What follows belongs to an exercise in optimizing a design on an open flow for small area; a production flow would make more cautious choices. In this exercise RTL edits were held to simulation tests only and were not proved equivalent to the original. Not every run is shown, and edits may drop behaviour that the tests do not exercise.

File: flow/config.mk
export PLATFORM = sky130hd
export DESIGN_NAME = complex_mult
export DESIGN_NICKNAME = complex_mult
export VERILOG_FILES = /design/flow/design.v
export SDC_FILE = /design/flow/constraint.sdc
export NUM_CORES = 4
export LEC_CHECK = 0
export CAP_MARGIN = 20
export CORE_MARGIN = 2
export CORE_UTILIZATION = 40
export SLEW_MARGIN = 20
File: flow/constraint.sdc
create_clock -name core_clock -period 7.0 [get_ports {clk}]
set_input_delay 1.4000 -clock core_clock [delete_from_list [all_inputs] [get_ports {clk}]]
set_output_delay 1.4000 -clock core_clock [all_outputs]
set_load 0.01 [all_outputs]
File: flow/design.v
`timescale 1ns / 1ps
module complex_mult
#(
    parameter AWIDTH = 16,
    parameter BWIDTH = 16,
    parameter OUTWIDTH = 33   
) (
    input  wire clk,
    input  wire [  AWIDTH-1:0] a_real,
    input  wire [  AWIDTH-1:0] a_imag,
    input  wire [  BWIDTH-1:0] b_real,
    input  wire [  BWIDTH-1:0] b_imag,
    input  wire                 valid,
    output wire [OUTWIDTH-1:0] z_real,
    output wire [OUTWIDTH-1:0] z_imag
);
    reg  signed [AWIDTH-1:0]
    dsp1_trig1_1, dsp1_trig1_2,dsp1_trig1_3,dsp1_trig2_1,
    dsp2_trig1_1, dsp2_trig1_2,dsp2_trig1_3,dsp2_trig2_1,
    dsp3_trig1_1, dsp3_trig1_2,dsp3_trig1_3,dsp3_trig2_1;
    reg  signed [AWIDTH:0]
        dsp1_adder_1,dsp2_adder_1,dsp3_adder_1;
    reg  signed [OUTWIDTH-1:0]
        dsp1_mult,dsp2_mult,dsp3_mult,
        dsp1_mult_del,dsp2_mult_del,dsp3_mult_del;
    reg  signed [OUTWIDTH-1:0]
        dsp1_adder_2,dsp3_adder_2,
        dsp1_adder_2_del,dsp3_adder_2_del;
    reg signed [OUTWIDTH-1:0] z_real_int;
    reg signed [OUTWIDTH-1:0] z_imag_int;
always @(posedge clk) begin
    if (valid) begin
        dsp1_trig1_1 <= b_imag;
        dsp1_trig1_2 <= a_real;
        dsp1_trig1_3 <= a_imag;
        dsp2_trig1_1 <= a_real;
        dsp2_trig1_2 <= b_real;
        dsp2_trig1_3 <= b_imag;
        dsp3_trig1_1 <= b_real;
        dsp3_trig1_2 <= a_real;
        dsp3_trig1_3 <= a_imag;
    end
end
always @(posedge clk) begin
        dsp1_trig2_1    <=      dsp1_trig1_1;
        dsp1_adder_1    <=      dsp1_trig1_2 + dsp1_trig1_3;
        dsp2_trig2_1    <=      dsp2_trig1_1;
        dsp2_adder_1    <=      dsp2_trig1_2 + dsp2_trig1_3;
        dsp3_trig2_1    <=      dsp3_trig1_1;
        dsp3_adder_1    <=      dsp3_trig1_3 - dsp3_trig1_2;
end
always @(posedge clk)
    begin
        dsp1_mult       <=      dsp1_trig2_1 * dsp1_adder_1;
        dsp2_mult       <=      dsp2_trig2_1 * dsp2_adder_1;
        dsp3_mult       <=      dsp3_trig2_1 * dsp3_adder_1;
    end
always @(posedge clk)
   begin
        dsp1_mult_del   <=      dsp1_mult;
        dsp2_mult_del   <=      dsp2_mult;
        dsp3_mult_del   <=      dsp3_mult;
    end
always @(posedge clk)
    begin
        dsp1_adder_2    <=      dsp2_mult_del-dsp1_mult_del;
        dsp3_adder_2    <=      dsp2_mult_del+dsp3_mult_del;
    end
always @(posedge clk)
      begin
        dsp1_adder_2_del <=     dsp1_adder_2;
        dsp3_adder_2_del <=     dsp3_adder_2;
      end
always @(posedge clk)
    begin
        z_real_int       <=     dsp1_adder_2_del;
        z_imag_int       <=     dsp3_adder_2_del;
    end
    assign z_real = z_real_int;
    assign z_imag = z_imag_int;
endmodule
File: flow/run.sh
#!/bin/bash
# synth_recipe.tcl (not shown) runs the flow's synth.tcl, then flattens the netlist and writes it again
# the make line also repeats each setting of config.mk as NAME=value (left out here)
make -C /OpenROAD-flow-scripts/flow DESIGN_CONFIG=/design/flow/config.mk WORK_HOME=/design/flow/orfs CLKGATE_MAP_FILE= SYNTH_SCRIPT=/design/flow/synth_recipe.tcl finish
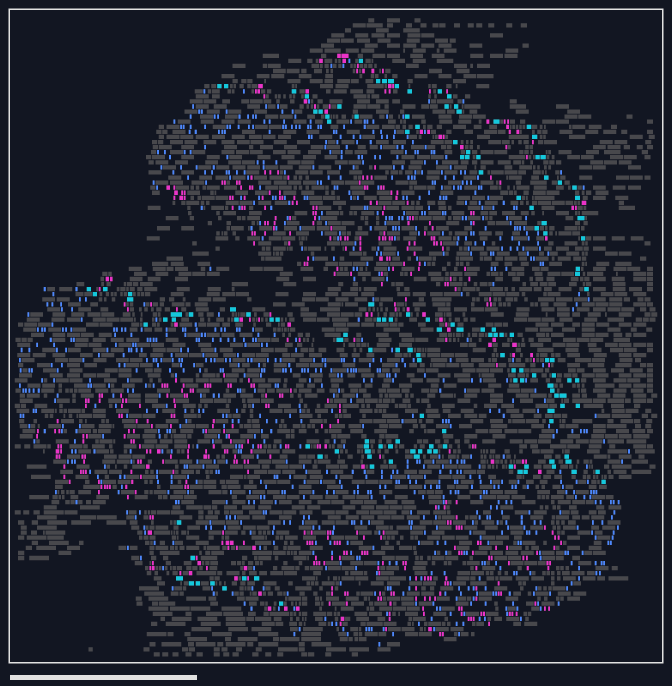
*Gate-type map, run 1*
Scale bar: 100 um.
nand cells -> magenta  # cells 506
inv cells -> blue  # cells 988, where spread over the die
non-inverting ao/oa cells -> cyan  # cells 147
multi-input combinational area share: 59.53%
Finished Layout Cells: 6,429
commonest non-fill, non-tap cell in the layout: inv_1

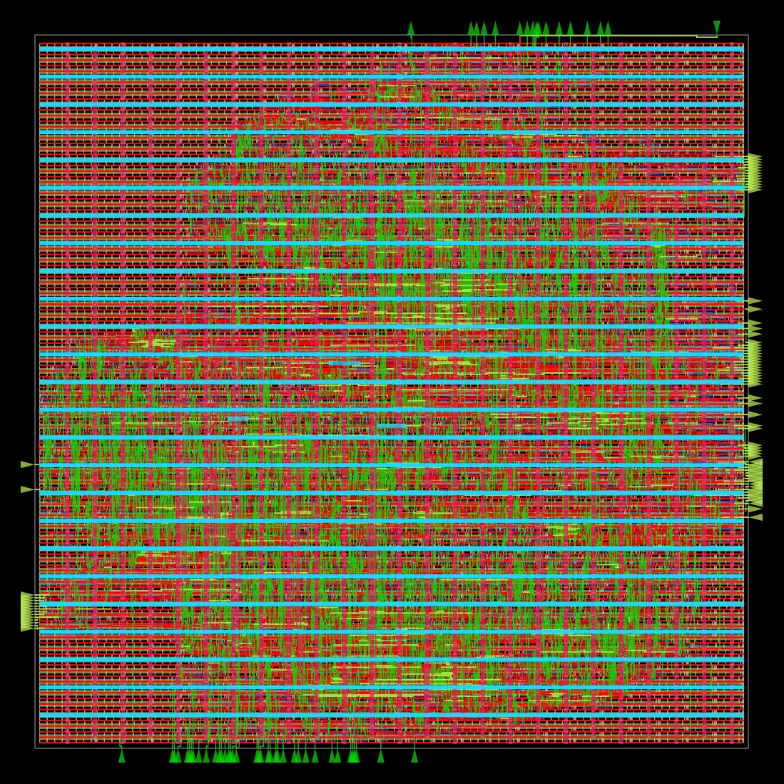
*Final layout, run 1*
Die Y: 349.6 um
fin area: 53,450 um2

==> flow_metrics.py, run 1 <==
metrics = {
    "detailed_routing": {
        "drc": 0,
        "wl_per_cell_um": 17.51,
        "totalWireLength_um": 112600,
        "via_per_inst": 4.854,
        "ant_nets": 0,
        "vias": 31210,
        "drt_iter0_drc": 1722,
        "drt_first_pass_iters": 5,
    },
    "global_routing": {
        "grt_pass1_vias": 33760,
        "grt_max_degree": 65,
        "antenna_found_initial": 8,
        "grtUsageTotal_pct": 19.52,
        "grt_pass1_wl_um": 184600,
        "grt.overflow.total": 0,
    },
    "logic_synthesis": {
        "yosys-top-cells-area": "fa_1, dfxtp_1, ha_1, inv_1, and2_1",
        "synthesis.area_um2": 47770,
        "syn_inst": 4684,
        "seq_area_frac_synth_pct": 24.72,
        "synth_nets": 5947,
        "synth-edff-count": 64,
        "synth_top_area_cell": "fa_1",
        "synth_top_area_share_pct": 34.91,
        "netlist-cell-type-count": 71,
        "async_flop_share_pct": 0,
        "synth_ff_type": "dfxtp_1",
        "avgSynthCellArea_um2": 10.20,
        "synth_warnings": 1,
        "synth_seq_cells": 558,
    },
    "setup_path": {
        "required_ns": 7.56,
        "crit_arrival_ns": 7.20,
        "worstReg2RegStart": "dsp2_trig2_1[8]",
        "worst-path-max-fanout": 17,
        "r2r_cells": 20,
        "r2r_end": "dsp2_mult[32]",
        "worst-r2r-setup-slack_ns": 0.36,
        "crit_path_end_kind": "flop",
        "critPathLaunchType": "flop",
        "critical_path_class": "reg2reg",
    },
    "cts": {
        "cts_max_level": 3,
        "cts_root_buffer": "clkbuf_16",
        "tritoncts": "built",
        "cts_buffer_depth": 3,
        "numCtsBuffers": 66,
        "clk_latency_ns": 0.65,
        "clk_pin_slew_worst_paths_ns": 0.06,
        "clock-sinks": 558,
    },
    "cells_and_area": {
        "syn2layout_area_growth_pct": 11.89,
        "layout.nets": 6102,
        "drive_gt1_share_pct": 4.354,
        "final_cell_mix": "inv_1, fa_1, dfxtp_1",
        "finalCoreUtilization_pct": 45.21,
    },
    "placed_design": {
        "placed_cell_area_um2": 51130,
        "hpwl_um": 94770,
        "dpl_worst_slack_ns": 0.2384,
        "portBuffers": 131,
        "gp_congestion": 0.8886,
    },
    "timing": {
        "relSlewSlack_pct": 37.96,
        "fin_ws_ns": 0.3568,
        "slew_violations": 0,
        "worstMarginPinSlew_ns": 0.9305,
        "setup_viol": 0,
        "finalHoldViolCount": 0,
        "fin_crit_sh_pct": 94.90,
        "rsz0062_at_grt": "false",
        "fin_tns_setup_ns": 0,
        "period_needed_ns": 6.643,
        "clock.fmax_ghz": 0.1505,
        "clock_skew_ns": 0.04121,
    },
    "floorplan": {
        "die_area_um2": 122200,
        "ios": 132,
        "die_w_um": 349.6,
        "fp-row-count": 126,
        "start_util_pct": 40.40,
    },
    "worst_hold_path": {
        "holdPathStages": 0,
        "min_from": "dsp2_mult[22]",
        "worstHoldEndpoint": "dsp2_mult_del[22]",
        "hold_class": "reg2reg",
    },
    "status": {
        "status": "no timing/DRC/antenna violations",
    },
    "job": {
        "maxCapViolCount": 0,
    },
}
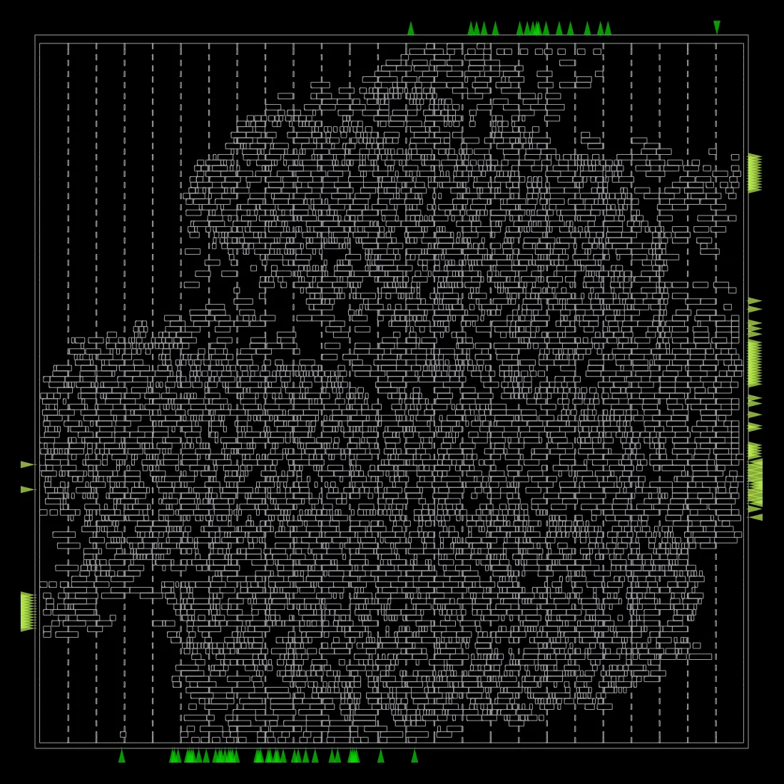
*Placed standard cells, run 1*
Core Region: 118,200 um2
# fillers: 11,210

## run 1: synth_stat cells (5+ instances only)
| master | number |
|---|---|
| a2111oi_0 | 8 |
| a211o_1 | 6 |
| a211oi_1 | 27 |
| a21o_1 | 75 |
| a21oi_1 | 142 |
| a221oi_1 | 5 |
| a31o_2 | 8 |
| a31oi_1 | 9 |
| and2_1 | 386 |
| and3_1 | 19 |
| clkbuf_1 | 116 |
| dfxtp_1 | 494 |
| edfxtp_1 | 64 |
| fa_1 | 833 |
| ha_1 | 364 |
| inv_1 | 988 |
| nand2_1 | 441 |
| nand2b_1 | 29 |
| nand3_1 | 17 |
| nand4_1 | 14 |
| nor2_1 | 139 |
| nor2b_1 | 18 |
| nor3_1 | 30 |
| nor4_1 | 5 |
| o211ai_1 | 11 |
| o21a_1 | 38 |
| o21ai_0 | 78 |
| o21bai_1 | 29 |
| o22ai_1 | 8 |
| o31ai_1 | 5 |
| or2_2 | 8 |
| or3_1 | 11 |
| xnor2_1 | 150 |
| xor2_1 | 46 |
## run 1: worst max path at each step
stage	from	end	cells after the start	slack, ns
after floorplan	dsp1_trig2_1[7]	dsp1_mult[32]	24	0.85
after global placement	dsp1_trig2_1[1]	dsp1_mult[32]	20	0.29
after detailed placement	dsp1_trig2_1[1]	dsp1_mult[32]	20	0.24
after CTS	dsp1_trig2_1[2]	dsp1_mult[32]	20	0.22
after global routing	dsp2_adder_1[7]	dsp2_mult[32]	22	0.005
final	dsp2_trig2_1[8]	dsp2_mult[32]	20	0.36
## run 1: layer usage
metal	vias up	GRT usage, %	share of wire, %
met5	-	0	0.030
met4	6	7.460	4.0
met3	162	2.270	4.3
met2	696	33.24	48
met1	15740	25.46	44
li1	14610	-	-
## run 1: critical path, cell delays in order, from the launching register on
cell and delay [ns]:
dfxtp_1 0.87, nand2_1 0.21, fa_1 0.57, inv_1 0.06, fa_1 0.48, fa_1 0.60
fa_1 0.45, fa_1 0.50, inv_1 0.05, fa_1 0.47, inv_1 0.04, ha_1 0.35
o21ai_0 0.22, o21ai_0 0.12, a21oi_1 0.19, o211a_1 0.20, o21bai_2 0.10, o31a_4 0.31
a21o_1 0.19, or4_1 0.50, nand3_1 0.10
## run 1: metrics by stage
step	std cells	hold slack (ns)
finish	6429	0.3079
global route	6428	0.3094
floorplan	4684	0.3096
global placement	6307	0.3097
detailed placement	6307	0.3121
CTS	6428	0.2998
## run 1: what timing repair did
item,in CTS,in global routing
buffers inserted,0,0
resized for setup,0,6
endpoints found under the setup margin,0,5
hold endpoints to repair,0,0
hold buffers,0,0
## run 1: cell families after synthesis
group	after synthesis	share of synthesized area, %
muxes	1	0.02095
xor gates and xnor gates	196	3.593
adders and majority gates	1197	44.44
buffers and inverters	1106	8.690
and+or+nand+nor	1135	11.79
AOI/OAI and AO/OA	491	6.744
DFF	558	24.72
## run 1: cell type report
cell class | instances | area, um2
fillers | 11210 | 64780
well taps | 1536 | 1922
diodes | 1 | 2.502
multi-input cells | 3020 | 31820
repair buffers | 205 | 1877
inverters | 988 | 3709
flip-flops and latches | 558 | 11820
clock inverters | 37 | 495.5
clock buffers | 84 | 1810
## Run 2: large edit since run 1, in outline
flow/design.v: 81 -> 2059 lines; modules unchanged: 0
  complex_mult: edited, 80 -> 2058 lines
--- a/flow/config.mk
+++ b/flow/config.mk
@@ -6,4 +6,5 @@
 export NUM_CORES = 4
 export LEC_CHECK = 0
+export ABC_AREA = 1
 export CAP_MARGIN = 20
 export CORE_MARGIN = 2
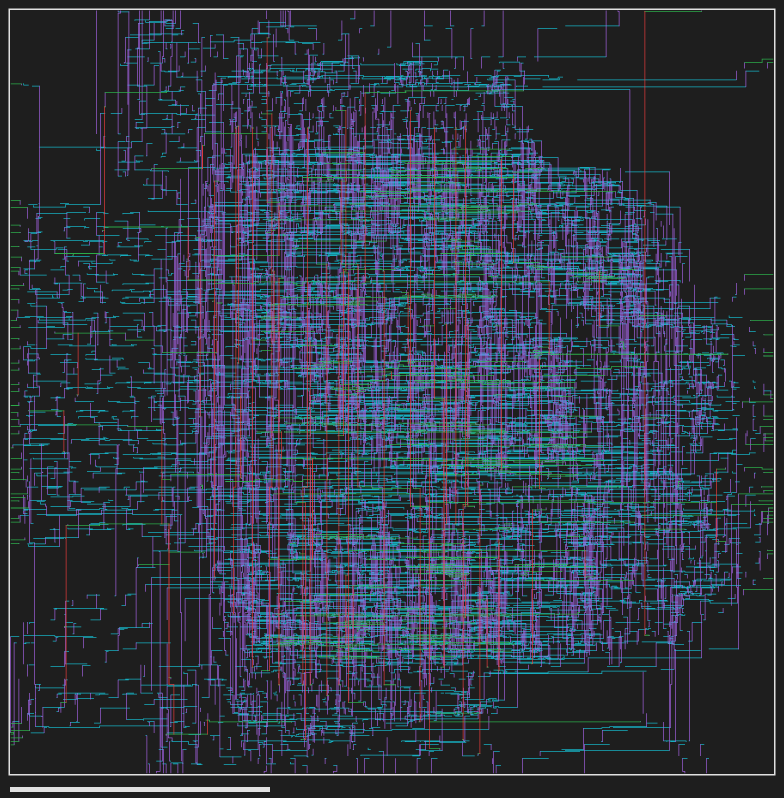
*Metal layers overlaid, run 2*
Scale bar: 100 um.
M3 -> green  # wire length 5,860 um
M4 -> red  # wire length 4,940 um
M1 -> cyan  # wire length 37.5 mm
M2 -> purple  # wire length 40.3 mm
final wirelength: 88,570 um
GR Util All Layers: 20.90%

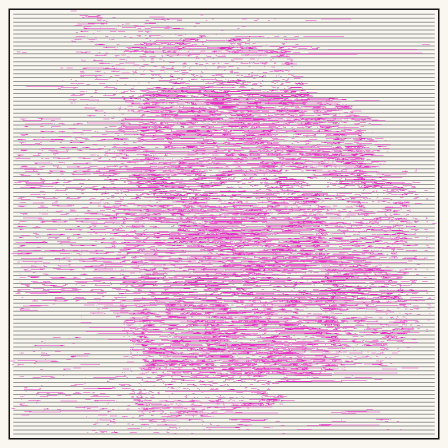
*Met1 routing, run 2*
Supply wires on this layer in gray.
share of all routed wire = 42%
main direction = horizontal
nets with wire on the layer = 3,861
longest straight run = 97.1 um
wire length on this layer = 37.5 mm
met1 Usage GRT: 28.25%
vias post-DR: 22,210

==> run 2 against run 1 <==
  * Still clean on timing, DRC and antenna
  * Final area fell by 28%
  * Synthesized cell count fell by 31%
  * Worst setup slack got worse by 0.12 ns
  * Cell count fell by 30%
  * Clock skew fell by 0.0066 ns
==> flow_metrics.py, run 2 <==
metrics = {
    "logic_synthesis": {
        "synthMostInstantiatedCell": "inv_1",
        "avgSynthCellArea_um2": 10.45,
        "synth_top_area_share_pct": 28.04,
        "synth_top_area_cell": "fa_1",
        "synth_ff_type": "dfxtp_1",
        "synthesis.area_um2": 33630,
        "synth_seq_cells": 484,
        "synth_nets": 3909,
        "synth_common_cells": "inv_1, fa_1, dfxtp_1, xor2_1, o22ai_1",
        "synth_warnings": 1,
        "async_flop_share_pct": 0,
        "yosys-top-cells-area": "fa_1, dfxtp_1, xor2_1, inv_1, o22ai_1",
        "seq_area_frac_synth_pct": 30.72,
        "syn_inst": 3217,
        "netlist-cell-type-count": 40,
        "synth-edff-count": 64,
    },
    "cts": {
        "cts_max_level": 2,
        "ctsResizeCount": 0,
        "cts_root_buffer": "clkbuf_16",
        "clk_pin_slew_worst_paths_ns": 0.06,
        "tritoncts": "built",
        "clk_latency_ns": 0.63,
        "cts_buffer_depth": 3,
        "post-cts-setup-buffers": 0,
        "clock-sinks": 484,
        "holdBufCountCts": 0,
        "numCtsBuffers": 51,
    },
    "detailed_routing": {
        "drt_iter0_drc": 1560,
        "drt_first_pass_iters": 6,
        "drc": 0,
        "ant_nets": 0,
        "wl_per_cell_um": 19.62,
        "via_per_inst": 4.919,
    },
    "cells_and_area": {
        "layout_commonest_cell": "inv_1",
        "top_regs": "zi7: 33 flops, zr7: 33 flops",
        "drive_gt1_share_pct": 9.811,
        "layout.nets": 4084,
        "final_cell_mix": "inv_1, fa_1, dfxtp_1",
        "finalCoreUtilization_pct": 45.83,
        "seqCellArea_um2": 10330,
        "multi_input_area_um2": 19620,
        "diodes": 0,
        "syn2layout_area_growth_pct": 13.69,
    },
    "placed_design": {
        "gp_congestion": 0.9389,
        "hpwl_um": 72780,
        "portBuffers": 131,
    },
    "setup_path": {
        "crit_path_end_kind": "flop",
        "critPathLaunchType": "flop",
        "crit_arrival_ns": 7.28,
        "worst-path-max-fanout": 2,
        "required_ns": 7.51,
        "critical_path_class": "reg2reg",
    },
    "floorplan": {
        "ios": 132,
        "start_util_pct": 40.31,
        "dieHeight_um": 293.9,
        "die_area_um2": 86400,
        "fp-row-count": 106,
        "die_w_um": 293.9,
    },
    "timing": {
        "slew_violations": 0,
        "fin_tns_setup_ns": 0,
        "finalHoldViolCount": 0,
        "clock_skew_ns": 0.03466,
        "period_needed_ns": 6.766,
        "relSlewSlack_pct": 40.12,
        "fin_crit_sh_pct": 96.66,
        "rsz0062_at_grt": "false",
        "setup_viol": 0,
        "worstMarginPinSlew_ns": 0.8888,
        "clock.fmax_ghz": 0.1478,
    },
    "job": {
        "maxCapViolCount": 0,
    },
    "global_routing": {
        "grt.overflow.total": 0,
        "grt_max_degree": 65,
        "grt_pass1_wl_um": 135500,
        "grt_pass1_vias": 22550,
        "antenna_found_initial": 0,
    },
    "status": {
        "status": "no timing/DRC/antenna violations",
    },
    "worst_hold_path": {
        "hold_class": "reg2reg",
    },
}
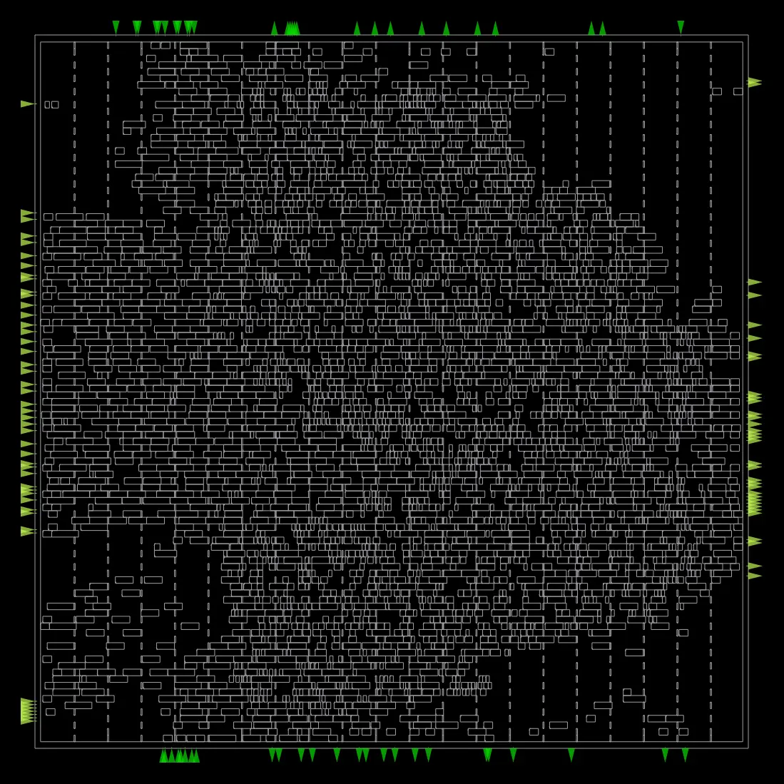
*Placed standard cells, run 2*
Tapcell Cnt: 1,080
Core Region: 83,420 um2
# fillers: 7,908
number of sequential cells: 484

[run 2: cell families (layout without fill, tap and decap cells)]
family          count (synthesis)  after routing  share of synthesized area, %
buf+inv                       896           1114                         10.97
xor+xnor                      417            417                         10.86
compound gates                505            505                         9.979
simple gates                  289            289                         3.665
fa+ha+maj                     626            626                         33.81
flops                         484            484                         30.72
[run 2: critical path, stage by stage, from the launching register on]
cell	delay [ns]
dfxtp_1	0.34
inv_1	0.05
ha_1	0.20
fa_1	0.41
fa_1	0.39
fa_1	0.39
fa_1	0.40
fa_1	0.39
fa_1	0.40
fa_1	0.39
fa_1	0.39
fa_1	0.39
fa_1	0.40
fa_1	0.40
fa_1	0.40
fa_1	0.39
fa_1	0.39
fa_1	0.49
inv_1	0.04
[run 2: per-layer routing]
| metal | vias up | global-route usage [%] | routed length, um |
|---|---|---|---|
| met5 | - | 0 | 0 |
| met4 | 0 | 10.12 | 4944 |
| met3 | 157 | 2.931 | 5863 |
| met2 | 777 | 33.04 | 40290 |
| met1 | 10920 | 28.25 | 37470 |
| li1 | 10360 | - | - |
[run 2: area by class of cell]
type / instances / area share, %
Clock buffer: 68 / 3.800
Timing Repair Buffer: 276 / 6.264
Clock inverter: 28 / 0.7593
Tap cell: 1080 / 3.535
Multi-Input combinational cell: 1837 / 51.31
Inverter: 742 / 7.311
Sequential cell: 484 / 27.02
[run 2: final timing paths]
| kind | from | endpoint | slack [ns] | cells after the start |
|---|---|---|---|---|
| min | br3[14] | br4[14] | 0.31 | 0 |
| min reg2reg | br3[14] | br4[14] | 0.31 | 0 |
| max reg2reg | bi5[0] | ps2[15] | 0.23 | 18 |
| max | bi5[0] | ps2[15] | 0.23 | 18 |
[run 2: through the flow]
step	instance area, um2	setup WS [ns]	hold WS [ns]	instances
finish	38230	0.2338	0.3078	4515
global route	38230	0.01562	0.3203	4515
CTS	38220	0.2337	0.3095	4515
detailed placement	36480	0.3195	0.3121	4419
global placement	36480	0.3847	0.3104	4419
floorplan	33630	0.5577	0.3096	3217
==> inputs of run 3 (changes only) <==
--- a/flow/config.mk
+++ b/flow/config.mk
@@ -10,3 +10,3 @@
 export CORE_MARGIN = 2
-export CORE_UTILIZATION = 40
+export CORE_UTILIZATION = 65
 export SLEW_MARGIN = 20
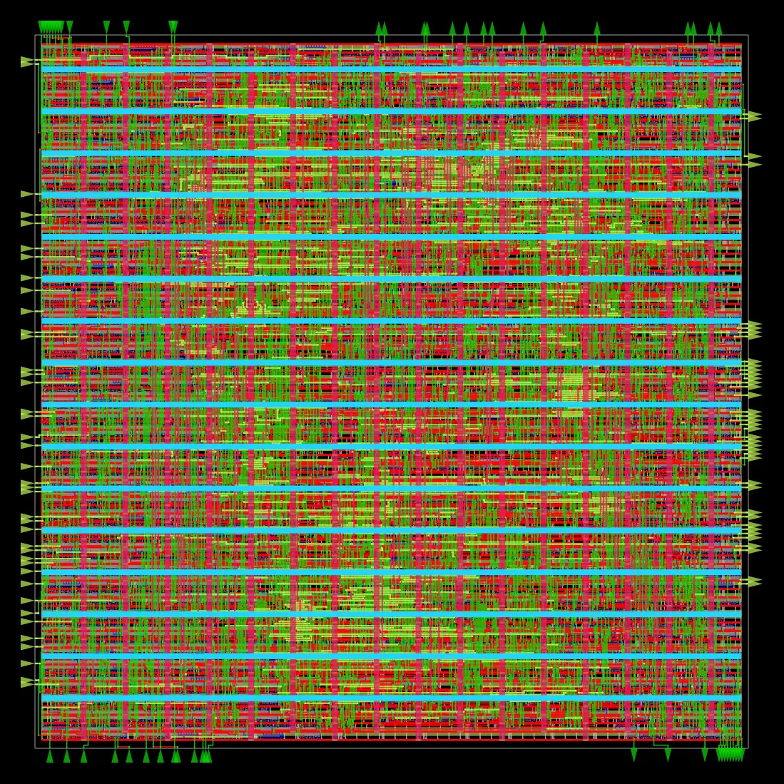
*Final layout, run 3*
die area: 53,570 um2
final core utilization: 73.17%
final wirelength: 94,500 um
FP Rows: 83
number of I/O pins: 132

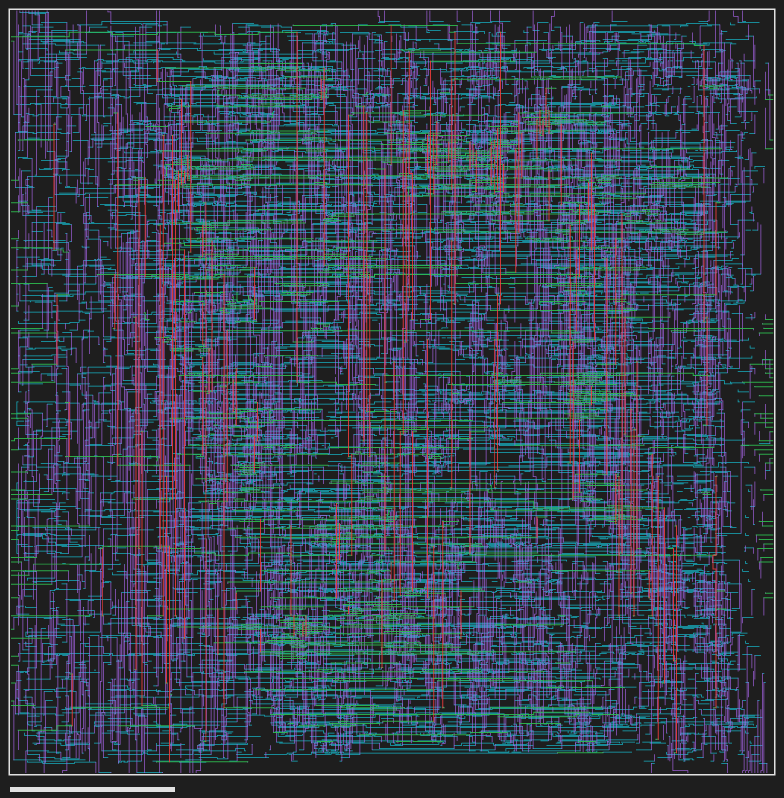
*Metal layers overlaid, run 3*
Scale bar: 50 um.
M2 -> purple  # wire length 43.5 mm
M1 -> cyan  # wire length 36.7 mm
M3 -> green  # wire length 8,780 um
M4 -> red  # wire length 5,470 um
GR Util All Layers: 35.89%
vias post-DR: 23,190
routed len/inst: 23.17 um

==> run 3 against run 2 <==
  * Area after synthesis unchanged
  * Synthesized cell count stayed put
  * Worst hold slack improved by 0.0013 ns
  * Routed wire length rose by 6.7%
  * Via count grew 4.4%
  * Die area decreased by 38%
  * Cell count fell by 9.7%
  * Flip-flop and latch count unchanged
  * Final area shrank 2.0%
  * Global-route usage increased by 15 points
  * Largest cell class unchanged
==> flow_metrics.py, run 3 <==
metrics = {
    "timing": {
        "clock.fmax_ghz": 0.1460,
        "setup_viol": 0,
        "worstMarginPinSlew_ns": 1.131,
        "relSlewSlack_pct": 23.78,
        "fin_crit_sh_pct": 97.87,
        "slew_violations": 0,
        "finalHoldViolCount": 0,
        "clock_skew_ns": 0.05169,
        "period_needed_ns": 6.851,
    },
    "logic_synthesis": {
        "async_flop_share_pct": 0,
        "synth-edff-count": 64,
        "synth_top_area_share_pct": 28.04,
        "synth_seq_cells": 484,
        "synth_nets": 3909,
        "seq_area_frac_synth_pct": 30.72,
        "yosys-top-cells-area": "fa_1, dfxtp_1, xor2_1, inv_1, o22ai_1",
        "synth_common_cells": "inv_1, fa_1, dfxtp_1, xor2_1, o22ai_1",
        "synth_warnings": 1,
        "synth_ff_type": "dfxtp_1",
        "syn_inst": 3217,
        "synthesis.area_um2": 33630,
        "synth_top_area_cell": "fa_1",
        "netlist-cell-type-count": 40,
        "synthMostInstantiatedCell": "inv_1",
        "avgSynthCellArea_um2": 10.45,
    },
    "cts": {
        "clock-sinks": 484,
        "tritoncts": "built",
        "cts_buffer_depth": 3,
        "cts_max_level": 2,
        "clk_pin_slew_worst_paths_ns": 0.06,
        "numCtsBuffers": 46,
        "cts_root_buffer": "clkbuf_16",
        "clk_latency_ns": 0.63,
    },
    "floorplan": {
        "die_w_um": 231.5,
        "dieHeight_um": 231.5,
        "start_util_pct": 65.68,
        "core_um2": 51200,
    },
    "cells_and_area": {
        "fill_cells": 3529,
        "final_cell_mix": "inv_1, fa_1, xor2_1, dfxtp_1, o22ai_1",
        "layout_commonest_cell": "inv_1",
        "drive_gt1_share_pct": 9.594,
        "top_regs": "zi7: 33 flops, zr7: 33 flops",
        "syn2layout_area_growth_pct": 11.40,
        "layout.nets": 4052,
        "multi_input_area_um2": 19710,
        "seqCellArea_um2": 10340,
        "diodes": 0,
    },
    "setup_path": {
        "crit_family": "adder cells",
        "worst-r2r-setup-slack_ns": 0.15,
        "crit_path_end_kind": "flop",
        "critPathLaunchType": "flop",
        "worst-path-max-fanout": 3,
        "worstReg2RegStart": "br5[0]",
        "r2r_cells": 16,
        "crit_buf_inv": 0,
        "slowest_delay_ns": 0.44,
        "required_ns": 7.47,
        "worst_path_max_delay_cell": "fa_1",
        "crit_arrival_ns": 7.32,
        "path_common_cell": "fa_1",
        "critical_path_class": "reg2reg",
        "r2r_end": "ps3[15]",
        "cp_cell_sequence": "ha_1, fa_1, fa_1, fa_1, fa_1, fa_1, fa_1, fa_2, fa_1, fa_1, fa_1, fa_1, fa_1, fa_1, fa_2, fa_1",
    },
    "global_routing": {
        "antenna_found_initial": 1,
        "grt_pass1_wl_um": 142300,
        "grt_max_degree": 65,
        "grt_pass1_vias": 23910,
        "grt.overflow.total": 0,
    },
    "status": {
        "status": "no timing/DRC/antenna violations",
    },
    "worst_hold_path": {
        "holdPathStages": 0,
        "worstHoldEndpoint": "br5[4]",
        "min_from": "br4[4]",
        "hold_class": "reg2reg",
    },
    "detailed_routing": {
        "drc": 0,
        "drt_iter0_drc": 2127,
        "drt_first_pass_iters": 7,
        "ant_nets": 0,
        "via_per_inst": 5.687,
    },
    "placed_design": {
        "gp_congestion": 1.031,
        "hpwl_um": 74850,
        "portBuffers": 131,
        "place_inst": 3986,
    },
    "job": {
        "maxCapViolCount": 0,
    },
}
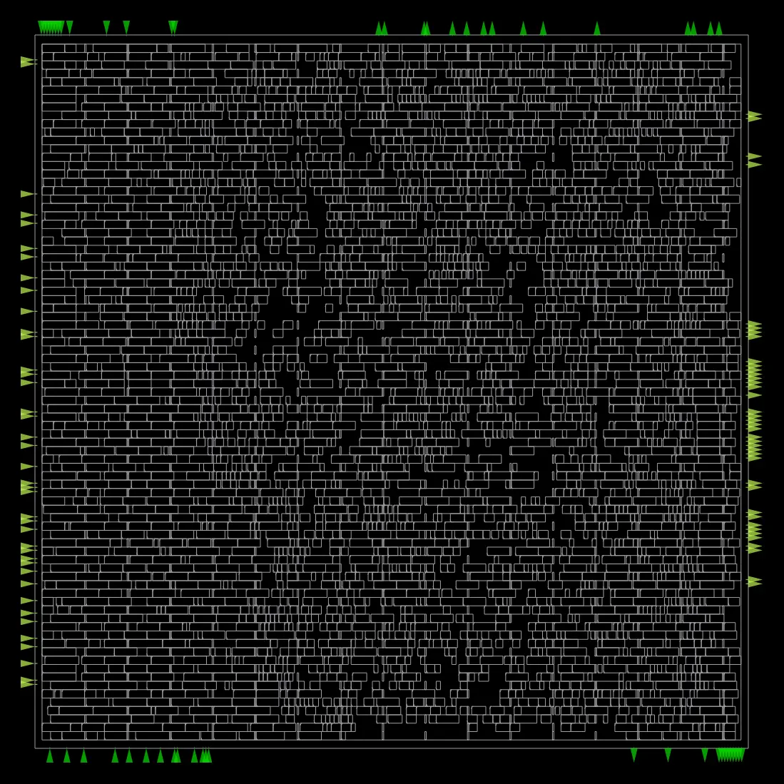
*Placed standard cells, run 3*
Tapcell Cnt: 680
Finished Layout Cells: 4,078

[run 3: cell count changes in the layout (fill, tap and decap cells not counted), moves of 5 or more]
cell       before  now
o21ai_4         1    7
inv_1         721  716
fa_1          471  464
fa_2            0    7
clkbuf_16      53   46
o21ai_2        20   14
dfxtp_1       420  415
nand2_1       175  170
buf_4         145  116
[run 3: how the worst max path moves through the flow]
stage / start / end / depth (start not counted)
after global placement: bi5[0] / ps2[15] / 18
after detailed placement: bi5[0] / ps2[15] / 18
after CTS: bi5[0] / ps2[15] / 18
after floorplan: bi5[0] / ps2[15] / 18
after global routing: br6[5] / zr7[31] / 32
final: br5[0] / ps3[15] / 16
[run 3: layout make-up]
cell class,count,share of cell area (%)
sequential,484,27.60
timing repair buffer,249,5.905
clock buffer,65,3.557
clock inverter,21,0.5778
multi-input combinational,1837,52.62
tap,680,2.271
inverter,742,7.471
[run 3: cell families after synthesis]
kind of cell	count (synthesis)	share of synthesized area (%)
flops	484	30.72
buf+inv	896	10.97
simple gates	289	3.665
fa+ha+maj	626	33.81
compound gates	505	9.979
xor+xnor	417	10.86
[run 3: stage by stage]
step	hold slack [ns]	worst slack (ns)	instance area (um2)	TNS (ns)
4_1_cts	0.3117	0.05374	37280	0
5_1_grt	0.3232	-0.02894	37460	-0.03794
6_report	0.3090	0.1493	37460	0
3_5_place_dp	0.3121	0.1576	35730	0
2_1_floorplan	0.3096	0.5577	33630	0
3_3_place_gp	0.3096	0.2338	35730	0
[run 3: what timing repair did]
action,4_1_cts,5_1_grt
hold buffers,0,0
setup buffers,0,6
setup endpoints to repair,2,24
gates resized for setup,2,36
endpoints found under the hold margin,0,0
pin swaps,0,3
[run 3: worst register-to-register path: cells and delay by family, from the launching register on]
kind | cells | cell delay [ns]
adder cells (fa/ha/maj) | 16 | 6.38
flip-flops | 1 | 0.33
[run 3: metal layers]
layer | global-route usage, % | up-vias | routed length [um]
li1 | - | 10310 | -
met1 | 47.00 | 11380 | 36710
met2 | 57.40 | 1217 | 43540
met3 | 7.283 | 285 | 8779
met4 | 17.36 | 0 | 5469
met5 | 0 | - | 0
==> inputs of run 4 (changes only) <==
--- a/flow/config.mk
+++ b/flow/config.mk
@@ -11,2 +11,3 @@
 export CORE_UTILIZATION = 65
+export CTS_BUF_LIST = sky130_fd_sc_hd__clkbuf_4
 export SLEW_MARGIN = 20
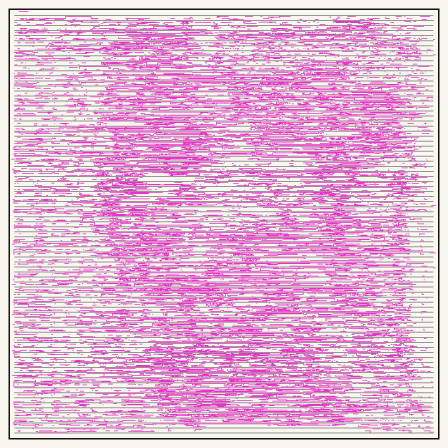
*Met1 routing, run 4*
Supply wires on this layer in gray.
nets with wire on the layer = 3,885
main direction = horizontal
vias post-DR: 23,440
met1 Usage GRT: 45.67%
final wirelength: 93,080 um

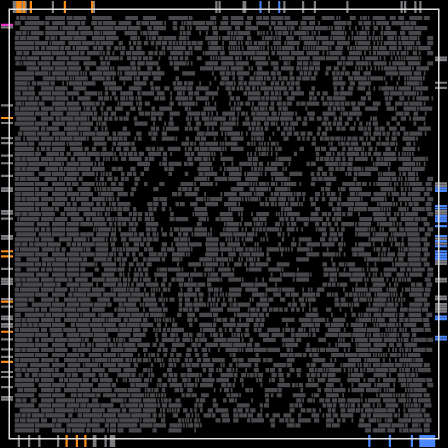
*Ports around the boundary, run 4*
Pins as bars across the die edge, other pins in gray.
z_imag -> blue  # pins 33, direction output, edge 19 right, 12 bottom, 2 top
b_imag -> orange  # pins 16, direction input, edge 7 top, 6 left, 3 bottom
clk -> magenta  # pins 1, direction input, edge left
all pins by edge = 40 left, 39 right, 28 top, 25 bottom
Die Y: 231.5 um
die width: 231.5 um
PortBufs: 131

==> run 4 against run 3 <==
  * Still clean
  * Core utilization fell by 0.33 points
  * Global-route usage fell by 0.28 points
  * Clock skew up 0.11 ns
  * Die area unchanged
  * Register-to-register slack got worse by 0.05 ns
  * Flip-flop and latch count is the same
  * Sequential share of layout area increased by 0.11 points
  * Cell count rose by 2.8%
  * Routed wire length down 1.5%
  * Critical endpoint is now ps1[15]
  * Largest cell class unchanged
==> flow_metrics.py, run 4 <==
metrics = {
    "floorplan": {
        "die_area_um2": 53570,
        "ios": 132,
        "core_um2": 51200,
        "fp-row-count": 83,
        "start_util_pct": 65.68,
    },
    "cts": {
        "numCtsBuffers": 111,
        "ctsResizeCount": 0,
        "post-cts-setup-buffers": 0,
        "cts_root_buffer": "clkbuf_4",
        "cts_max_level": 3,
        "cts_buffer_depth": 3,
        "tritoncts": "built",
        "clk_latency_ns": 0.97,
        "holdBufCountCts": 0,
        "clock-sinks": 484,
        "clk_pin_slew_worst_paths_ns": 0.07,
    },
    "global_routing": {
        "grtUsageTotal_pct": 35.61,
        "use_met3_pct": 8.649,
        "grt_pass1_vias": 24330,
        "grt_busiest_layer": "met2",
        "antenna_found_initial": 2,
        "grt_pass1_wl_um": 141200,
        "grt.overflow.total": 0,
        "grt_max_degree": 65,
        "use_met2_pct": 57.46,
    },
    "logic_synthesis": {
        "synth_ff_type": "dfxtp_1",
        "synth_warnings": 1,
        "netlist-cell-type-count": 40,
        "synth-edff-count": 64,
        "synth_nets": 3909,
        "syn_inst": 3217,
        "synthMostInstantiatedCell": "inv_1",
        "synth_top_area_share_pct": 28.04,
        "synthesis.area_um2": 33630,
        "synth_top_area_cell": "fa_1",
        "avgSynthCellArea_um2": 10.45,
        "async_flop_share_pct": 0,
        "seq_area_frac_synth_pct": 30.72,
        "synth_seq_cells": 484,
        "yosys-top-cells-area": "fa_1, dfxtp_1, xor2_1, inv_1, o22ai_1",
        "synth_common_cells": "inv_1, fa_1, dfxtp_1, xor2_1, o22ai_1",
    },
    "setup_path": {
        "crit_arrival_ns": 7.60,
        "required_ns": 7.70,
        "crit_path_end_kind": "flop",
        "critPathLaunchType": "flop",
        "crit_start": "ar5[0]",
        "r2r_cells": 16,
        "worst-r2r-setup-slack_ns": 0.1,
        "worstReg2RegStart": "ar5[0]",
        "r2r_end": "ps1[15]",
        "worst-path-max-fanout": 2,
        "critical_path_class": "reg2reg",
        "crit_path_end": "ps1[15]",
    },
    "cells_and_area": {
        "layout_commonest_cell": "inv_1",
        "syn2layout_area_growth_pct": 10.90,
        "final_cell_mix": "inv_1, fa_1, dfxtp_1",
        "top_regs": "zi7: 33 flops, zr7: 33 flops",
        "drive_gt1_share_pct": 11.65,
        "layout.nets": 4111,
    },
    "timing": {
        "clock.fmax_ghz": 0.1449,
        "period_needed_ns": 6.901,
        "slew_violations": 0,
        "relSlewSlack_pct": 31.89,
        "finalHoldViolCount": 0,
        "clock_skew_ns": 0.1602,
        "worstMarginPinSlew_ns": 1.011,
        "fin_tns_setup_ns": 0,
        "fin_crit_sh_pct": 98.59,
        "setup_viol": 0,
    },
    "worst_hold_path": {
        "hold_class": "reg2reg",
        "min_from": "ar4[0]",
    },
    "detailed_routing": {
        "drc": 0,
        "wl_per_cell_um": 22.20,
        "drt_iter0_drc": 2088,
        "via_per_inst": 5.590,
        "ant_nets": 0,
        "drt_first_pass_iters": 6,
    },
    "placed_design": {
        "placed_cell_area_um2": 35730,
        "gp_congestion": 1.031,
        "hpwl_um": 74850,
    },
    "job": {
        "maxCapViolCount": 0,
    },
    "status": {
        "status": "no timing/DRC/antenna violations",
    },
}
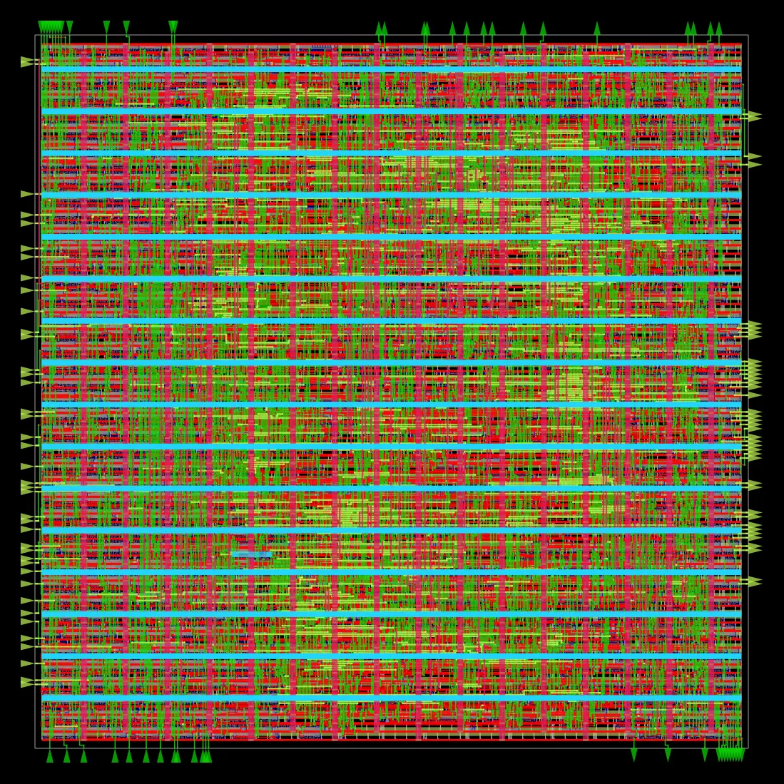
*Final layout, run 4*
fin area: 37,290 um2
Finished Layout Cells: 4,193
final core utilization: 72.84%

[run 4: critical path: stages (launching register included)]
cell and delay [ns]:
dfxtp_1 0.32, ha_1 0.20, fa_1 0.38, fa_1 0.39
fa_1 0.44, fa_1 0.41, fa_1 0.41, fa_1 0.40
fa_1 0.40, fa_1 0.41, fa_1 0.39, fa_1 0.43
fa_1 0.39, fa_1 0.40, fa_1 0.41, fa_1 0.43
fa_1 0.45
[run 4: per-layer routing]
layer	part of all wire, %	up-vias
met5	0.012	-
met4	4.9	2
met3	9.2	247
met2	47	1149
met1	39	11530
li1	-	10510
[run 4: area by class of cell]
cell class                      count  area [um2]
Antenna cell                        2       5.005
Clock buffer                      163        1224
Clock inverter                     42       282.8
Fill cell                        3571       13910
Inverter                          742        2795
Multi-Input combinational cell   1837       19650
Sequential cell                   484       10330
Tap cell                          680       850.8
Timing Repair Buffer              243        2151
[run 4: kinds of logic (layout without fill, tap and decap cells)]
logic type / after synthesis / count (layout) / share of synthesized area [%]
AOI/OAI and AO/OA: 505 / 505 / 9.979
xor gates and xnor gates: 417 / 417 / 10.86
adders and majority gates: 626 / 626 / 33.81
buffers and inverters: 896 / 1190 / 10.97
DFF: 484 / 484 / 30.72
other: 0 / 2 / 0
and+or+nand+nor: 289 / 289 / 3.665
[run 4: how the worst min path moves through the flow]
stage,cells past startpoint,slack [ns],endpoint
after global placement,0,0.31,ar5[14]
after detailed placement,0,0.31,ai3[10]
final,0,0.26,ar5[0]
after floorplan,0,0.31,ai3[0]
after CTS,0,0.30,ar5[0]
after global routing,0,0.30,ar5[0]
[run 4: through the flow]
step / utilization [%] / worst slack, ns / std cells / hold WS, ns
global route: 72.84 / -0.03170 / 4193 / 0.3049
floorplan: - / 0.5577 / 3217 / 0.3096
CTS: 72.73 / 0.01909 / 4191 / 0.3023
global placement: 69.79 / 0.2338 / 3986 / 0.3096
finish: 72.84 / 0.09879 / 4193 / 0.2598
detailed placement: 69.79 / 0.1576 / 3986 / 0.3121
==> inputs of run 5 (changes only) <==
--- a/flow/config.mk
+++ b/flow/config.mk
@@ -11,3 +11,3 @@
 export CORE_UTILIZATION = 65
-export CTS_BUF_LIST = sky130_fd_sc_hd__clkbuf_4
+export CTS_BUF_LIST = sky130_fd_sc_hd__clkbuf_8
 export SLEW_MARGIN = 20
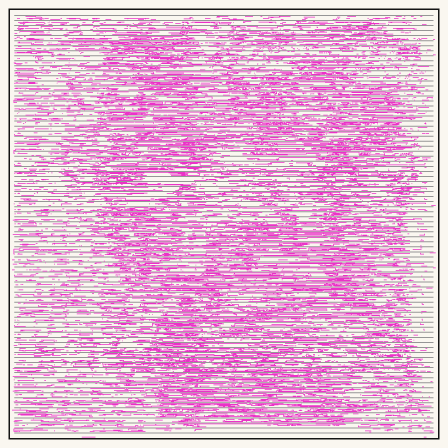
*Met1 routing, run 5*
Supply wires on this layer in gray.
wire length on this layer = 36.8 mm
longest straight run = 117 um
vias post-DR: 23,160
met1 Usage GRT: 46.45%
final wirelength: 94,180 um

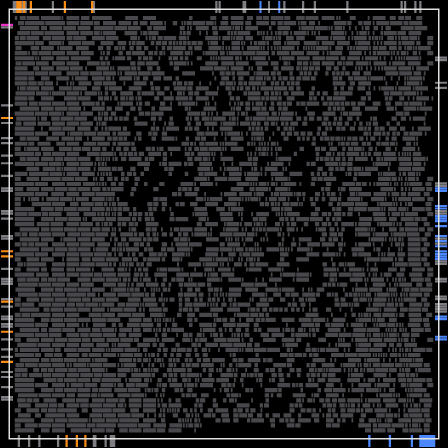
*Ports around the boundary, run 5*
Pins as bars across the die edge, other pins in gray.
z_imag -> blue  # pins 33, direction output, edge 19 right, 12 bottom, 2 top
clk -> magenta  # pins 1, direction input, edge left
b_imag -> orange  # pins 16, direction input, edge 7 top, 6 left, 3 bottom

==> run 5 against run 4 <==
  * Flip-flop and latch count unchanged
  * Final area up 0.14%
  * Area after synthesis did not move
  * Critical path depth is the same
  * Maximum frequency grew 0.37%
  * Cell count down 1.7%
  * Worst hold slack better by 0.058 ns
  * Via count shrank 1.2%
  * Critical endpoint is now ps3[15]
  * Highest routed layer is now met4
==> flow_metrics.py, run 5 <==
metrics = {
    "cells_and_area": {
        "syn2layout_area_growth_pct": 11.05,
        "top_regs": "zi7: 33 flops, zr7: 33 flops",
        "diodes": 0,
        "layout.nets": 4073,
        "fill_cells": 3548,
        "final_cell_mix": "inv_1, fa_1, dfxtp_1",
        "stdcell_area_um2": 37340,
        "layout_commonest_cell": "inv_1",
        "drive_gt1_share_pct": 9.913,
    },
    "setup_path": {
        "critPathLaunchType": "flop",
        "worst-path-max-fanout": 3,
        "worst-r2r-setup-slack_ns": 0.12,
        "worst_path_max_delay_cell": "fa_1",
        "r2r_cells": 16,
        "cp_cell_sequence": "ha_1, fa_1, fa_1, fa_1, fa_1, fa_1, fa_1, fa_2, fa_1, fa_1, fa_1, fa_1, fa_1, fa_1, fa_2, fa_1",
        "crit_path_end_kind": "flop",
        "critical_path_class": "reg2reg",
        "path_common_cell": "fa_1",
        "r2r_end": "ps3[15]",
        "crit_arrival_ns": 7.41,
        "crit_start": "br5[0]",
        "required_ns": 7.54,
        "slowest_delay_ns": 0.46,
        "worstReg2RegStart": "br5[0]",
    },
    "detailed_routing": {
        "drt_first_pass_iters": 6,
        "ant_nets": 0,
        "wl_met2_um": 43620,
        "via_per_inst": 5.622,
        "wl_met3_um": 8472,
        "met1_length_um": 36750,
        "routed.top_layer": "met4",
        "drt_iter0_drc": 2185,
        "drc": 0,
    },
    "placed_design": {
        "portBuffers": 131,
        "placed_cell_area_um2": 35730,
        "gp_congestion": 1.031,
        "hpwl_um": 74850,
    },
    "floorplan": {
        "ios": 132,
        "start_util_pct": 65.68,
        "die_w_um": 231.5,
        "dieHeight_um": 231.5,
        "core_um2": 51200,
        "fp-row-count": 83,
        "die_area_um2": 53570,
    },
    "global_routing": {
        "grt_pass1_vias": 24200,
        "grt.overflow.total": 0,
        "antenna_found_initial": 0,
        "grt_pass1_wl_um": 142700,
        "grt_max_degree": 65,
    },
    "logic_synthesis": {
        "yosys-top-cells-area": "fa_1, dfxtp_1, xor2_1, inv_1, o22ai_1",
        "synth_common_cells": "inv_1, fa_1, dfxtp_1, xor2_1, o22ai_1",
        "async_flop_share_pct": 0,
        "synth_ff_type": "dfxtp_1",
        "avgSynthCellArea_um2": 10.45,
        "synthesis.area_um2": 33630,
        "syn_inst": 3217,
        "synthMostInstantiatedCell": "inv_1",
        "netlist-cell-type-count": 40,
        "synth_top_area_share_pct": 28.04,
        "synth-edff-count": 64,
        "synth_nets": 3909,
        "synth_seq_cells": 484,
        "synth_top_area_cell": "fa_1",
        "seq_area_frac_synth_pct": 30.72,
        "synth_warnings": 1,
    },
    "worst_hold_path": {
        "min_from": "bi3[10]",
        "hold_class": "reg2reg",
        "holdPathStages": 0,
        "worstHoldEndpoint": "bi4[10]",
    },
    "timing": {
        "finalHoldViolCount": 0,
        "rsz0062_at_grt": "false",
        "fin_crit_sh_pct": 98.22,
        "fin_tns_setup_ns": 0,
        "worstMarginPinSlew_ns": 1.133,
        "period_needed_ns": 6.876,
        "relSlewSlack_pct": 23.68,
        "clock_skew_ns": 0.06535,
        "setup_viol": 0,
        "clock.fmax_ghz": 0.1454,
        "slew_violations": 0,
    },
    "cts": {
        "post-cts-setup-buffers": 0,
        "clk_pin_slew_worst_paths_ns": 0.07,
        "cts_max_level": 3,
        "cts_buffer_depth": 3,
        "clock-sinks": 484,
        "cts_root_buffer": "clkbuf_8",
        "numCtsBuffers": 73,
        "tritoncts": "built",
        "clk_latency_ns": 0.72,
        "holdBufCountCts": 0,
    },
    "status": {
        "status": "no timing/DRC/antenna violations",
    },
    "job": {
        "maxCapViolCount": 0,
    },
}
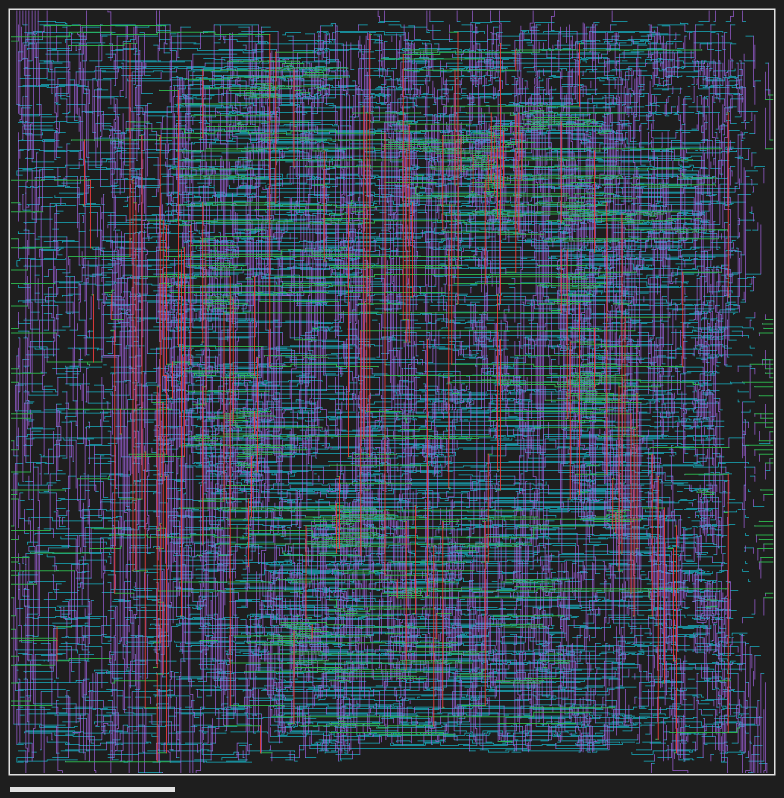
*Metal layers overlaid, run 5*
Scale bar: 50 um.
M3 -> green  # wire length 8,470 um
M4 -> red  # wire length 5,330 um
M2 -> purple  # wire length 43.6 mm
M1 -> cyan  # wire length 36.8 mm
GR Util All Layers: 36.05%
routed len/inst: 22.86 um

## run 5: cell counts after synthesis
Identical to the previous run, type by type.
## run 5: logic make-up after synthesis
group                      count (synthesis)  synth area share (%)
buffers and inverters                    896                 10.97
adders and majority gates                626                 33.81
AOI/OAI and AO/OA                        505                 9.979
DFF                                      484                 30.72
xor gates and xnor gates                 417                 10.86
and+or+nand+nor                          289                 3.665
## run 5: layout make-up
class | count | area [um2] | share of cell area (%)
sequential | 484 | 10330 | 27.67
tap | 680 | 850.8 | 2.278
clock inverter | 40 | 250.2 | 0.6701
multi-input combinational | 1837 | 19670 | 52.68
inverter | 742 | 2793 | 7.478
timing repair buffer | 243 | 2151 | 5.759
clock buffer | 94 | 1294 | 3.464
## run 5: repair_timing
| action | in CTS | in global routing |
|---|---|---|
| endpoints found under the setup margin | 1 | 19 |
| resized for setup | 1 | 19 |
| pin swaps | 0 | 1 |
| gates cloned | 0 | 0 |
## run 5: per-stage QoR
stage / cells / utilization [%] / hold slack, ns / setup WS [ns]
floorplan: 3217 / - / 0.3096 / 0.5577
global placement: 3986 / 69.79 / 0.3096 / 0.2338
detailed placement: 3986 / 69.79 / 0.3121 / 0.1576
CTS: 4120 / 72.81 / 0.3218 / 0.03503
global route: 4120 / 72.94 / 0.3195 / 0.006491
finish: 4120 / 72.94 / 0.3182 / 0.1243
## run 5: how the worst max path moves through the flow
| stage | to | slack, ns | cells past startpoint |
|---|---|---|---|
| floorplan | ps2[15] | 0.56 | 18 |
| global route | ps2[15] | 0.006 | 18 |
| finish | ps3[15] | 0.12 | 16 |
| global placement | ps2[15] | 0.23 | 18 |
| CTS | ps2[15] | 0.04 | 18 |
| detailed placement | ps2[15] | 0.16 | 18 |
## run 5: critical path, delay by kind of cell (launching register included)
kind / cells / cell delay (ns)
DFF: 1 / 0.34
adders and majority gates: 16 / 6.40
## run 5: metal layers
metal  GRT usage [%]  vias up
li1                -    10350
met1           46.45    11410
met2           57.73     1145
met3           7.960      253
met4           18.06        0
met5               0        -
==> inputs of run 6 (changes only) <==
==> flow/flow/run.sh (new file) <==
#!/bin/bash
# Standard synthesis, then an inverter clean-up around full adders and XOR gates
# (flow/invopt.py), then the standard layout with 1x port buffers.
set -euo pipefail
R=orfs/results/${FLOW_PLATFORM}/complex_mult/base
bash standard.sh synth > synth.log 2>&1
cp $R/1_2_yosys.v $R/1_2_yosys_std.v
python3 flow/invopt.py $R/1_2_yosys_std.v $R/1_2_yosys.v downsize > invopt.log 2>&1
touch $R/1_2_yosys.v
bash standard.sh BUFFER_PORTS_ARGS="-buffer_cell sky130_fd_sc_hd__buf_1" finish > layout.log 2>&1
==> flow/flow/invopt.py (new file) <==
#!/usr/bin/env python3
"""Remove inverters around full adders and XOR gates in a flat sky130 Yosys netlist.

A full adder is self-dual: FA(~a,~b,~c) = (~sum, ~cout), so each fa cell may be
flipped (all its pins complemented) without changing the logic.  An XOR gate can
absorb an inversion on any input or on its output by swapping xor2 <-> xnor2.
A greedy search picks flips that minimise the inverters needed; the netlist is
then rewritten with at most one inverter per signal whose complement is used.
Registers and every other cell are kept as they are.
With a third argument 'downsize', every multi-size combinational cell is set
to its smallest size, for the layout's timing repair to size up where needed.
usage: invopt.py in.v out.v [downsize]
"""
import re, sys, random
from collections import defaultdict

P = 'sky130_fd_sc_hd__'
INV = {P + 'inv_1', P + 'inv_2', P + 'clkinv_1'}
FA = {P + 'fa_1', P + 'fa_2', P + 'fa_4'}
XOR = {P + 'xor2_1': (P + 'xor2_1', P + 'xnor2_1', 0), P + 'xnor2_1': (P + 'xor2_1', P + 'xnor2_1', 1),
       P + 'xor2_2': (P + 'xor2_2', P + 'xnor2_2', 0), P + 'xnor2_2': (P + 'xor2_2', P + 'xnor2_2', 1),
       P + 'xor3_1': (P + 'xor3_1', P + 'xnor3_1', 0), P + 'xnor3_1': (P + 'xor3_1', P + 'xnor3_1', 1)}
OUTPINS = {'X', 'Y', 'Q', 'Q_N', 'SUM', 'COUT', 'HI', 'LO'}

src = open(sys.argv[1]).read()
mod = re.search(r'^(module\s+\w+\s*\(.*?\);)(.*)^(endmodule)', src, re.S | re.M)
pre, head, body, tail = src[:mod.start()], mod.group(1), mod.group(2), src[mod.start(3):]

cell_re = re.compile(r'^\s*(sky130_fd_sc_hd__\w+)\s+(\\\S+|\S+)\s*\((.*?)\);\n?', re.S | re.M)
pin_re = re.compile(r'\.(\w+)\(\s*(\\\S+\s|[^()\s]+)\s*\)')
cells = []
for mm in cell_re.finditer(body):
    typ, name, pins = mm.groups()
    pm = {p: n.strip() for p, n in pin_re.findall(pins)}
    cells.append([typ, name, pm])
rest = cell_re.sub('', body)

def q(n):
    return n + ' ' if n.startswith('\\') else n

protected = set()   # nets named in assigns or ports: their polarity is fixed
for a in re.findall(r'assign\s+(.*?);', rest, re.S):
    for tok in re.findall(r'\\\S+|[A-Za-z_][\w$]*(?:\[\d+\])?', a):
        protected.add(tok)
ports = set()
for d in re.findall(r'^\s*(?:input|output)\b([^;]*);', rest, re.M):
    for tok in re.findall(r'[A-Za-z_]\w*', d.split(']')[-1]):
        ports.add(tok)
def is_port_net(n):
    return n.split('[')[0] in ports or n in protected

drv = {}
for i, (typ, name, pm) in enumerate(cells):
    for p, n in pm.items():
        if p in OUTPINS:
            drv[n] = i
isinv = [c[0] in INV for c in cells]
isfa = [c[0] in FA for c in cells]
isxor = [c[0] in XOR for c in cells]

def resolve(n):
    i = drv.get(n)
    if i is not None and isinv[i] and not is_port_net(n):
        return cells[i][2]['A'], 1
    return n, 0

# loads of each base signal: (cell, pin, w0); w0 = 1 if it currently reads the complement
loads = defaultdict(list)
for i, (typ, name, pm) in enumerate(cells):
    if isinv[i] and not is_port_net(pm['Y']):
        continue
    for p, n in pm.items():
        if p in OUTPINS:
            continue
        b, w = resolve(n)
        loads[b].append((i, p, w))

flip = [0] * len(cells)       # FA: all pins complemented; XOR: output complemented
pinned = set()
for i, (typ, name, pm) in enumerate(cells):
    if isfa[i] or isxor[i]:
        for p, n in pm.items():
            if p in OUTPINS and is_port_net(n):
                pinned.add(i)

def dpol(b):
    i = drv.get(b)
    return flip[i] if i is not None and (isfa[i] or isxor[i]) else 0

def need(b):
    d = dpol(b)
    for (i, p, w) in loads[b]:
        if isxor[i]:
            continue
        wf = w ^ (flip[i] if isfa[i] else 0)
        if wf != d:
            return 1
    return 0

touch = defaultdict(set)
for b, ls in loads.items():
    for (i, p, w) in ls:
        touch[i].add(b)
for b in loads:
    i = drv.get(b)
    if i is not None:
        touch[i].add(b)

before = sum(need(b) for b in loads)
cand = [i for i in range(len(cells)) if (isfa[i] or isxor[i]) and i not in pinned]
best_flip, best = list(flip), before
random.seed(1)
for restart in range(8):
    if restart:
        flip = list(best_flip)
        for i in random.sample(cand, len(cand) // 10):
            flip[i] ^= 1
    changed = True
    while changed:
        changed = False
        order = cand[:]
        random.shuffle(order)
        for i in order:
            bs = touch[i]
            c0 = sum(need(b) for b in bs)
            flip[i] ^= 1
            c1 = sum(need(b) for b in bs)
            if c1 < c0 or (c1 == c0 and random.random() < 0.3):
                changed = changed or c1 < c0
            else:
                flip[i] ^= 1
    tot = sum(need(b) for b in loads)
    if tot < best:
        best, best_flip = tot, list(flip)
flip = best_flip
print(f'inverters: {sum(isinv)} in netlist, {before} signals needing a complement -> {best}', file=sys.stderr)

# rewrite
compl = {}
newcells = []
def comp_net(b):
    if b not in compl:
        nm = f'_invopt_{len(compl)}_'
        compl[b] = nm
        newcells.append((P + 'inv_1', nm + 'i', {'A': b, 'Y': nm}))
    return compl[b]

out = []
for i, (typ, name, pm) in enumerate(cells):
    if isinv[i] and not is_port_net(pm['Y']):
        continue
    npm = {}
    par = 0
    for p, n in pm.items():
        if p in OUTPINS:
            npm[p] = n
            continue
        b, w = resolve(n)
        d = dpol(b)
        if isxor[i]:
            npm[p] = b
            par ^= w ^ d          # reads b^d physically, wanted b^w
        else:
            wf = w ^ (flip[i] if isfa[i] else 0)
            npm[p] = b if wf == d else comp_net(b)
    if isxor[i]:
        xt, xnt, inv0 = XOR[typ]
        # wanted out = xor(inputs wanted) ^ inv0; physical output = wanted ^ flip
        typ = xnt if (inv0 ^ par ^ flip[i]) else xt
        opin = 'Y' if 'xnor2' in typ else 'X'
        onet = npm.pop('X', None) or npm.pop('Y')
        npm[opin] = onet
    out.append((typ, name, npm))

SMALLEST = {'a2111o': 1, 'a2111oi': 0, 'a211o': 1, 'a211oi': 1, 'a21bo': 2, 'a21boi': 1, 'a21o': 1, 'a21oi': 1, 'a221o': 1, 'a221oi': 1, 'a22o': 1, 'a22oi': 1, 'a2bb2o': 1, 'a2bb2oi': 1, 'a311o': 1, 'a311oi': 1, 'a31o': 2, 'a31oi': 1, 'a32o': 1, 'a32oi': 1, 'a41o': 1, 'a41oi': 1, 'and2': 1, 'and2b': 1, 'and3': 1, 'and3b': 1, 'and4': 1, 'and4b': 1, 'and4bb': 2, 'buf': 1, 'bufbuf': 8, 'bufinv': 8, 'ebufn': 1, 'einvn': 0, 'einvp': 1, 'fa': 1, 'ha': 1, 'inv': 2, 'maj3': 1, 'mux2': 2, 'mux2i': 1, 'mux4': 2, 'nand2': 1, 'nand2b': 1, 'nand3': 1, 'nand3b': 1, 'nand4': 1, 'nand4b': 1, 'nand4bb': 1, 'nor2': 1, 'nor2b': 1, 'nor3': 1, 'nor3b': 1, 'nor4': 1, 'nor4b': 1, 'nor4bb': 1, 'o2111a': 1, 'o2111ai': 1, 'o211a': 2, 'o211ai': 1, 'o21a': 1, 'o21ai': 1, 'o21ba': 2, 'o21bai': 1, 'o221a': 2, 'o221ai': 1, 'o22a': 1, 'o22ai': 1, 'o2bb2a': 1, 'o2bb2ai': 1, 'o311a': 1, 'o311ai': 1, 'o31a': 1, 'o31ai': 1, 'o32a': 1, 'o32ai': 1, 'o41a': 1, 'o41ai': 1, 'or2': 2, 'or2b': 1, 'or3': 1, 'or3b': 2, 'or4': 1, 'or4b': 2, 'or4bb': 1, 'sdlclkp': 1, 'sedfxbp': 1, 'sedfxtp': 1, 'xnor2': 1, 'xnor3': 1, 'xor2': 1, 'xor3': 1}
if len(sys.argv) > 3 and sys.argv[3] == 'downsize':
    nd = 0
    for k, (typ, name, pm) in enumerate(out):
        base, _, sz = typ[len(P):].rpartition('_')
        if base in SMALLEST and int(sz) != SMALLEST[base]:
            out[k] = (f'{P}{base}_{SMALLEST[base]}', name, pm)
            nd += 1
    print(f'downsized {nd} cells', file=sys.stderr)

lines = [f'  wire {n};' for n in compl.values()]
for typ, name, pm in newcells + out:
    pins = ', '.join(f'.{p}({q(n)})' for p, n in pm.items())
    lines.append(f'  {typ} {q(name)} ({pins});')
open(sys.argv[2], 'w').write(pre + head + rest + '\n'.join(lines) + '\n' + tail)
==> flow/standard.sh (new file) <==
#!/bin/bash
# synth_recipe.tcl (not shown) runs the flow's synth.tcl, then flattens the netlist and writes it again
# the make line also repeats each setting of config.mk as NAME=value (left out here)
make -C /OpenROAD-flow-scripts/flow DESIGN_CONFIG=/design/flow/config.mk WORK_HOME=/design/flow/orfs CLKGATE_MAP_FILE= SYNTH_SCRIPT=/design/flow/synth_recipe.tcl "${@:-finish}"
--- a/flow/config.mk
+++ b/flow/config.mk
@@ -11,3 +11,3 @@
 export CORE_UTILIZATION = 65
-export CTS_BUF_LIST = sky130_fd_sc_hd__clkbuf_8
+export CTS_BUF_LIST = sky130_fd_sc_hd__clkbuf_4
 export SLEW_MARGIN = 20
removed: flow/run.sh
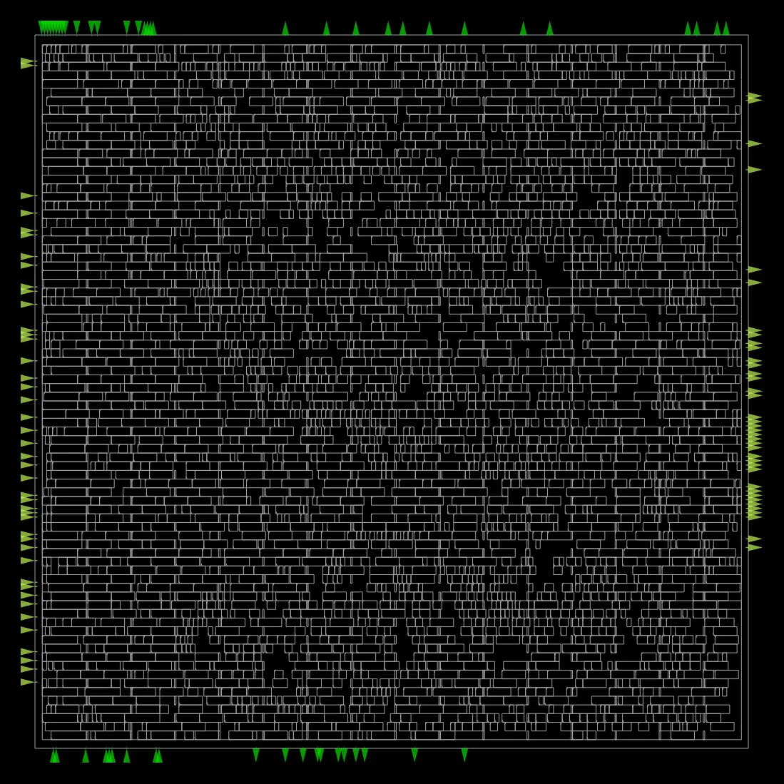
*Placed standard cells, run 6*
Core Region: 47,650 um2
Finished Layout Cells: 3,700

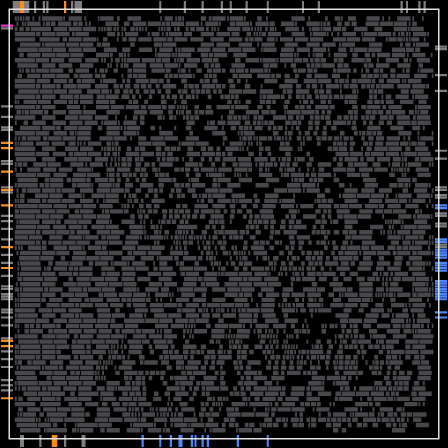
*Ports around the boundary, run 6*
Pins as bars across the die edge, other pins in gray.
z_imag -> blue  # pins 33, direction output, edge 22 right, 11 bottom
clk -> magenta  # pins 1, direction input, edge left
b_imag -> orange  # pins 16, direction input, edge 10 left, 3 bottom, 3 top
all pins by edge = 43 left, 38 right, 31 top, 20 bottom
die width: 223.4 um
Die Y: 223.4 um

==> run 6 against run 5 <==
  * Routed wire length decreased by 13%
  * Non-clock buffer count increased by 25
  * Flip-flop and latch count unchanged
  * Critical endpoint is now ps2[15]
  * Highest routed layer unchanged
==> flow_metrics.py, run 6 <==
metrics = {
    "status": {
        "status": "no timing/DRC/antenna violations",
    },
    "timing": {
        "clock.fmax_ghz": 0.1483,
        "clock_skew_ns": 0.06838,
        "setup_viol": 0,
        "hold_ws_ns": 0.2678,
        "fin_tns_setup_ns": 0,
        "fin_crit_sh_pct": 96.36,
        "period_needed_ns": 6.745,
        "slew_violations": 0,
        "finalHoldViolCount": 0,
        "relSlewSlack_pct": 41.25,
        "worstMarginPinSlew_ns": 0.8753,
        "rsz0062_at_grt": "false",
    },
    "global_routing": {
        "grtUsageTotal_pct": 34.32,
        "grt.overflow.total": 0,
        "grt_pass1_wl_um": 127000,
        "antenna_found_initial": 2,
        "grt_max_degree": 55,
        "grt_pass1_vias": 22450,
    },
    "detailed_routing": {
        "ant_nets": 0,
        "drt_iter0_drc": 2182,
        "drc": 0,
        "via_per_inst": 5.858,
        "drt_first_pass_iters": 6,
        "wl_per_cell_um": 22.27,
    },
    "floorplan": {
        "start_util_pct": 65.68,
        "die_area_um2": 49910,
        "ios": 132,
        "fp-row-count": 80,
    },
    "cells_and_area": {
        "drive_gt1_share_pct": 11.06,
        "stdcell_area_um2": 34660,
        "top_regs": "zi7: 33 flops, zr7: 33 flops",
        "syn2layout_area_growth_pct": 10.77,
        "layout_commonest_cell": "fa_1",
        "final_cell_mix": "fa_1, dfxtp_1, o22ai_1",
        "layout.nets": 3687,
    },
    "cts": {
        "clk_pin_slew_worst_paths_ns": 0.07,
        "clk_latency_ns": 0.87,
        "tritoncts": "built",
        "cts_root_buffer": "clkbuf_4",
        "clock-sinks": 484,
        "cts_buffer_depth": 3,
        "numCtsBuffers": 114,
        "cts_max_level": 3,
    },
    "setup_path": {
        "required_ns": 7.69,
        "critPathLaunchType": "flop",
        "crit_path_end_kind": "flop",
        "critical_path_class": "reg2reg",
        "worst-path-max-fanout": 3,
        "crit_arrival_ns": 7.44,
    },
    "logic_synthesis": {
        "synth_warnings": 1,
        "avgSynthCellArea_um2": 11.32,
        "syn_inst": 2765,
        "synth_nets": 3457,
        "synthesis.area_um2": 31290,
    },
    "placed_design": {
        "hpwl_um": 67590,
        "place_inst": 3492,
        "placed_cell_area_um2": 33010,
        "gp_congestion": 1.022,
        "portBuffers": 131,
    },
    "job": {
        "maxCapViolCount": 0,
    },
    "worst_hold_path": {
        "hold_class": "reg2reg",
    },
}
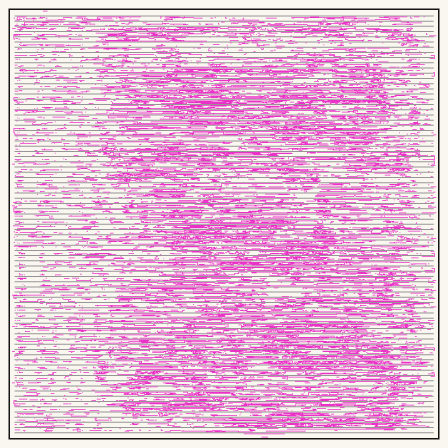
*Met1 routing, run 6*
Supply wires on this layer in gray.
wire length on this layer = 32.1 mm
nets with wire on the layer = 3,401
share of all routed wire = 39%
final wirelength: 82,400 um
vias post-DR: 21,680
met1 Usage GRT: 45.48%

## run 6: changes by cell type in the layout (fill, tap and decap cells not counted), sizes merged, moves of 70 or more
cell           previous run  this run
buf                     113       267
xnor2                     2        92
clkbuf                   94       164
clkdlybuf4s50           130         0
inv                     767       295
xor2                    415       325
## run 6: final timing paths
check / slack (ns) / endpoint / start / cells past startpoint
setup / recovery: 0.25 / ps2[15] / br5[1] / 16
hold / removal: 0.27 / bi4[14] / bi3[14] / 0
setup reg to reg: 0.25 / ps2[15] / br5[1] / 16
hold reg to reg: 0.27 / bi4[14] / bi3[14] / 0
## run 6: layout make-up
cell class | count | area, um2
Multi-Input combinational cell | 1837 | 19310
Fill cell | 3452 | 12980
Sequential cell | 484 | 10330
Timing Repair Buffer | 268 | 1554
Clock buffer | 163 | 1224
Inverter | 290 | 1092
Tap cell | 615 | 769.5
Clock inverter | 40 | 374.1
Antenna cell | 3 | 7.507
## run 6: metrics by stage
step           setup slack, ns  utilization, %
2_1_floorplan           0.3704               -
3_3_place_gp            0.3254           69.29
3_5_place_dp            0.1356           69.29
4_1_cts                 0.1478           72.64
5_1_grt               0.004325           72.75
6_report                0.2546           72.75
## run 6: per-layer routing
metal  track usage (%)  part of all wire (%)  up-vias
li1                  -                     -     9668
met1             45.48                    39    10590
met2             53.13                    46     1181
met3             5.545                   8.3      240
met4             22.02                   7.1        0
met5                 0                     0        -
## run 6: worst max-delay path: stages, from the launching register on
cell,delay (ns)
dfxtp_1,0.43
inv_1,0.10
fa_1,0.45
fa_1,0.40
fa_1,0.40
fa_1,0.40
fa_1,0.40
fa_1,0.39
fa_1,0.40
fa_1,0.39
fa_1,0.40
fa_1,0.39
fa_1,0.41
fa_1,0.40
fa_1,0.39
fa_1,0.39
fa_1,0.44
## run 6: what timing repair did
action | in CTS | in global routing
hold buffers | 0 | 0
resized for setup | 0 | 9
setup buffers | 0 | 2
setup endpoints to repair | 0 | 8
==> inputs of run 7 (changes only) <==
--- a/flow/config.mk
+++ b/flow/config.mk
@@ -8,3 +8,3 @@
 export ABC_AREA = 1
-export CAP_MARGIN = 20
+export CAP_MARGIN = 0
 export CORE_MARGIN = 2
@@ -12,2 +12,2 @@
 export CTS_BUF_LIST = sky130_fd_sc_hd__clkbuf_4
-export SLEW_MARGIN = 20
+export SLEW_MARGIN = 0
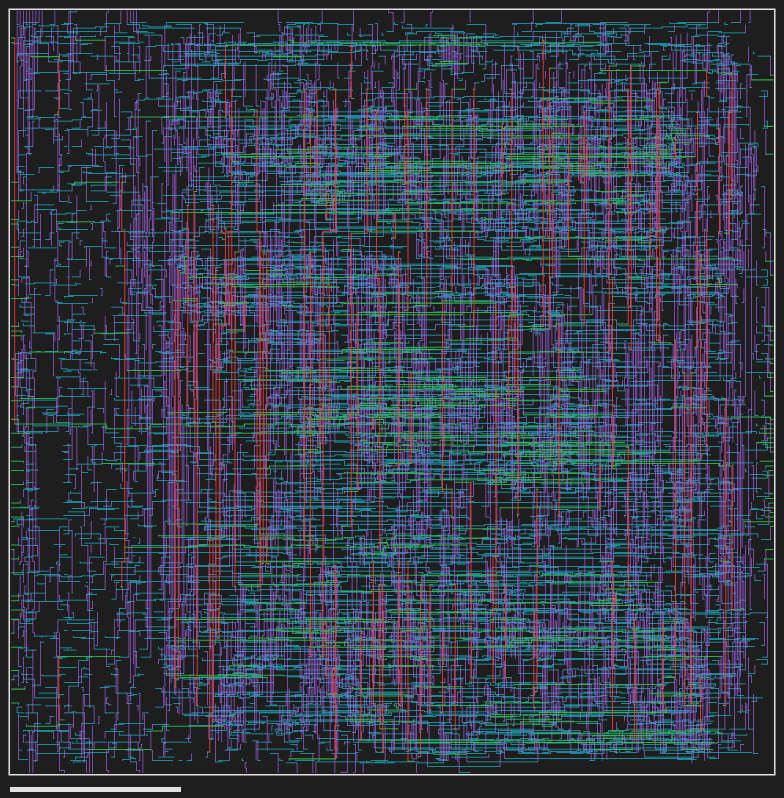
*Metal layers overlaid, run 7*
Scale bar: 50 um.
M3 -> green  # wire length 6,820 um
M2 -> purple  # wire length 37.6 mm
M1 -> cyan  # wire length 32.1 mm
M4 -> red  # wire length 5,890 um
GR Util All Layers: 34.32%
routed len/inst: 22.27 um

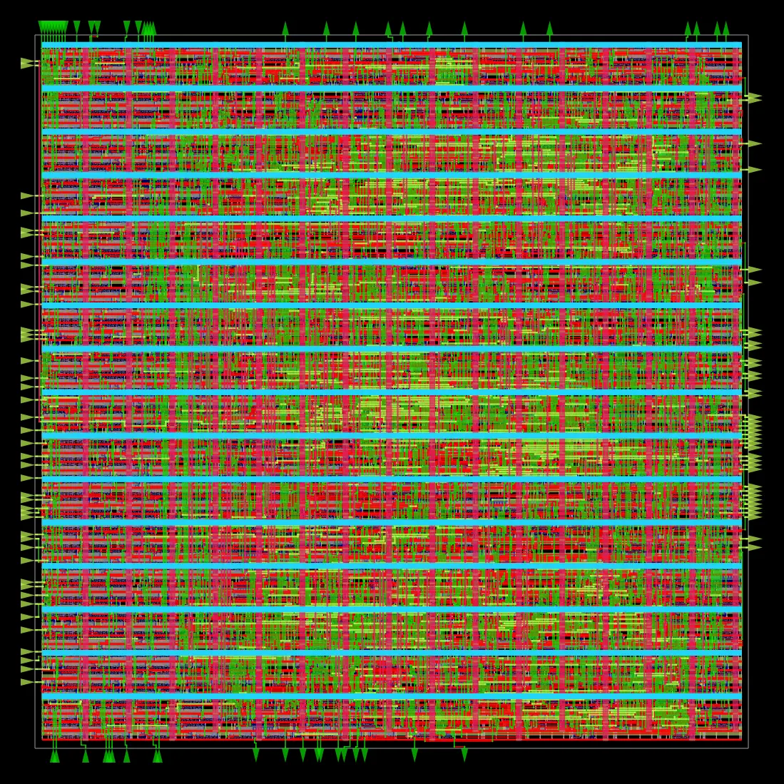
*Final layout, run 7*
die area: 49,910 um2
FP Rows: 80
final core utilization: 72.75%
fin area: 34,660 um2

==> run 7 against run 6 <==
  * Final area unchanged
  * Non-clock buffer count unchanged
  * Via count unchanged
  * Register-to-register slack about the same
  * Highest routed layer unchanged
==> flow_metrics.py, run 7 <==
metrics = {
    "setup_path": {
        "crit_arrival_ns": 7.44,
        "crit_family": "adder cells",
        "required_ns": 7.69,
        "cp_cell_sequence": "inv_1, fa_1, fa_1, fa_1, fa_1, fa_1, fa_1, fa_1, fa_1, fa_1, fa_1, fa_1, fa_1, fa_1, fa_1, fa_1",
        "worst_path_max_delay_cell": "fa_1",
        "crit_buf_inv": 1,
        "critical_path_class": "reg2reg",
        "slowest_delay_ns": 0.45,
        "worst-path-max-fanout": 3,
        "crit_path_end_kind": "flop",
        "critPathLaunchType": "flop",
        "path_common_cell": "fa_1",
    },
    "detailed_routing": {
        "vias": 21680,
        "wl_met3_um": 6822,
        "met1_length_um": 32070,
        "drt_iter0_drc": 2182,
        "drc": 0,
        "via_per_inst": 5.858,
        "drt_first_pass_iters": 6,
        "totalWireLength_um": 82400,
        "routed.top_layer": "met4",
        "wl_met2_um": 37620,
        "ant_nets": 0,
    },
    "logic_synthesis": {
        "avgSynthCellArea_um2": 11.32,
        "synth_warnings": 1,
        "syn_inst": 2765,
        "synth_nets": 3457,
        "synthesis.area_um2": 31290,
    },
    "floorplan": {
        "dieHeight_um": 223.4,
        "die_w_um": 223.4,
        "ios": 132,
        "start_util_pct": 65.68,
    },
    "cells_and_area": {
        "syn2layout_area_growth_pct": 10.77,
        "final_cells": 3700,
        "layout.nets": 3687,
        "drive_gt1_share_pct": 11.06,
        "top_regs": "zi7: 33 flops, zr7: 33 flops",
        "final_cell_mix": "fa_1, dfxtp_1, o22ai_1",
    },
    "timing": {
        "clock_skew_ns": 0.06838,
        "fin_ws_ns": 0.2546,
        "rsz0062_at_grt": "false",
        "relSlewSlack_pct": 41.25,
        "fin_crit_sh_pct": 96.36,
        "clock.fmax_ghz": 0.1483,
        "worstMarginPinSlew_ns": 0.8753,
        "period_needed_ns": 6.745,
        "fin_tns_setup_ns": 0,
        "slew_violations": 0,
    },
    "global_routing": {
        "grt_max_degree": 55,
        "grt.overflow.total": 0,
        "grt_pass1_vias": 22450,
        "grt_pass1_wl_um": 127000,
        "antenna_found_initial": 2,
    },
    "cts": {
        "cts_root_buffer": "clkbuf_4",
        "clk_pin_slew_worst_paths_ns": 0.07,
        "clock-sinks": 484,
        "cts_max_level": 3,
        "tritoncts": "built",
        "numCtsBuffers": 114,
        "clk_latency_ns": 0.87,
        "holdBufCountCts": 0,
        "cts_buffer_depth": 3,
    },
    "placed_design": {
        "dpl_worst_slack_ns": 0.1356,
        "placed_cell_area_um2": 33010,
        "hpwl_um": 67590,
        "place_inst": 3492,
        "portBuffers": 131,
        "gp_congestion": 1.022,
    },
    "worst_hold_path": {
        "hold_class": "reg2reg",
    },
    "status": {
        "status": "no timing/DRC/antenna violations",
    },
    "job": {
        "maxCapViolCount": 0,
    },
}
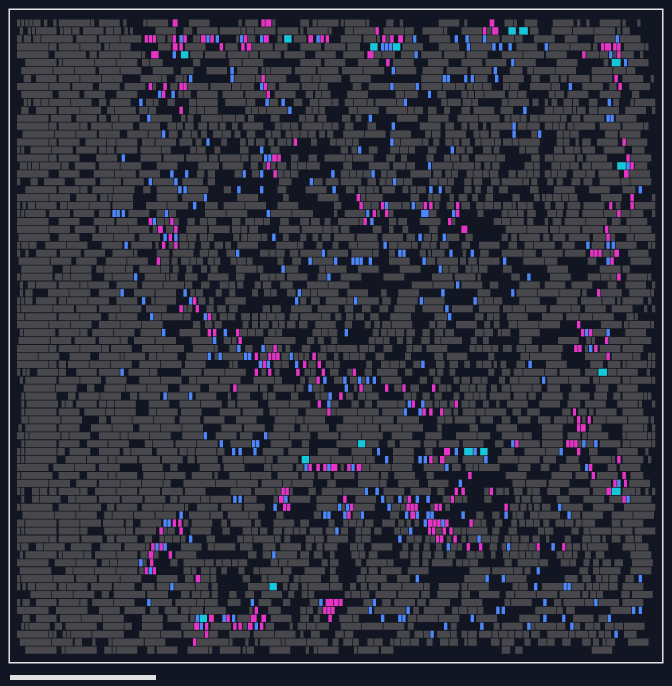
*Gate-type map, run 7*
Scale bar: 50 um.
non-inverting ao/oa cells -> cyan  # cells 16
nand cells -> magenta  # cells 229, where spread over the die
inv cells -> blue  # cells 290, where spread over the die
multi-input combinational area share: 55.71%
commonest non-fill, non-tap cell in the layout: fa_1

[run 7: final timing paths]
path / startpoint / to / slack [ns] / cells after the start
worst max register to register: br5[1] / ps2[15] / 0.25 / 16
worst max-delay path: br5[1] / ps2[15] / 0.25 / 16
worst min-delay path: bi3[14] / bi4[14] / 0.27 / 0
worst min register to register: bi3[14] / bi4[14] / 0.27 / 0
[run 7: layout make-up]
| cell class | instances | area (um2) |
|---|---|---|
| clock inverter | 40 | 374.1 |
| antenna | 3 | 7.507 |
| fill | 3452 | 12980 |
| sequential | 484 | 10330 |
| tap | 615 | 769.5 |
| clock buffer | 163 | 1224 |
| inverter | 290 | 1092 |
| multi-input combinational | 1837 | 19310 |
| timing repair buffer | 268 | 1554 |
[run 7: through the flow]
step / hold WS (ns)
floorplan: 0.3096
global placement: 0.3098
detailed placement: 0.3121
CTS: 0.2713
global route: 0.2844
finish: 0.2678
[run 7: timing repair]
action,4_1_cts,5_1_grt
setup endpoints to repair,0,8
setup buffers,0,2
resized for setup,0,9
[run 7: metal layers]
| layer | up-vias | track usage (%) |
|---|---|---|
| met2 | 1181 | 53.13 |
| met5 | - | 0 |
| li1 | 9668 | - |
| met4 | 0 | 22.02 |
| met3 | 240 | 5.545 |
| met1 | 10590 | 45.48 |
[run 7: worst register-to-register path: stages, from the launching register on]
cell     delay [ns]
dfxtp_1        0.43
inv_1          0.10
fa_1           0.45
fa_1           0.40
fa_1           0.40
fa_1           0.40
fa_1           0.40
fa_1           0.39
fa_1           0.40
fa_1           0.39
fa_1           0.40
fa_1           0.39
fa_1           0.41
fa_1           0.40
fa_1           0.39
fa_1           0.39
fa_1           0.44
==> inputs of run 8 (changes only) <==
--- a/flow/flow/run.sh
+++ b/flow/flow/run.sh
@@ -7,3 +7,3 @@
 cp $R/1_2_yosys.v $R/1_2_yosys_std.v
-python3 flow/invopt.py $R/1_2_yosys_std.v $R/1_2_yosys.v downsize > invopt.log 2>&1
+python3 flow/invopt.py $R/1_2_yosys_std.v $R/1_2_yosys.v > invopt.log 2>&1
 touch $R/1_2_yosys.v
--- a/flow/flow/invopt.py
+++ b/flow/flow/invopt.py
@@ -9,5 +9,3 @@
 Registers and every other cell are kept as they are.
-With a third argument 'downsize', every multi-size combinational cell is set
-to its smallest size, for the layout's timing repair to size up where needed.
-usage: invopt.py in.v out.v [downsize]
+usage: invopt2.py in.v out.v
 """
@@ -112,3 +110,3 @@
 random.seed(1)
-for restart in range(8):
+for restart in range(int(sys.argv[3]) if len(sys.argv) > 3 else 8):
     if restart:
@@ -174,12 +172,2 @@
 
-SMALLEST = {'a2111o': 1, 'a2111oi': 0, 'a211o': 1, 'a211oi': 1, 'a21bo': 2, 'a21boi': 1, 'a21o': 1, 'a21oi': 1, 'a221o': 1, 'a221oi': 1, 'a22o': 1, 'a22oi': 1, 'a2bb2o': 1, 'a2bb2oi': 1, 'a311o': 1, 'a311oi': 1, 'a31o': 2, 'a31oi': 1, 'a32o': 1, 'a32oi': 1, 'a41o': 1, 'a41oi': 1, 'and2': 1, 'and2b': 1, 'and3': 1, 'and3b': 1, 'and4': 1, 'and4b': 1, 'and4bb': 2, 'buf': 1, 'bufbuf': 8, 'bufinv': 8, 'ebufn': 1, 'einvn': 0, 'einvp': 1, 'fa': 1, 'ha': 1, 'inv': 2, 'maj3': 1, 'mux2': 2, 'mux2i': 1, 'mux4': 2, 'nand2': 1, 'nand2b': 1, 'nand3': 1, 'nand3b': 1, 'nand4': 1, 'nand4b': 1, 'nand4bb': 1, 'nor2': 1, 'nor2b': 1, 'nor3': 1, 'nor3b': 1, 'nor4': 1, 'nor4b': 1, 'nor4bb': 1, 'o2111a': 1, 'o2111ai': 1, 'o211a': 2, 'o211ai': 1, 'o21a': 1, 'o21ai': 1, 'o21ba': 2, 'o21bai': 1, 'o221a': 2, 'o221ai': 1, 'o22a': 1, 'o22ai': 1, 'o2bb2a': 1, 'o2bb2ai': 1, 'o311a': 1, 'o311ai': 1, 'o31a': 1, 'o31ai': 1, 'o32a': 1, 'o32ai': 1, 'o41a': 1, 'o41ai': 1, 'or2': 2, 'or2b': 1, 'or3': 1, 'or3b': 2, 'or4': 1, 'or4b': 2, 'or4bb': 1, 'sdlclkp': 1, 'sedfxbp': 1, 'sedfxtp': 1, 'xnor2': 1, 'xnor3': 1, 'xor2': 1, 'xor3': 1}
-if len(sys.argv) > 3 and sys.argv[3] == 'downsize':
-    nd = 0
-    for k, (typ, name, pm) in enumerate(out):
-        base, _, sz = typ[len(P):].rpartition('_')
-        if base in SMALLEST and int(sz) != SMALLEST[base]:
-            out[k] = (f'{P}{base}_{SMALLEST[base]}', name, pm)
-            nd += 1
-    print(f'downsized {nd} cells', file=sys.stderr)
-
 lines = [f'  wire {n};' for n in compl.values()]
--- a/flow/config.mk
+++ b/flow/config.mk
@@ -8,3 +8,3 @@
 export ABC_AREA = 1
-export CAP_MARGIN = 0
+export CAP_MARGIN = 20
 export CORE_MARGIN = 2
@@ -12,2 +12,2 @@
 export CTS_BUF_LIST = sky130_fd_sc_hd__clkbuf_4
-export SLEW_MARGIN = 0
+export SLEW_MARGIN = 20
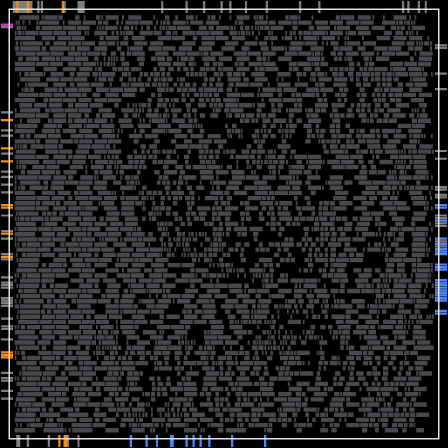
*Ports around the boundary, run 8*
Pins as bars across the die edge, other pins in gray.
z_imag -> blue  # pins 33, direction output, edge 22 right, 11 bottom
clk -> magenta  # pins 1, direction input, edge left
b_imag -> orange  # pins 16, direction input, edge 10 left, 3 bottom, 3 top
all pins by edge = 42 left, 38 right, 32 top, 20 bottom
die width: 225.6 um
Die Y: 225.6 um

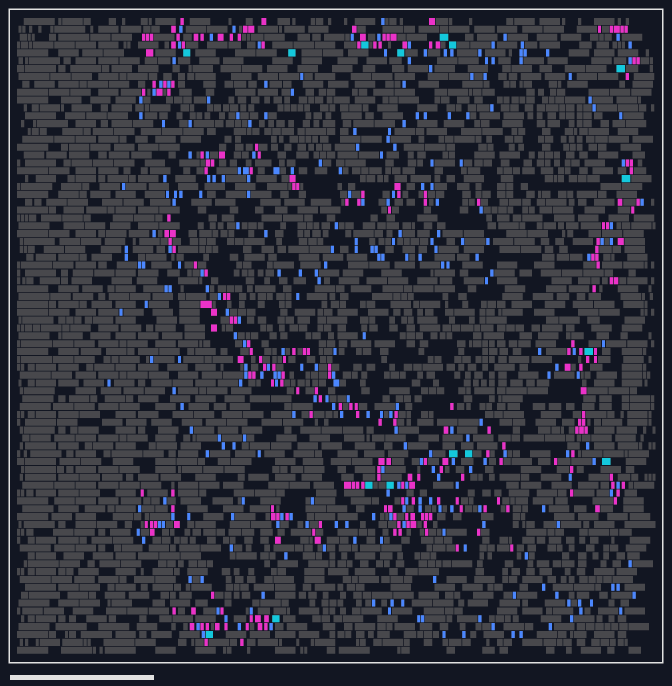
*Gate-type map, run 8*
Scale bar: 50 um.
non-inverting ao/oa cells -> cyan  # cells 16
nand cells -> magenta  # cells 229, where spread over the die
inv cells -> blue  # cells 290, where spread over the die
Finished Layout Cells: 3,717
multi-input combinational area share: 56.56%

==> run 8 against run 7 <==
  * Critical path depth grew 1
  * Cell count grew 0.46%
  * Largest cell class unchanged
  * Critical endpoint unchanged
  * Flip-flop and latch count is the same
  * Area after synthesis grew 2.0%
  * Sequential share of layout area is essentially flat
  * Non-clock buffer count shrank 27
  * Via count shrank 1.4%
==> flow_metrics.py, run 8 <==
metrics = {
    "detailed_routing": {
        "vias": 21380,
        "ant_nets": 0,
        "drt_first_pass_iters": 6,
        "drt_iter0_drc": 1785,
        "drc": 0,
        "wl_per_cell_um": 21.94,
        "via_per_inst": 5.751,
    },
    "global_routing": {
        "grt.overflow.total": 0,
        "grt_pass1_vias": 22410,
        "grt_pass1_wl_um": 126000,
        "antenna_found_initial": 1,
        "grtUsageTotal_pct": 33.50,
        "grt_max_degree": 65,
    },
    "timing": {
        "worstMarginPinSlew_ns": 0.8638,
        "setup_viol": 0,
        "relSlewSlack_pct": 41.81,
        "clock.fmax_ghz": 0.1498,
        "rsz0062_at_grt": "false",
        "clock_skew_ns": 0.06565,
        "period_needed_ns": 6.675,
        "fin_crit_sh_pct": 95.35,
        "fin_tns_setup_ns": 0,
        "slew_violations": 0,
        "finalHoldViolCount": 0,
    },
    "cells_and_area": {
        "top_regs": "zi7: 33 flops, zr7: 33 flops",
        "syn2layout_area_growth_pct": 8.574,
        "layout_commonest_cell": "fa_1",
        "final_cell_mix": "fa_1, dfxtp_1, o22ai_1",
        "layout.nets": 3658,
        "drive_gt1_share_pct": 12.17,
    },
    "setup_path": {
        "r2r_cells": 17,
        "worst-path-max-fanout": 3,
        "required_ns": 7.71,
        "worst-r2r-setup-slack_ns": 0.33,
        "critical_path_class": "reg2reg",
        "crit_start": "br5[0]",
        "crit_arrival_ns": 7.38,
        "crit_path_end": "ps2[15]",
        "crit_path_end_kind": "flop",
        "critPathLaunchType": "flop",
        "worstReg2RegStart": "br5[0]",
        "r2r_end": "ps2[15]",
    },
    "logic_synthesis": {
        "synth_nets": 3457,
        "synth_warnings": 1,
        "avgSynthCellArea_um2": 11.55,
        "synthesis.area_um2": 31930,
        "syn_inst": 2765,
    },
    "cts": {
        "cts_max_level": 3,
        "cts_buffer_depth": 3,
        "tritoncts": "built",
        "clk_pin_slew_worst_paths_ns": 0.07,
        "ctsResizeCount": 0,
        "clk_latency_ns": 0.89,
        "post-cts-setup-buffers": 0,
        "clock-sinks": 484,
        "cts_root_buffer": "clkbuf_4",
        "numCtsBuffers": 112,
        "holdBufCountCts": 0,
    },
    "status": {
        "status": "no timing/DRC/antenna violations",
    },
    "floorplan": {
        "fp-row-count": 81,
        "start_util_pct": 65.50,
        "ios": 132,
        "core_um2": 48750,
    },
    "placed_design": {
        "gp_congestion": 0.9768,
        "portBuffers": 131,
        "hpwl_um": 67030,
        "place_inst": 3516,
    },
    "worst_hold_path": {
        "hold_class": "reg2reg",
    },
    "job": {
        "maxCapViolCount": 0,
    },
}
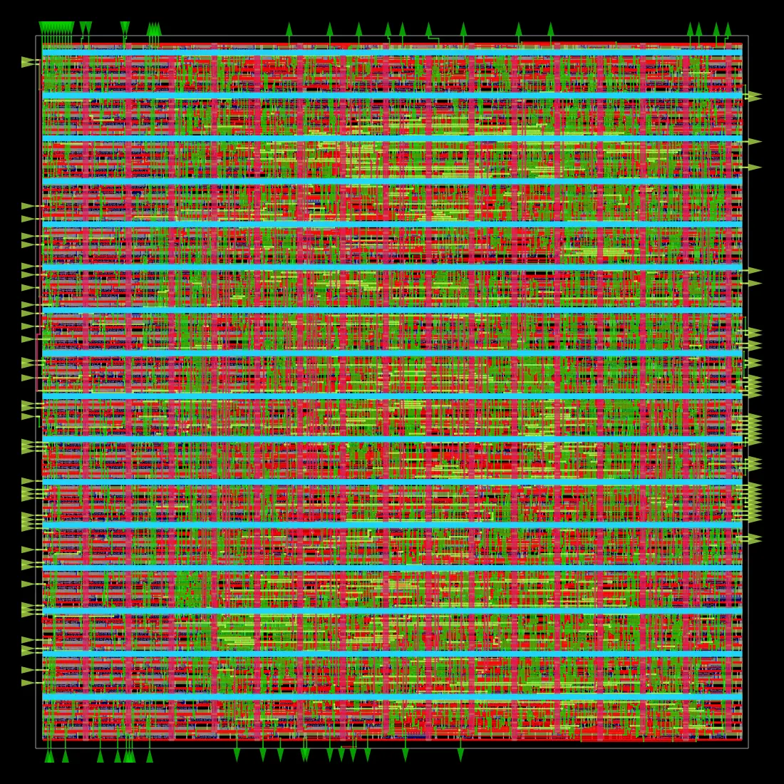
*Final layout, run 8*
die area: 50,910 um2
final wirelength: 81,540 um

run 8: cell count changes in the layout (fill, tap and decap cells not counted), moves of 23 or more:
cell     previous run  this run
o21ai_1            60         6
o21ai_0             0        36
o22ai_1           351       327
o22ai_2             0        24
buf_4             133       110
run 8: worst max-delay path, cell delays in order, from the launching register on:
cell     delay (ns)
dfxtp_1        0.37
ha_1           0.16
inv_1          0.05
fa_1           0.38
fa_1           0.39
fa_1           0.40
fa_1           0.39
fa_1           0.40
fa_1           0.40
fa_1           0.39
fa_1           0.39
fa_1           0.40
fa_1           0.39
fa_1           0.39
fa_1           0.39
fa_1           0.39
fa_1           0.39
fa_1           0.42
run 8: routing by layer:
layer	track usage [%]	part of all wire (%)	vias to the layer above
li1	-	-	9589
met1	43.61	40	10610
met2	52.44	46	965
met3	6.401	7.4	214
met4	20.32	6.6	0
met5	0	0	-
run 8: worst min path at each step:
stage | from | end | slack (ns) | depth (start not counted)
detailed placement | ar2[12] | ar3[12] | 0.31 | 0
global placement | ar3[14] | ar4[14] | 0.31 | 0
global route | ai3[11] | ai4[11] | 0.30 | 0
CTS | bi3[13] | bi4[13] | 0.27 | 0
floorplan | ai2[0] | ai3[0] | 0.31 | 0
finish | br4[13] | br5[13] | 0.26 | 0
run 8: layout make-up:
class                           count  area (um2)
Inverter                          290        1096
Clock buffer                      159        1194
Multi-Input combinational cell   1837       19610
Timing Repair Buffer              241        1319
Sequential cell                   484       10330
Fill cell                        3616       14080
Antenna cell                        4       10.01
Tap cell                          664       830.8
Clock inverter                     38       280.3
run 8: per-stage QoR:
stage / hold slack, ns / setup slack, ns / utilization, % / cell area [um2]
2_1_floorplan: 0.3096 / 0.6280 / - / 31930
3_3_place_gp: 0.3101 / 0.4575 / 68.07 / 33180
3_5_place_dp: 0.3121 / 0.3651 / 68.07 / 33180
4_1_cts: 0.2722 / 0.3141 / 71.10 / 34660
5_1_grt: 0.2956 / 0.003249 / 71.10 / 34660
6_report: 0.2611 / 0.3255 / 71.12 / 34670
==> inputs of run 9 (changes only) <==
--- a/flow/flow/run.sh
+++ b/flow/flow/run.sh
@@ -9,2 +9,2 @@
 touch $R/1_2_yosys.v
-bash standard.sh BUFFER_PORTS_ARGS="-buffer_cell sky130_fd_sc_hd__buf_1" finish > layout.log 2>&1
+bash standard.sh BUFFER_PORTS_ARGS="-buffer_cell sky130_fd_sc_hd__buf_1" "CTS_ARGS=-sink_clustering_enable -repair_clock_nets -dont_use_dummy_load -buf_list sky130_fd_sc_hd__clkbuf_8 -sink_clustering_size 14 -sink_clustering_max_diameter 60" finish > layout.log 2>&1
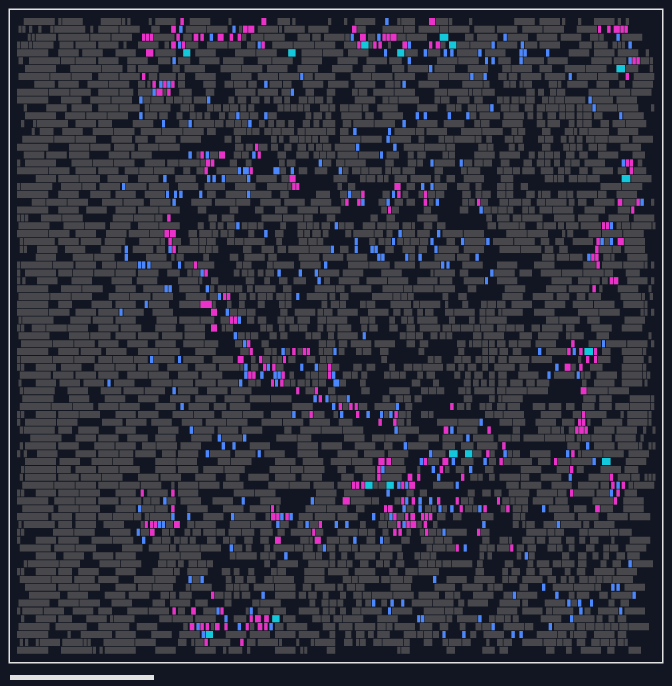
*Gate-type map, run 9*
Scale bar: 50 um.
nand cells -> magenta  # cells 229, where spread over the die
non-inverting ao/oa cells -> cyan  # cells 16
inv cells -> blue  # cells 290, where spread over the die
Finished Layout Cells: 3,563
multi-input combinational area share: 57.97%

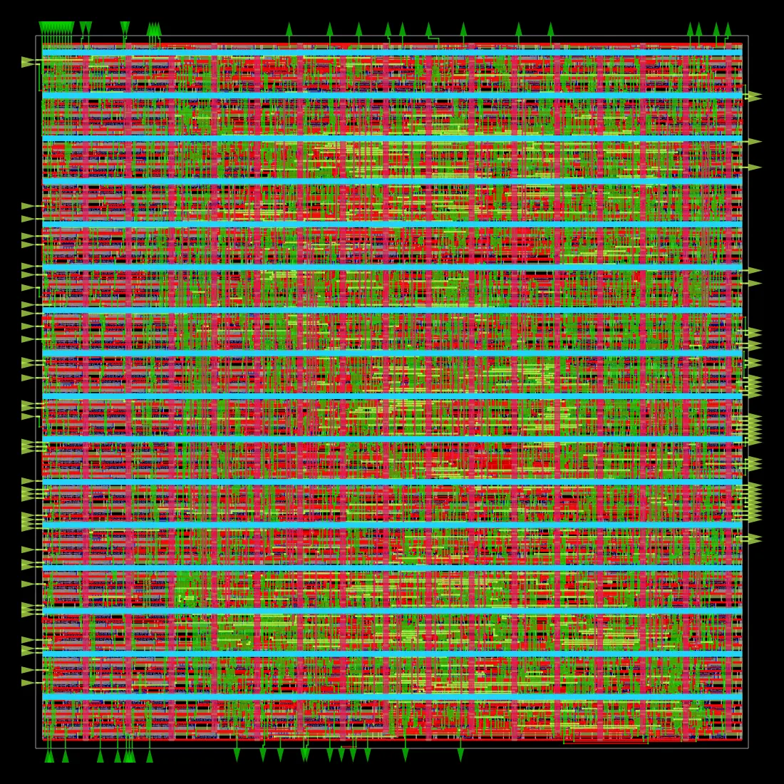
*Final layout, run 9*
FP Rows: 81
final wirelength: 80,780 um
final core utilization: 69.44%

==> run 9 against run 8 <==
  * Still clean
  * Die area did not move
  * First-iteration DRC count is 2.3% higher
  * Clock skew shrank 0.011 ns
  * Core utilization shrank 1.7 points
==> flow_metrics.py, run 9 <==
metrics = {
    "cts": {
        "post-cts-setup-buffers": 0,
        "cts_buffer_depth": 3,
        "tritoncts": "built",
        "holdBufCountCts": 0,
        "clock-sinks": 484,
        "clk_latency_ns": 0.63,
        "cts_root_buffer": "clkbuf_8",
        "cts_max_level": 2,
        "clk_pin_slew_worst_paths_ns": 0.09,
        "numCtsBuffers": 47,
    },
    "cells_and_area": {
        "top_regs": "zi7: 33 flops, zr7: 33 flops",
        "layout_commonest_cell": "fa_1",
        "syn2layout_area_growth_pct": 6.011,
        "final_cell_mix": "fa_1, dfxtp_1, o22ai_1",
        "diodes": 0,
        "drive_gt1_share_pct": 8.451,
        "fill_cells": 3675,
        "layout.nets": 3593,
    },
    "setup_path": {
        "worst-path-max-fanout": 3,
        "required_ns": 7.47,
        "critPathLaunchType": "flop",
        "crit_arrival_ns": 7.16,
        "critical_path_class": "reg2reg",
        "crit_path_end_kind": "flop",
    },
    "timing": {
        "finalHoldViolCount": 0,
        "clock.fmax_ghz": 0.1496,
        "clock_skew_ns": 0.05434,
        "fin_crit_sh_pct": 95.51,
        "relSlewSlack_pct": 40.94,
        "fin_tns_setup_ns": 0,
        "rsz0062_at_grt": "false",
        "period_needed_ns": 6.686,
        "slew_violations": 0,
        "setup_viol": 0,
        "worstMarginPinSlew_ns": 0.8766,
    },
    "global_routing": {
        "grt_max_degree": 65,
        "grtUsageTotal_pct": 33.02,
        "grt_pass1_wl_um": 124300,
        "use_met2_pct": 52.10,
        "grt_pass1_vias": 21800,
        "grt.overflow.total": 0,
        "use_met3_pct": 5.204,
        "antenna_found_initial": 0,
        "grt_busiest_layer": "met2",
    },
    "logic_synthesis": {
        "synth_warnings": 1,
        "syn_inst": 2765,
        "synth_nets": 3457,
        "synthesis.area_um2": 31930,
        "avgSynthCellArea_um2": 11.55,
    },
    "detailed_routing": {
        "wl_per_cell_um": 22.67,
        "via_per_inst": 5.845,
        "drt_first_pass_iters": 6,
        "ant_nets": 0,
        "drt_iter0_drc": 1826,
        "drc": 0,
    },
    "worst_hold_path": {
        "hold_class": "reg2reg",
    },
    "floorplan": {
        "die_w_um": 225.6,
        "start_util_pct": 65.50,
        "die_area_um2": 50910,
        "dieHeight_um": 225.6,
        "ios": 132,
        "core_um2": 48750,
    },
    "placed_design": {
        "place_inst": 3516,
        "hpwl_um": 67030,
        "gp_congestion": 0.9768,
        "portBuffers": 131,
    },
    "status": {
        "status": "no timing/DRC/antenna violations",
    },
    "job": {
        "maxCapViolCount": 0,
    },
}
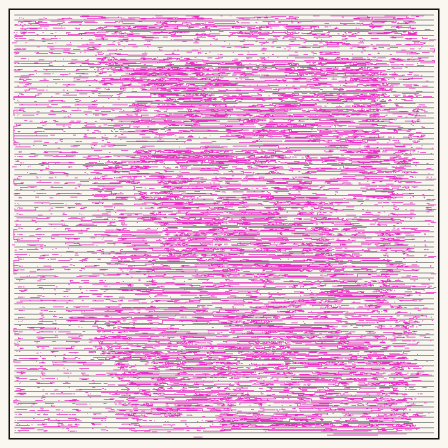
*Met1 routing, run 9*
Supply wires on this layer in gray.
main direction = horizontal
nets with wire on the layer = 3,264
met1 Usage GRT: 43.86%
vias post-DR: 20,830

[run 9: metrics by stage]
| step | util, % | setup WS (ns) | instance area [um2] | hold WS (ns) |
|---|---|---|---|---|
| 5_1_grt | 69.44 | 0.02918 | 33850 | 0.3320 |
| 2_1_floorplan | - | 0.6280 | 31930 | 0.3096 |
| 3_3_place_gp | 68.07 | 0.4575 | 33180 | 0.3101 |
| 6_report | 69.44 | 0.3144 | 33850 | 0.3199 |
| 4_1_cts | 69.40 | 0.3308 | 33830 | 0.3114 |
| 3_5_place_dp | 68.07 | 0.3651 | 33180 | 0.3121 |
[run 9: routing by layer]
layer	part of all wire [%]	wire length (um)
met1	40	32040
met2	46	37410
met3	7.4	5997
met4	6.6	5337
met5	0	0
[run 9: cell type report]
type | instances | area [um2] | share of cell area [%]
clock buffers | 47 | 646.9 | 1.911
well taps | 664 | 830.8 | 2.454
multi-input cells | 1837 | 19620 | 57.97
repair buffers | 241 | 1323 | 3.907
flip-flops and latches | 484 | 10330 | 30.52
inverters | 290 | 1096 | 3.238
[run 9: critical path, cell delays in order (launching register included)]
cell	delay, ns
dfxtp_1	0.38
ha_1	0.16
inv_1	0.05
fa_1	0.38
fa_1	0.39
fa_1	0.40
fa_1	0.39
fa_1	0.39
fa_1	0.41
fa_1	0.40
fa_1	0.39
fa_1	0.40
fa_1	0.39
fa_1	0.39
fa_1	0.39
fa_1	0.39
fa_1	0.39
fa_1	0.42
[run 9: worst paths after layout]
kind            from  endpoint  slack, ns  cells past startpoint
min          bi4[13]   bi5[13]       0.32                      0
max           br5[0]   ps2[15]       0.31                     17
max reg2reg   br5[0]   ps2[15]       0.31                     17
min reg2reg  bi4[13]   bi5[13]       0.32                      0
[run 9: timing repair]
item	CTS	global route
gates resized for setup	0	3
endpoints found under the setup margin	0	2
endpoints found under the hold margin	0	0
==> inputs of run 10 (changes only) <==
--- a/flow/flow/run.sh
+++ b/flow/flow/run.sh
@@ -9,2 +9,2 @@
 touch $R/1_2_yosys.v
-bash standard.sh BUFFER_PORTS_ARGS="-buffer_cell sky130_fd_sc_hd__buf_1" "CTS_ARGS=-sink_clustering_enable -repair_clock_nets -dont_use_dummy_load -buf_list sky130_fd_sc_hd__clkbuf_8 -sink_clustering_size 14 -sink_clustering_max_diameter 60" finish > layout.log 2>&1
+bash standard.sh BUFFER_PORTS_ARGS="-buffer_cell sky130_fd_sc_hd__buf_1" "CTS_ARGS=-sink_clustering_enable -repair_clock_nets -dont_use_dummy_load -buf_list sky130_fd_sc_hd__clkbuf_4 -sink_clustering_size 10 -sink_clustering_max_diameter 50" finish > layout.log 2>&1
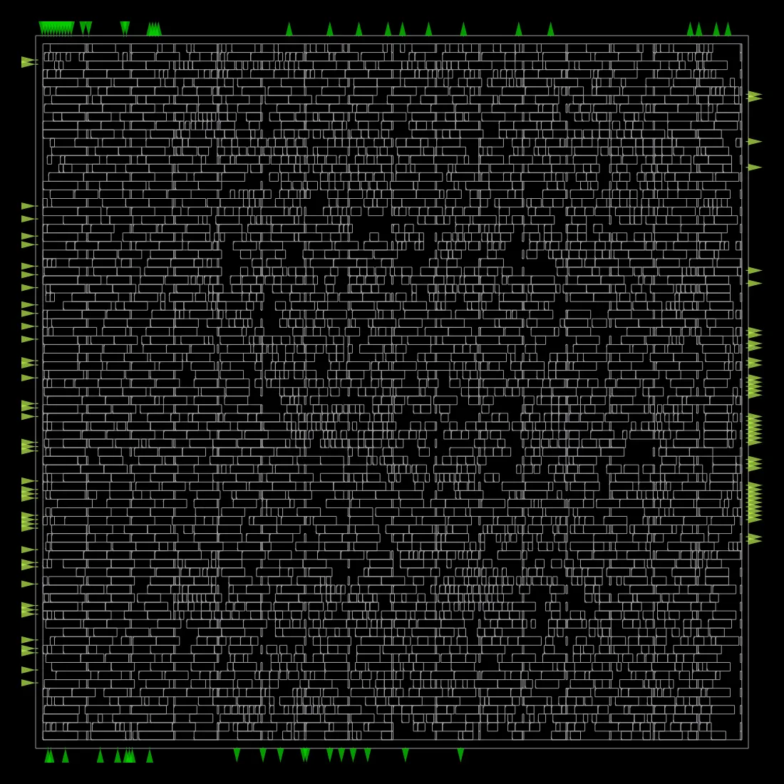
*Placed standard cells, run 10*
final core utilization: 69.04%
fraction of area in registers: 30.69%
Tapcell Cnt: 664
Core Region: 48,750 um2

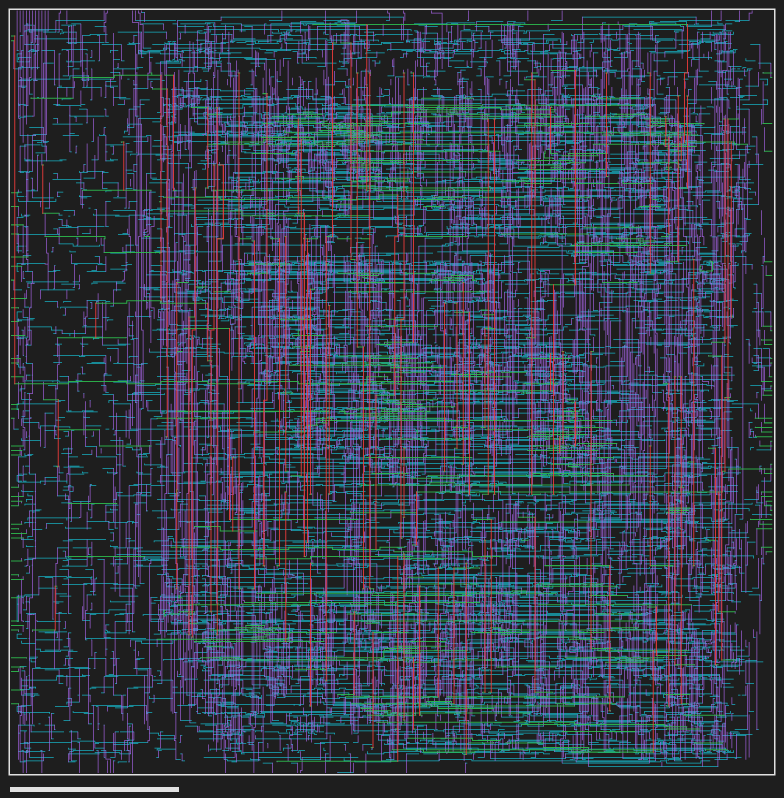
*Metal layers overlaid, run 10*
Scale bar: 50 um.
M2 -> purple  # wire length 36.9 mm
M4 -> red  # wire length 5,760 um
M3 -> green  # wire length 5,950 um
M1 -> cyan  # wire length 32.0 mm
final wirelength: 80,620 um
GR Util All Layers: 32.98%
vias post-DR: 21,000
routed len/inst: 22.53 um

==> run 10 against run 9 <==
  * Still clean
  * Clock-buffer cell count up 14
  * Global-route usage about the same
  * Routed wire length down 0.20%
  * Clock skew up 0.047 ns
  * Die area unchanged
  * Area after synthesis unchanged
  * Register-to-register slack worse by 0.03 ns
  * Core utilization down 0.40 points
  * Synthesized cell count unchanged
  * Critical endpoint unchanged
  * Highest routed layer unchanged
==> flow_metrics.py, run 10 <==
metrics = {
    "status": {
        "status": "no timing/DRC/antenna violations",
    },
    "global_routing": {
        "grt_pass1_vias": 21860,
        "grt.overflow.total": 0,
        "use_met3_pct": 5.243,
        "grt_max_degree": 65,
        "use_met2_pct": 51.59,
        "grt_pass1_wl_um": 124300,
        "grt_busiest_layer": "met2",
        "antenna_found_initial": 1,
        "grt_util_met1_pct": 43.79,
    },
    "cts": {
        "holdBufCountCts": 0,
        "ctsResizeCount": 0,
        "clk_pin_slew_worst_paths_ns": 0.10,
        "numCtsBuffers": 61,
        "clk_latency_ns": 0.83,
        "tritoncts": "built",
        "clock-sinks": 484,
        "cts_buffer_depth": 3,
        "cts_max_level": 2,
        "post-cts-setup-buffers": 0,
        "cts_root_buffer": "clkbuf_4",
    },
    "setup_path": {
        "crit_path_end": "ps2[15]",
        "critPathLaunchType": "flop",
        "critical_path_class": "reg2reg",
        "crit_arrival_ns": 7.37,
        "r2r_cells": 17,
        "crit_path_end_kind": "flop",
        "worstReg2RegStart": "br5[0]",
        "r2r_end": "ps2[15]",
        "crit_start": "br5[0]",
        "worst-r2r-setup-slack_ns": 0.29,
        "worst-path-max-fanout": 3,
        "required_ns": 7.65,
    },
    "detailed_routing": {
        "via_per_inst": 5.868,
        "drt_iter0_drc": 1741,
        "drt_first_pass_iters": 6,
        "ant_nets": 0,
        "drc": 0,
    },
    "placed_design": {
        "dpl_worst_slack_ns": 0.3651,
        "portBuffers": 131,
        "gp_congestion": 0.9768,
        "hpwl_um": 67030,
    },
    "timing": {
        "finalHoldViolCount": 0,
        "relSlewSlack_pct": 44.12,
        "fin_crit_sh_pct": 95.92,
        "clock.fmax_ghz": 0.1489,
        "rsz0062_at_grt": "false",
        "period_needed_ns": 6.715,
        "fin_tns_setup_ns": 0,
        "worstMarginPinSlew_ns": 0.8295,
        "clock_skew_ns": 0.1009,
        "hold_ws_ns": 0.2767,
        "slew_violations": 0,
        "setup_viol": 0,
        "fin_ws_ns": 0.2855,
    },
    "floorplan": {
        "ios": 132,
        "fp-row-count": 81,
        "die_w_um": 225.6,
        "start_util_pct": 65.50,
        "die_area_um2": 50910,
        "dieHeight_um": 225.6,
    },
    "cells_and_area": {
        "final_cell_mix": "fa_1, dfxtp_1, o22ai_1",
        "drive_gt1_share_pct": 8.891,
        "top_regs": "zi7: 33 flops, zr7: 33 flops",
        "layout.nets": 3607,
        "layout_commonest_cell": "fa_1",
        "syn2layout_area_growth_pct": 5.404,
    },
    "job": {
        "maxCapViolCount": 0,
    },
    "logic_synthesis": {
        "synth_warnings": 1,
        "avgSynthCellArea_um2": 11.55,
        "syn_inst": 2765,
        "synth_nets": 3457,
        "synthesis.area_um2": 31930,
    },
    "worst_hold_path": {
        "hold_class": "reg2reg",
    },
}
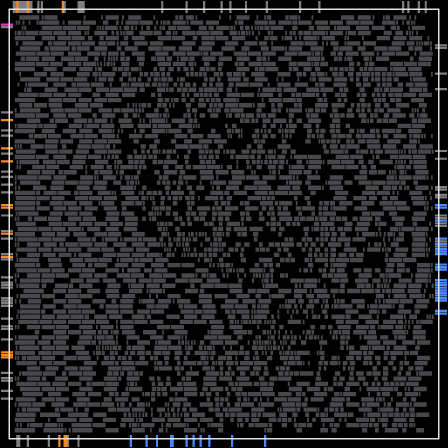
*Ports around the boundary, run 10*
Pins as bars across the die edge, other pins in gray.
clk -> magenta  # pins 1, direction input, edge left
z_imag -> blue  # pins 33, direction output, edge 22 right, 11 bottom
b_imag -> orange  # pins 16, direction input, edge 10 left, 3 bottom, 3 top

[run 10: worst min path at each step]
stage / start / end / slack (ns) / cells past startpoint
after floorplan: ai2[0] / ai3[0] / 0.31 / 0
after global placement: ar3[14] / ar4[14] / 0.31 / 0
after detailed placement: ar2[12] / ar3[12] / 0.31 / 0
after CTS: br4[13] / br5[13] / 0.29 / 0
after global routing: br2[13] / br3[13] / 0.31 / 0
final: br4[13] / br5[13] / 0.28 / 0
[run 10: cell type report]
class | count | area (um2)
timing repair buffer | 241 | 1323
clock buffer | 61 | 457.9
multi-input combinational | 1837 | 19620
tap | 664 | 830.8
inverter | 290 | 1096
antenna | 1 | 2.502
fill | 3715 | 15090
sequential | 484 | 10330
[run 10: metrics by stage]
stage / instance area, um2 / cells
2_1_floorplan: 31930 / 2765
3_3_place_gp: 33180 / 3516
3_5_place_dp: 33180 / 3516
4_1_cts: 33640 / 3577
5_1_grt: 33660 / 3578
6_report: 33660 / 3578
[run 10: critical path: stages (launching register included)]
cell     delay (ns)
dfxtp_1        0.39
ha_1           0.16
inv_1          0.05
fa_1           0.38
fa_1           0.39
fa_1           0.40
fa_1           0.39
fa_1           0.39
fa_1           0.40
fa_1           0.41
fa_1           0.40
fa_1           0.40
fa_1           0.39
fa_1           0.39
fa_1           0.39
fa_1           0.39
fa_1           0.39
fa_1           0.42
[run 10: per-layer routing]
layer  up-vias  part of all wire [%]
li1       9394                     -
met1     10440                    40
met2       941                    46
met3       217                   7.4
met4         0                   7.1
met5         -                     0
--- run 11: outline of the changes from run 10 ---
flow/design.v: 2059 -> 1939 lines; modules unchanged: 0
  complex_mult: edited, 2058 -> 1938 lines
==> flow/flow/run.sh (replaced) <==
#!/bin/bash
# Standard synthesis, then an inverter clean-up around full adders and XOR gates
# (flow/invopt.py), then the standard layout with 1x port buffers.
set -euo pipefail
R=orfs/results/${FLOW_PLATFORM}/complex_mult/base
bash standard.sh synth > synth.log 2>&1
cp $R/1_2_yosys.v $R/1_2_yosys_std.v
python3 flow/invopt.py $R/1_2_yosys_std.v $R/1_2_yosys.v > invopt.log 2>&1
touch $R/1_2_yosys.v
bash standard.sh BUFFER_PORTS_ARGS="-buffer_cell sky130_fd_sc_hd__buf_1" finish > layout.log 2>&1
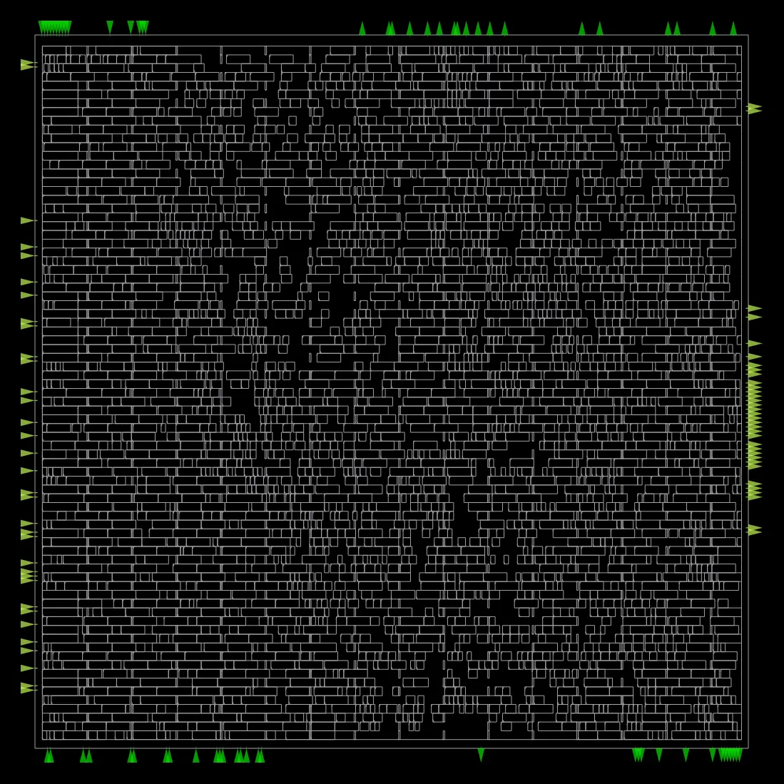
*Placed standard cells, run 11*
final core utilization: 72.53%
fraction of area in registers: 30.60%
Core Region: 46,560 um2
FP Rows: 79
Tapcell Cnt: 607

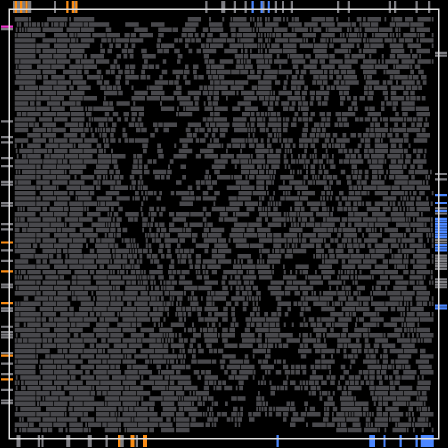
*Ports around the boundary, run 11*
Pins as bars across the die edge, other pins in gray.
z_imag -> blue  # pins 33, direction output, edge 16 right, 14 bottom, 3 top
b_imag -> orange  # pins 16, direction input, edge 6 top, 5 bottom, 5 left
clk -> magenta  # pins 1, direction input, edge left
all pins by edge = 34 left, 34 right, 33 top, 31 bottom
Die Y: 221.1 um
die width: 221.1 um

==> run 11 against run 10 <==
  * Area after synthesis shrank 4.1%
  * Highest routed layer is now met5
  * Core utilization grew 3.5 points
  * Critical path type unchanged
  * Critical path depth shrank 1
  * Die area shrank 4.0%
  * Clock-buffer cell count grew 108
  * Final area grew 0.33%
==> flow_metrics.py, run 11 <==
metrics = {
    "cells_and_area": {
        "drive_gt1_share_pct": 12.32,
        "layout_commonest_cell": "fa_1",
        "top_regs": "zi7: 33 flops, zr7: 33 flops",
        "syn2layout_area_growth_pct": 10.26,
        "seqCellArea_um2": 10330,
        "final_cell_mix": "fa_1, dfxtp_1, o22ai_1",
        "layout.nets": 3538,
    },
    "setup_path": {
        "crit_family": "adder cells",
        "crit_path_end_kind": "flop",
        "slowest_delay_ns": 0.44,
        "worst-path-max-fanout": 2,
        "critPathLaunchType": "flop",
        "critical_path_class": "reg2reg",
        "path_common_cell": "fa_1",
    },
    "cts": {
        "cts_buffer_depth": 3,
        "post-cts-setup-buffers": 0,
        "cts_max_level": 3,
        "clock-sinks": 484,
        "numCtsBuffers": 111,
        "tritoncts": "built",
    },
    "worst_hold_path": {
        "hold_class": "reg2reg",
    },
    "floorplan": {
        "start_util_pct": 65.78,
        "ios": 132,
    },
    "timing": {
        "relSlewSlack_pct": 29.81,
        "finalHoldViolCount": 0,
        "fin_crit_sh_pct": 97.69,
        "clock.fmax_ghz": 0.1462,
        "fin_tns_setup_ns": 0,
        "hold_ws_ns": 0.2746,
        "period_needed_ns": 6.838,
        "slew_violations": 0,
        "worstMarginPinSlew_ns": 1.042,
        "rsz0062_at_grt": "false",
        "setup_viol": 0,
    },
    "detailed_routing": {
        "drt_first_pass_iters": 6,
        "ant_nets": 0,
        "drt_iter0_drc": 2176,
        "via_per_inst": 5.994,
        "wl_per_cell_um": 25.06,
        "drc": 0,
    },
    "global_routing": {
        "grt_max_degree": 65,
        "grtUsageTotal_pct": 38.02,
        "grt_pass1_wl_um": 138000,
    },
    "placed_design": {
        "placed_cell_area_um2": 32180,
        "hpwl_um": 70740,
        "gp_congestion": 1.036,
        "portBuffers": 131,
    },
    "logic_synthesis": {
        "avgSynthCellArea_um2": 11.40,
        "syn_inst": 2686,
    },
    "status": {
        "status": "no timing/DRC/antenna violations",
    },
    "job": {
        "maxCapViolCount": 0,
    },
}
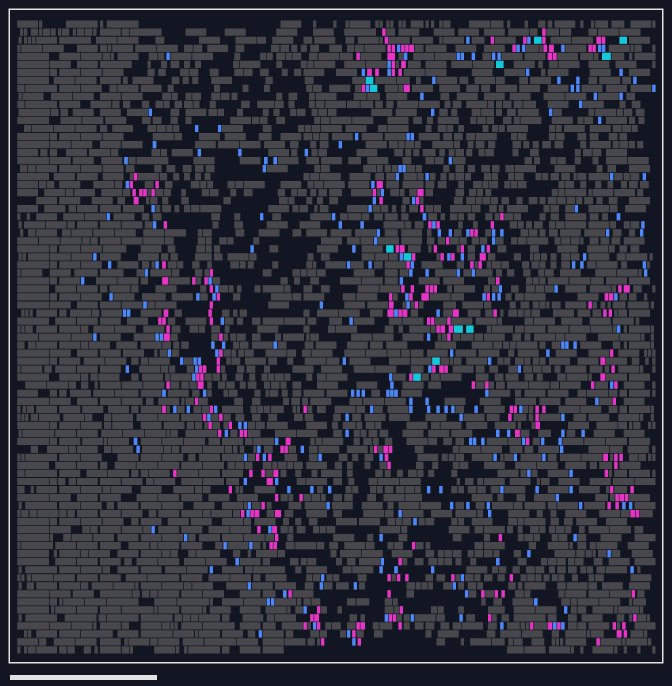
*Gate-type map, run 11*
Scale bar: 50 um.
non-inverting ao/oa cells -> cyan  # cells 12
nand cells -> magenta  # cells 233, where spread over the die
inv cells -> blue  # cells 277, where spread over the die
Finished Layout Cells: 3,613
multi-input combinational area share: 54.86%

-- run 11: repair_timing --
item                                    CTS  global route
resized for setup                         2            10
hold buffers                              0             0
pin swaps                                 0             1
endpoints found under the setup margin    1            12
-- run 11: worst paths after layout --
path	startpoint	end
worst max register to register	ai5[0]	ps1[15]
worst max-delay path	ai5[0]	ps1[15]
worst min register to register	br3[10]	br4[10]
worst min-delay path	br3[10]	br4[10]
-- run 11: per-layer routing --
metal / routed length, um / track usage (%) / vias up
met5: 26 / 0 / -
met2: 42700 / 60.87 / 1203
met1: 33230 / 47.39 / 10820
met4: 5177 / 19.90 / 4
li1: - / - / 9348
met3: 9407 / 10.58 / 284
-- run 11: cell type report --
type / count / share of cell area [%]
clock buffers: 169 / 3.757
clock inverters: 33 / 0.8374
flip-flops and latches: 484 / 30.60
multi-input cells: 1774 / 54.86
well taps: 607 / 2.249
diodes: 2 / 0.01482
inverters: 277 / 3.079
repair buffers: 267 / 4.606
-- run 11: stage by stage --
stage / setup slack (ns) / std cells
CTS: 0.03166 / 3611
finish: 0.1620 / 3613
detailed placement: -0.005472 / 3409
global placement: 0.1517 / 3409
global route: 0.009247 / 3613
floorplan: 0.6280 / 2686

what the ideal ports hide:
Ports are ideal in the flow. The routed layouts listed here were re-timed in OpenROAD.
Step 1 sets driving cells, clkbuf_16 on the clock port and buf_2 on the other inputs (assumed; they add their load-dependent delay and slew).
Step 2, shift: input delay + t, output delay - t, t = (earliest + latest rising clock arrival at the registers) / 2. This alone moves slack from input paths to output paths.
Slacks: ideal ports / drivers / drivers and shift; pairs: ideal ports / drivers.
run | t, ns | slack for setup (ns) | latest minus earliest clock arrival (ns)
run 1 | 0.706 | 0.357 / 0.357 / 0.357 | 0.042 / 0.042
run 2 | 0.681 | 0.234 / 0.234 / 0.234 | 0.034 / 0.035
run 3 | 0.669 | 0.149 / 0.149 / 0.149 | 0.054 / 0.053
run 4 | 0.942 | 0.099 / 0.099 / 0.099 | 0.162 / 0.162
run 5 | 0.744 | 0.124 / 0.124 / 0.124 | 0.065 / 0.066
run 6 | 0.895 | 0.255 / 0.255 / 0.255 | 0.069 / 0.069
run 7 | 0.895 | 0.255 / 0.255 / 0.255 | 0.069 / 0.069
run 8 | 0.904 | 0.325 / 0.325 / 0.325 | 0.076 / 0.076
run 9 | 0.653 | 0.314 / 0.314 / 0.314 | 0.066 / 0.065
run 10 | 0.839 | 0.285 / 0.285 / 0.285 | 0.101 / 0.101
run 11 | 0.938 | 0.162 / 0.162 / 0.162 | 0.149 / 0.149
After both steps setup and hold are still met in every run listed.
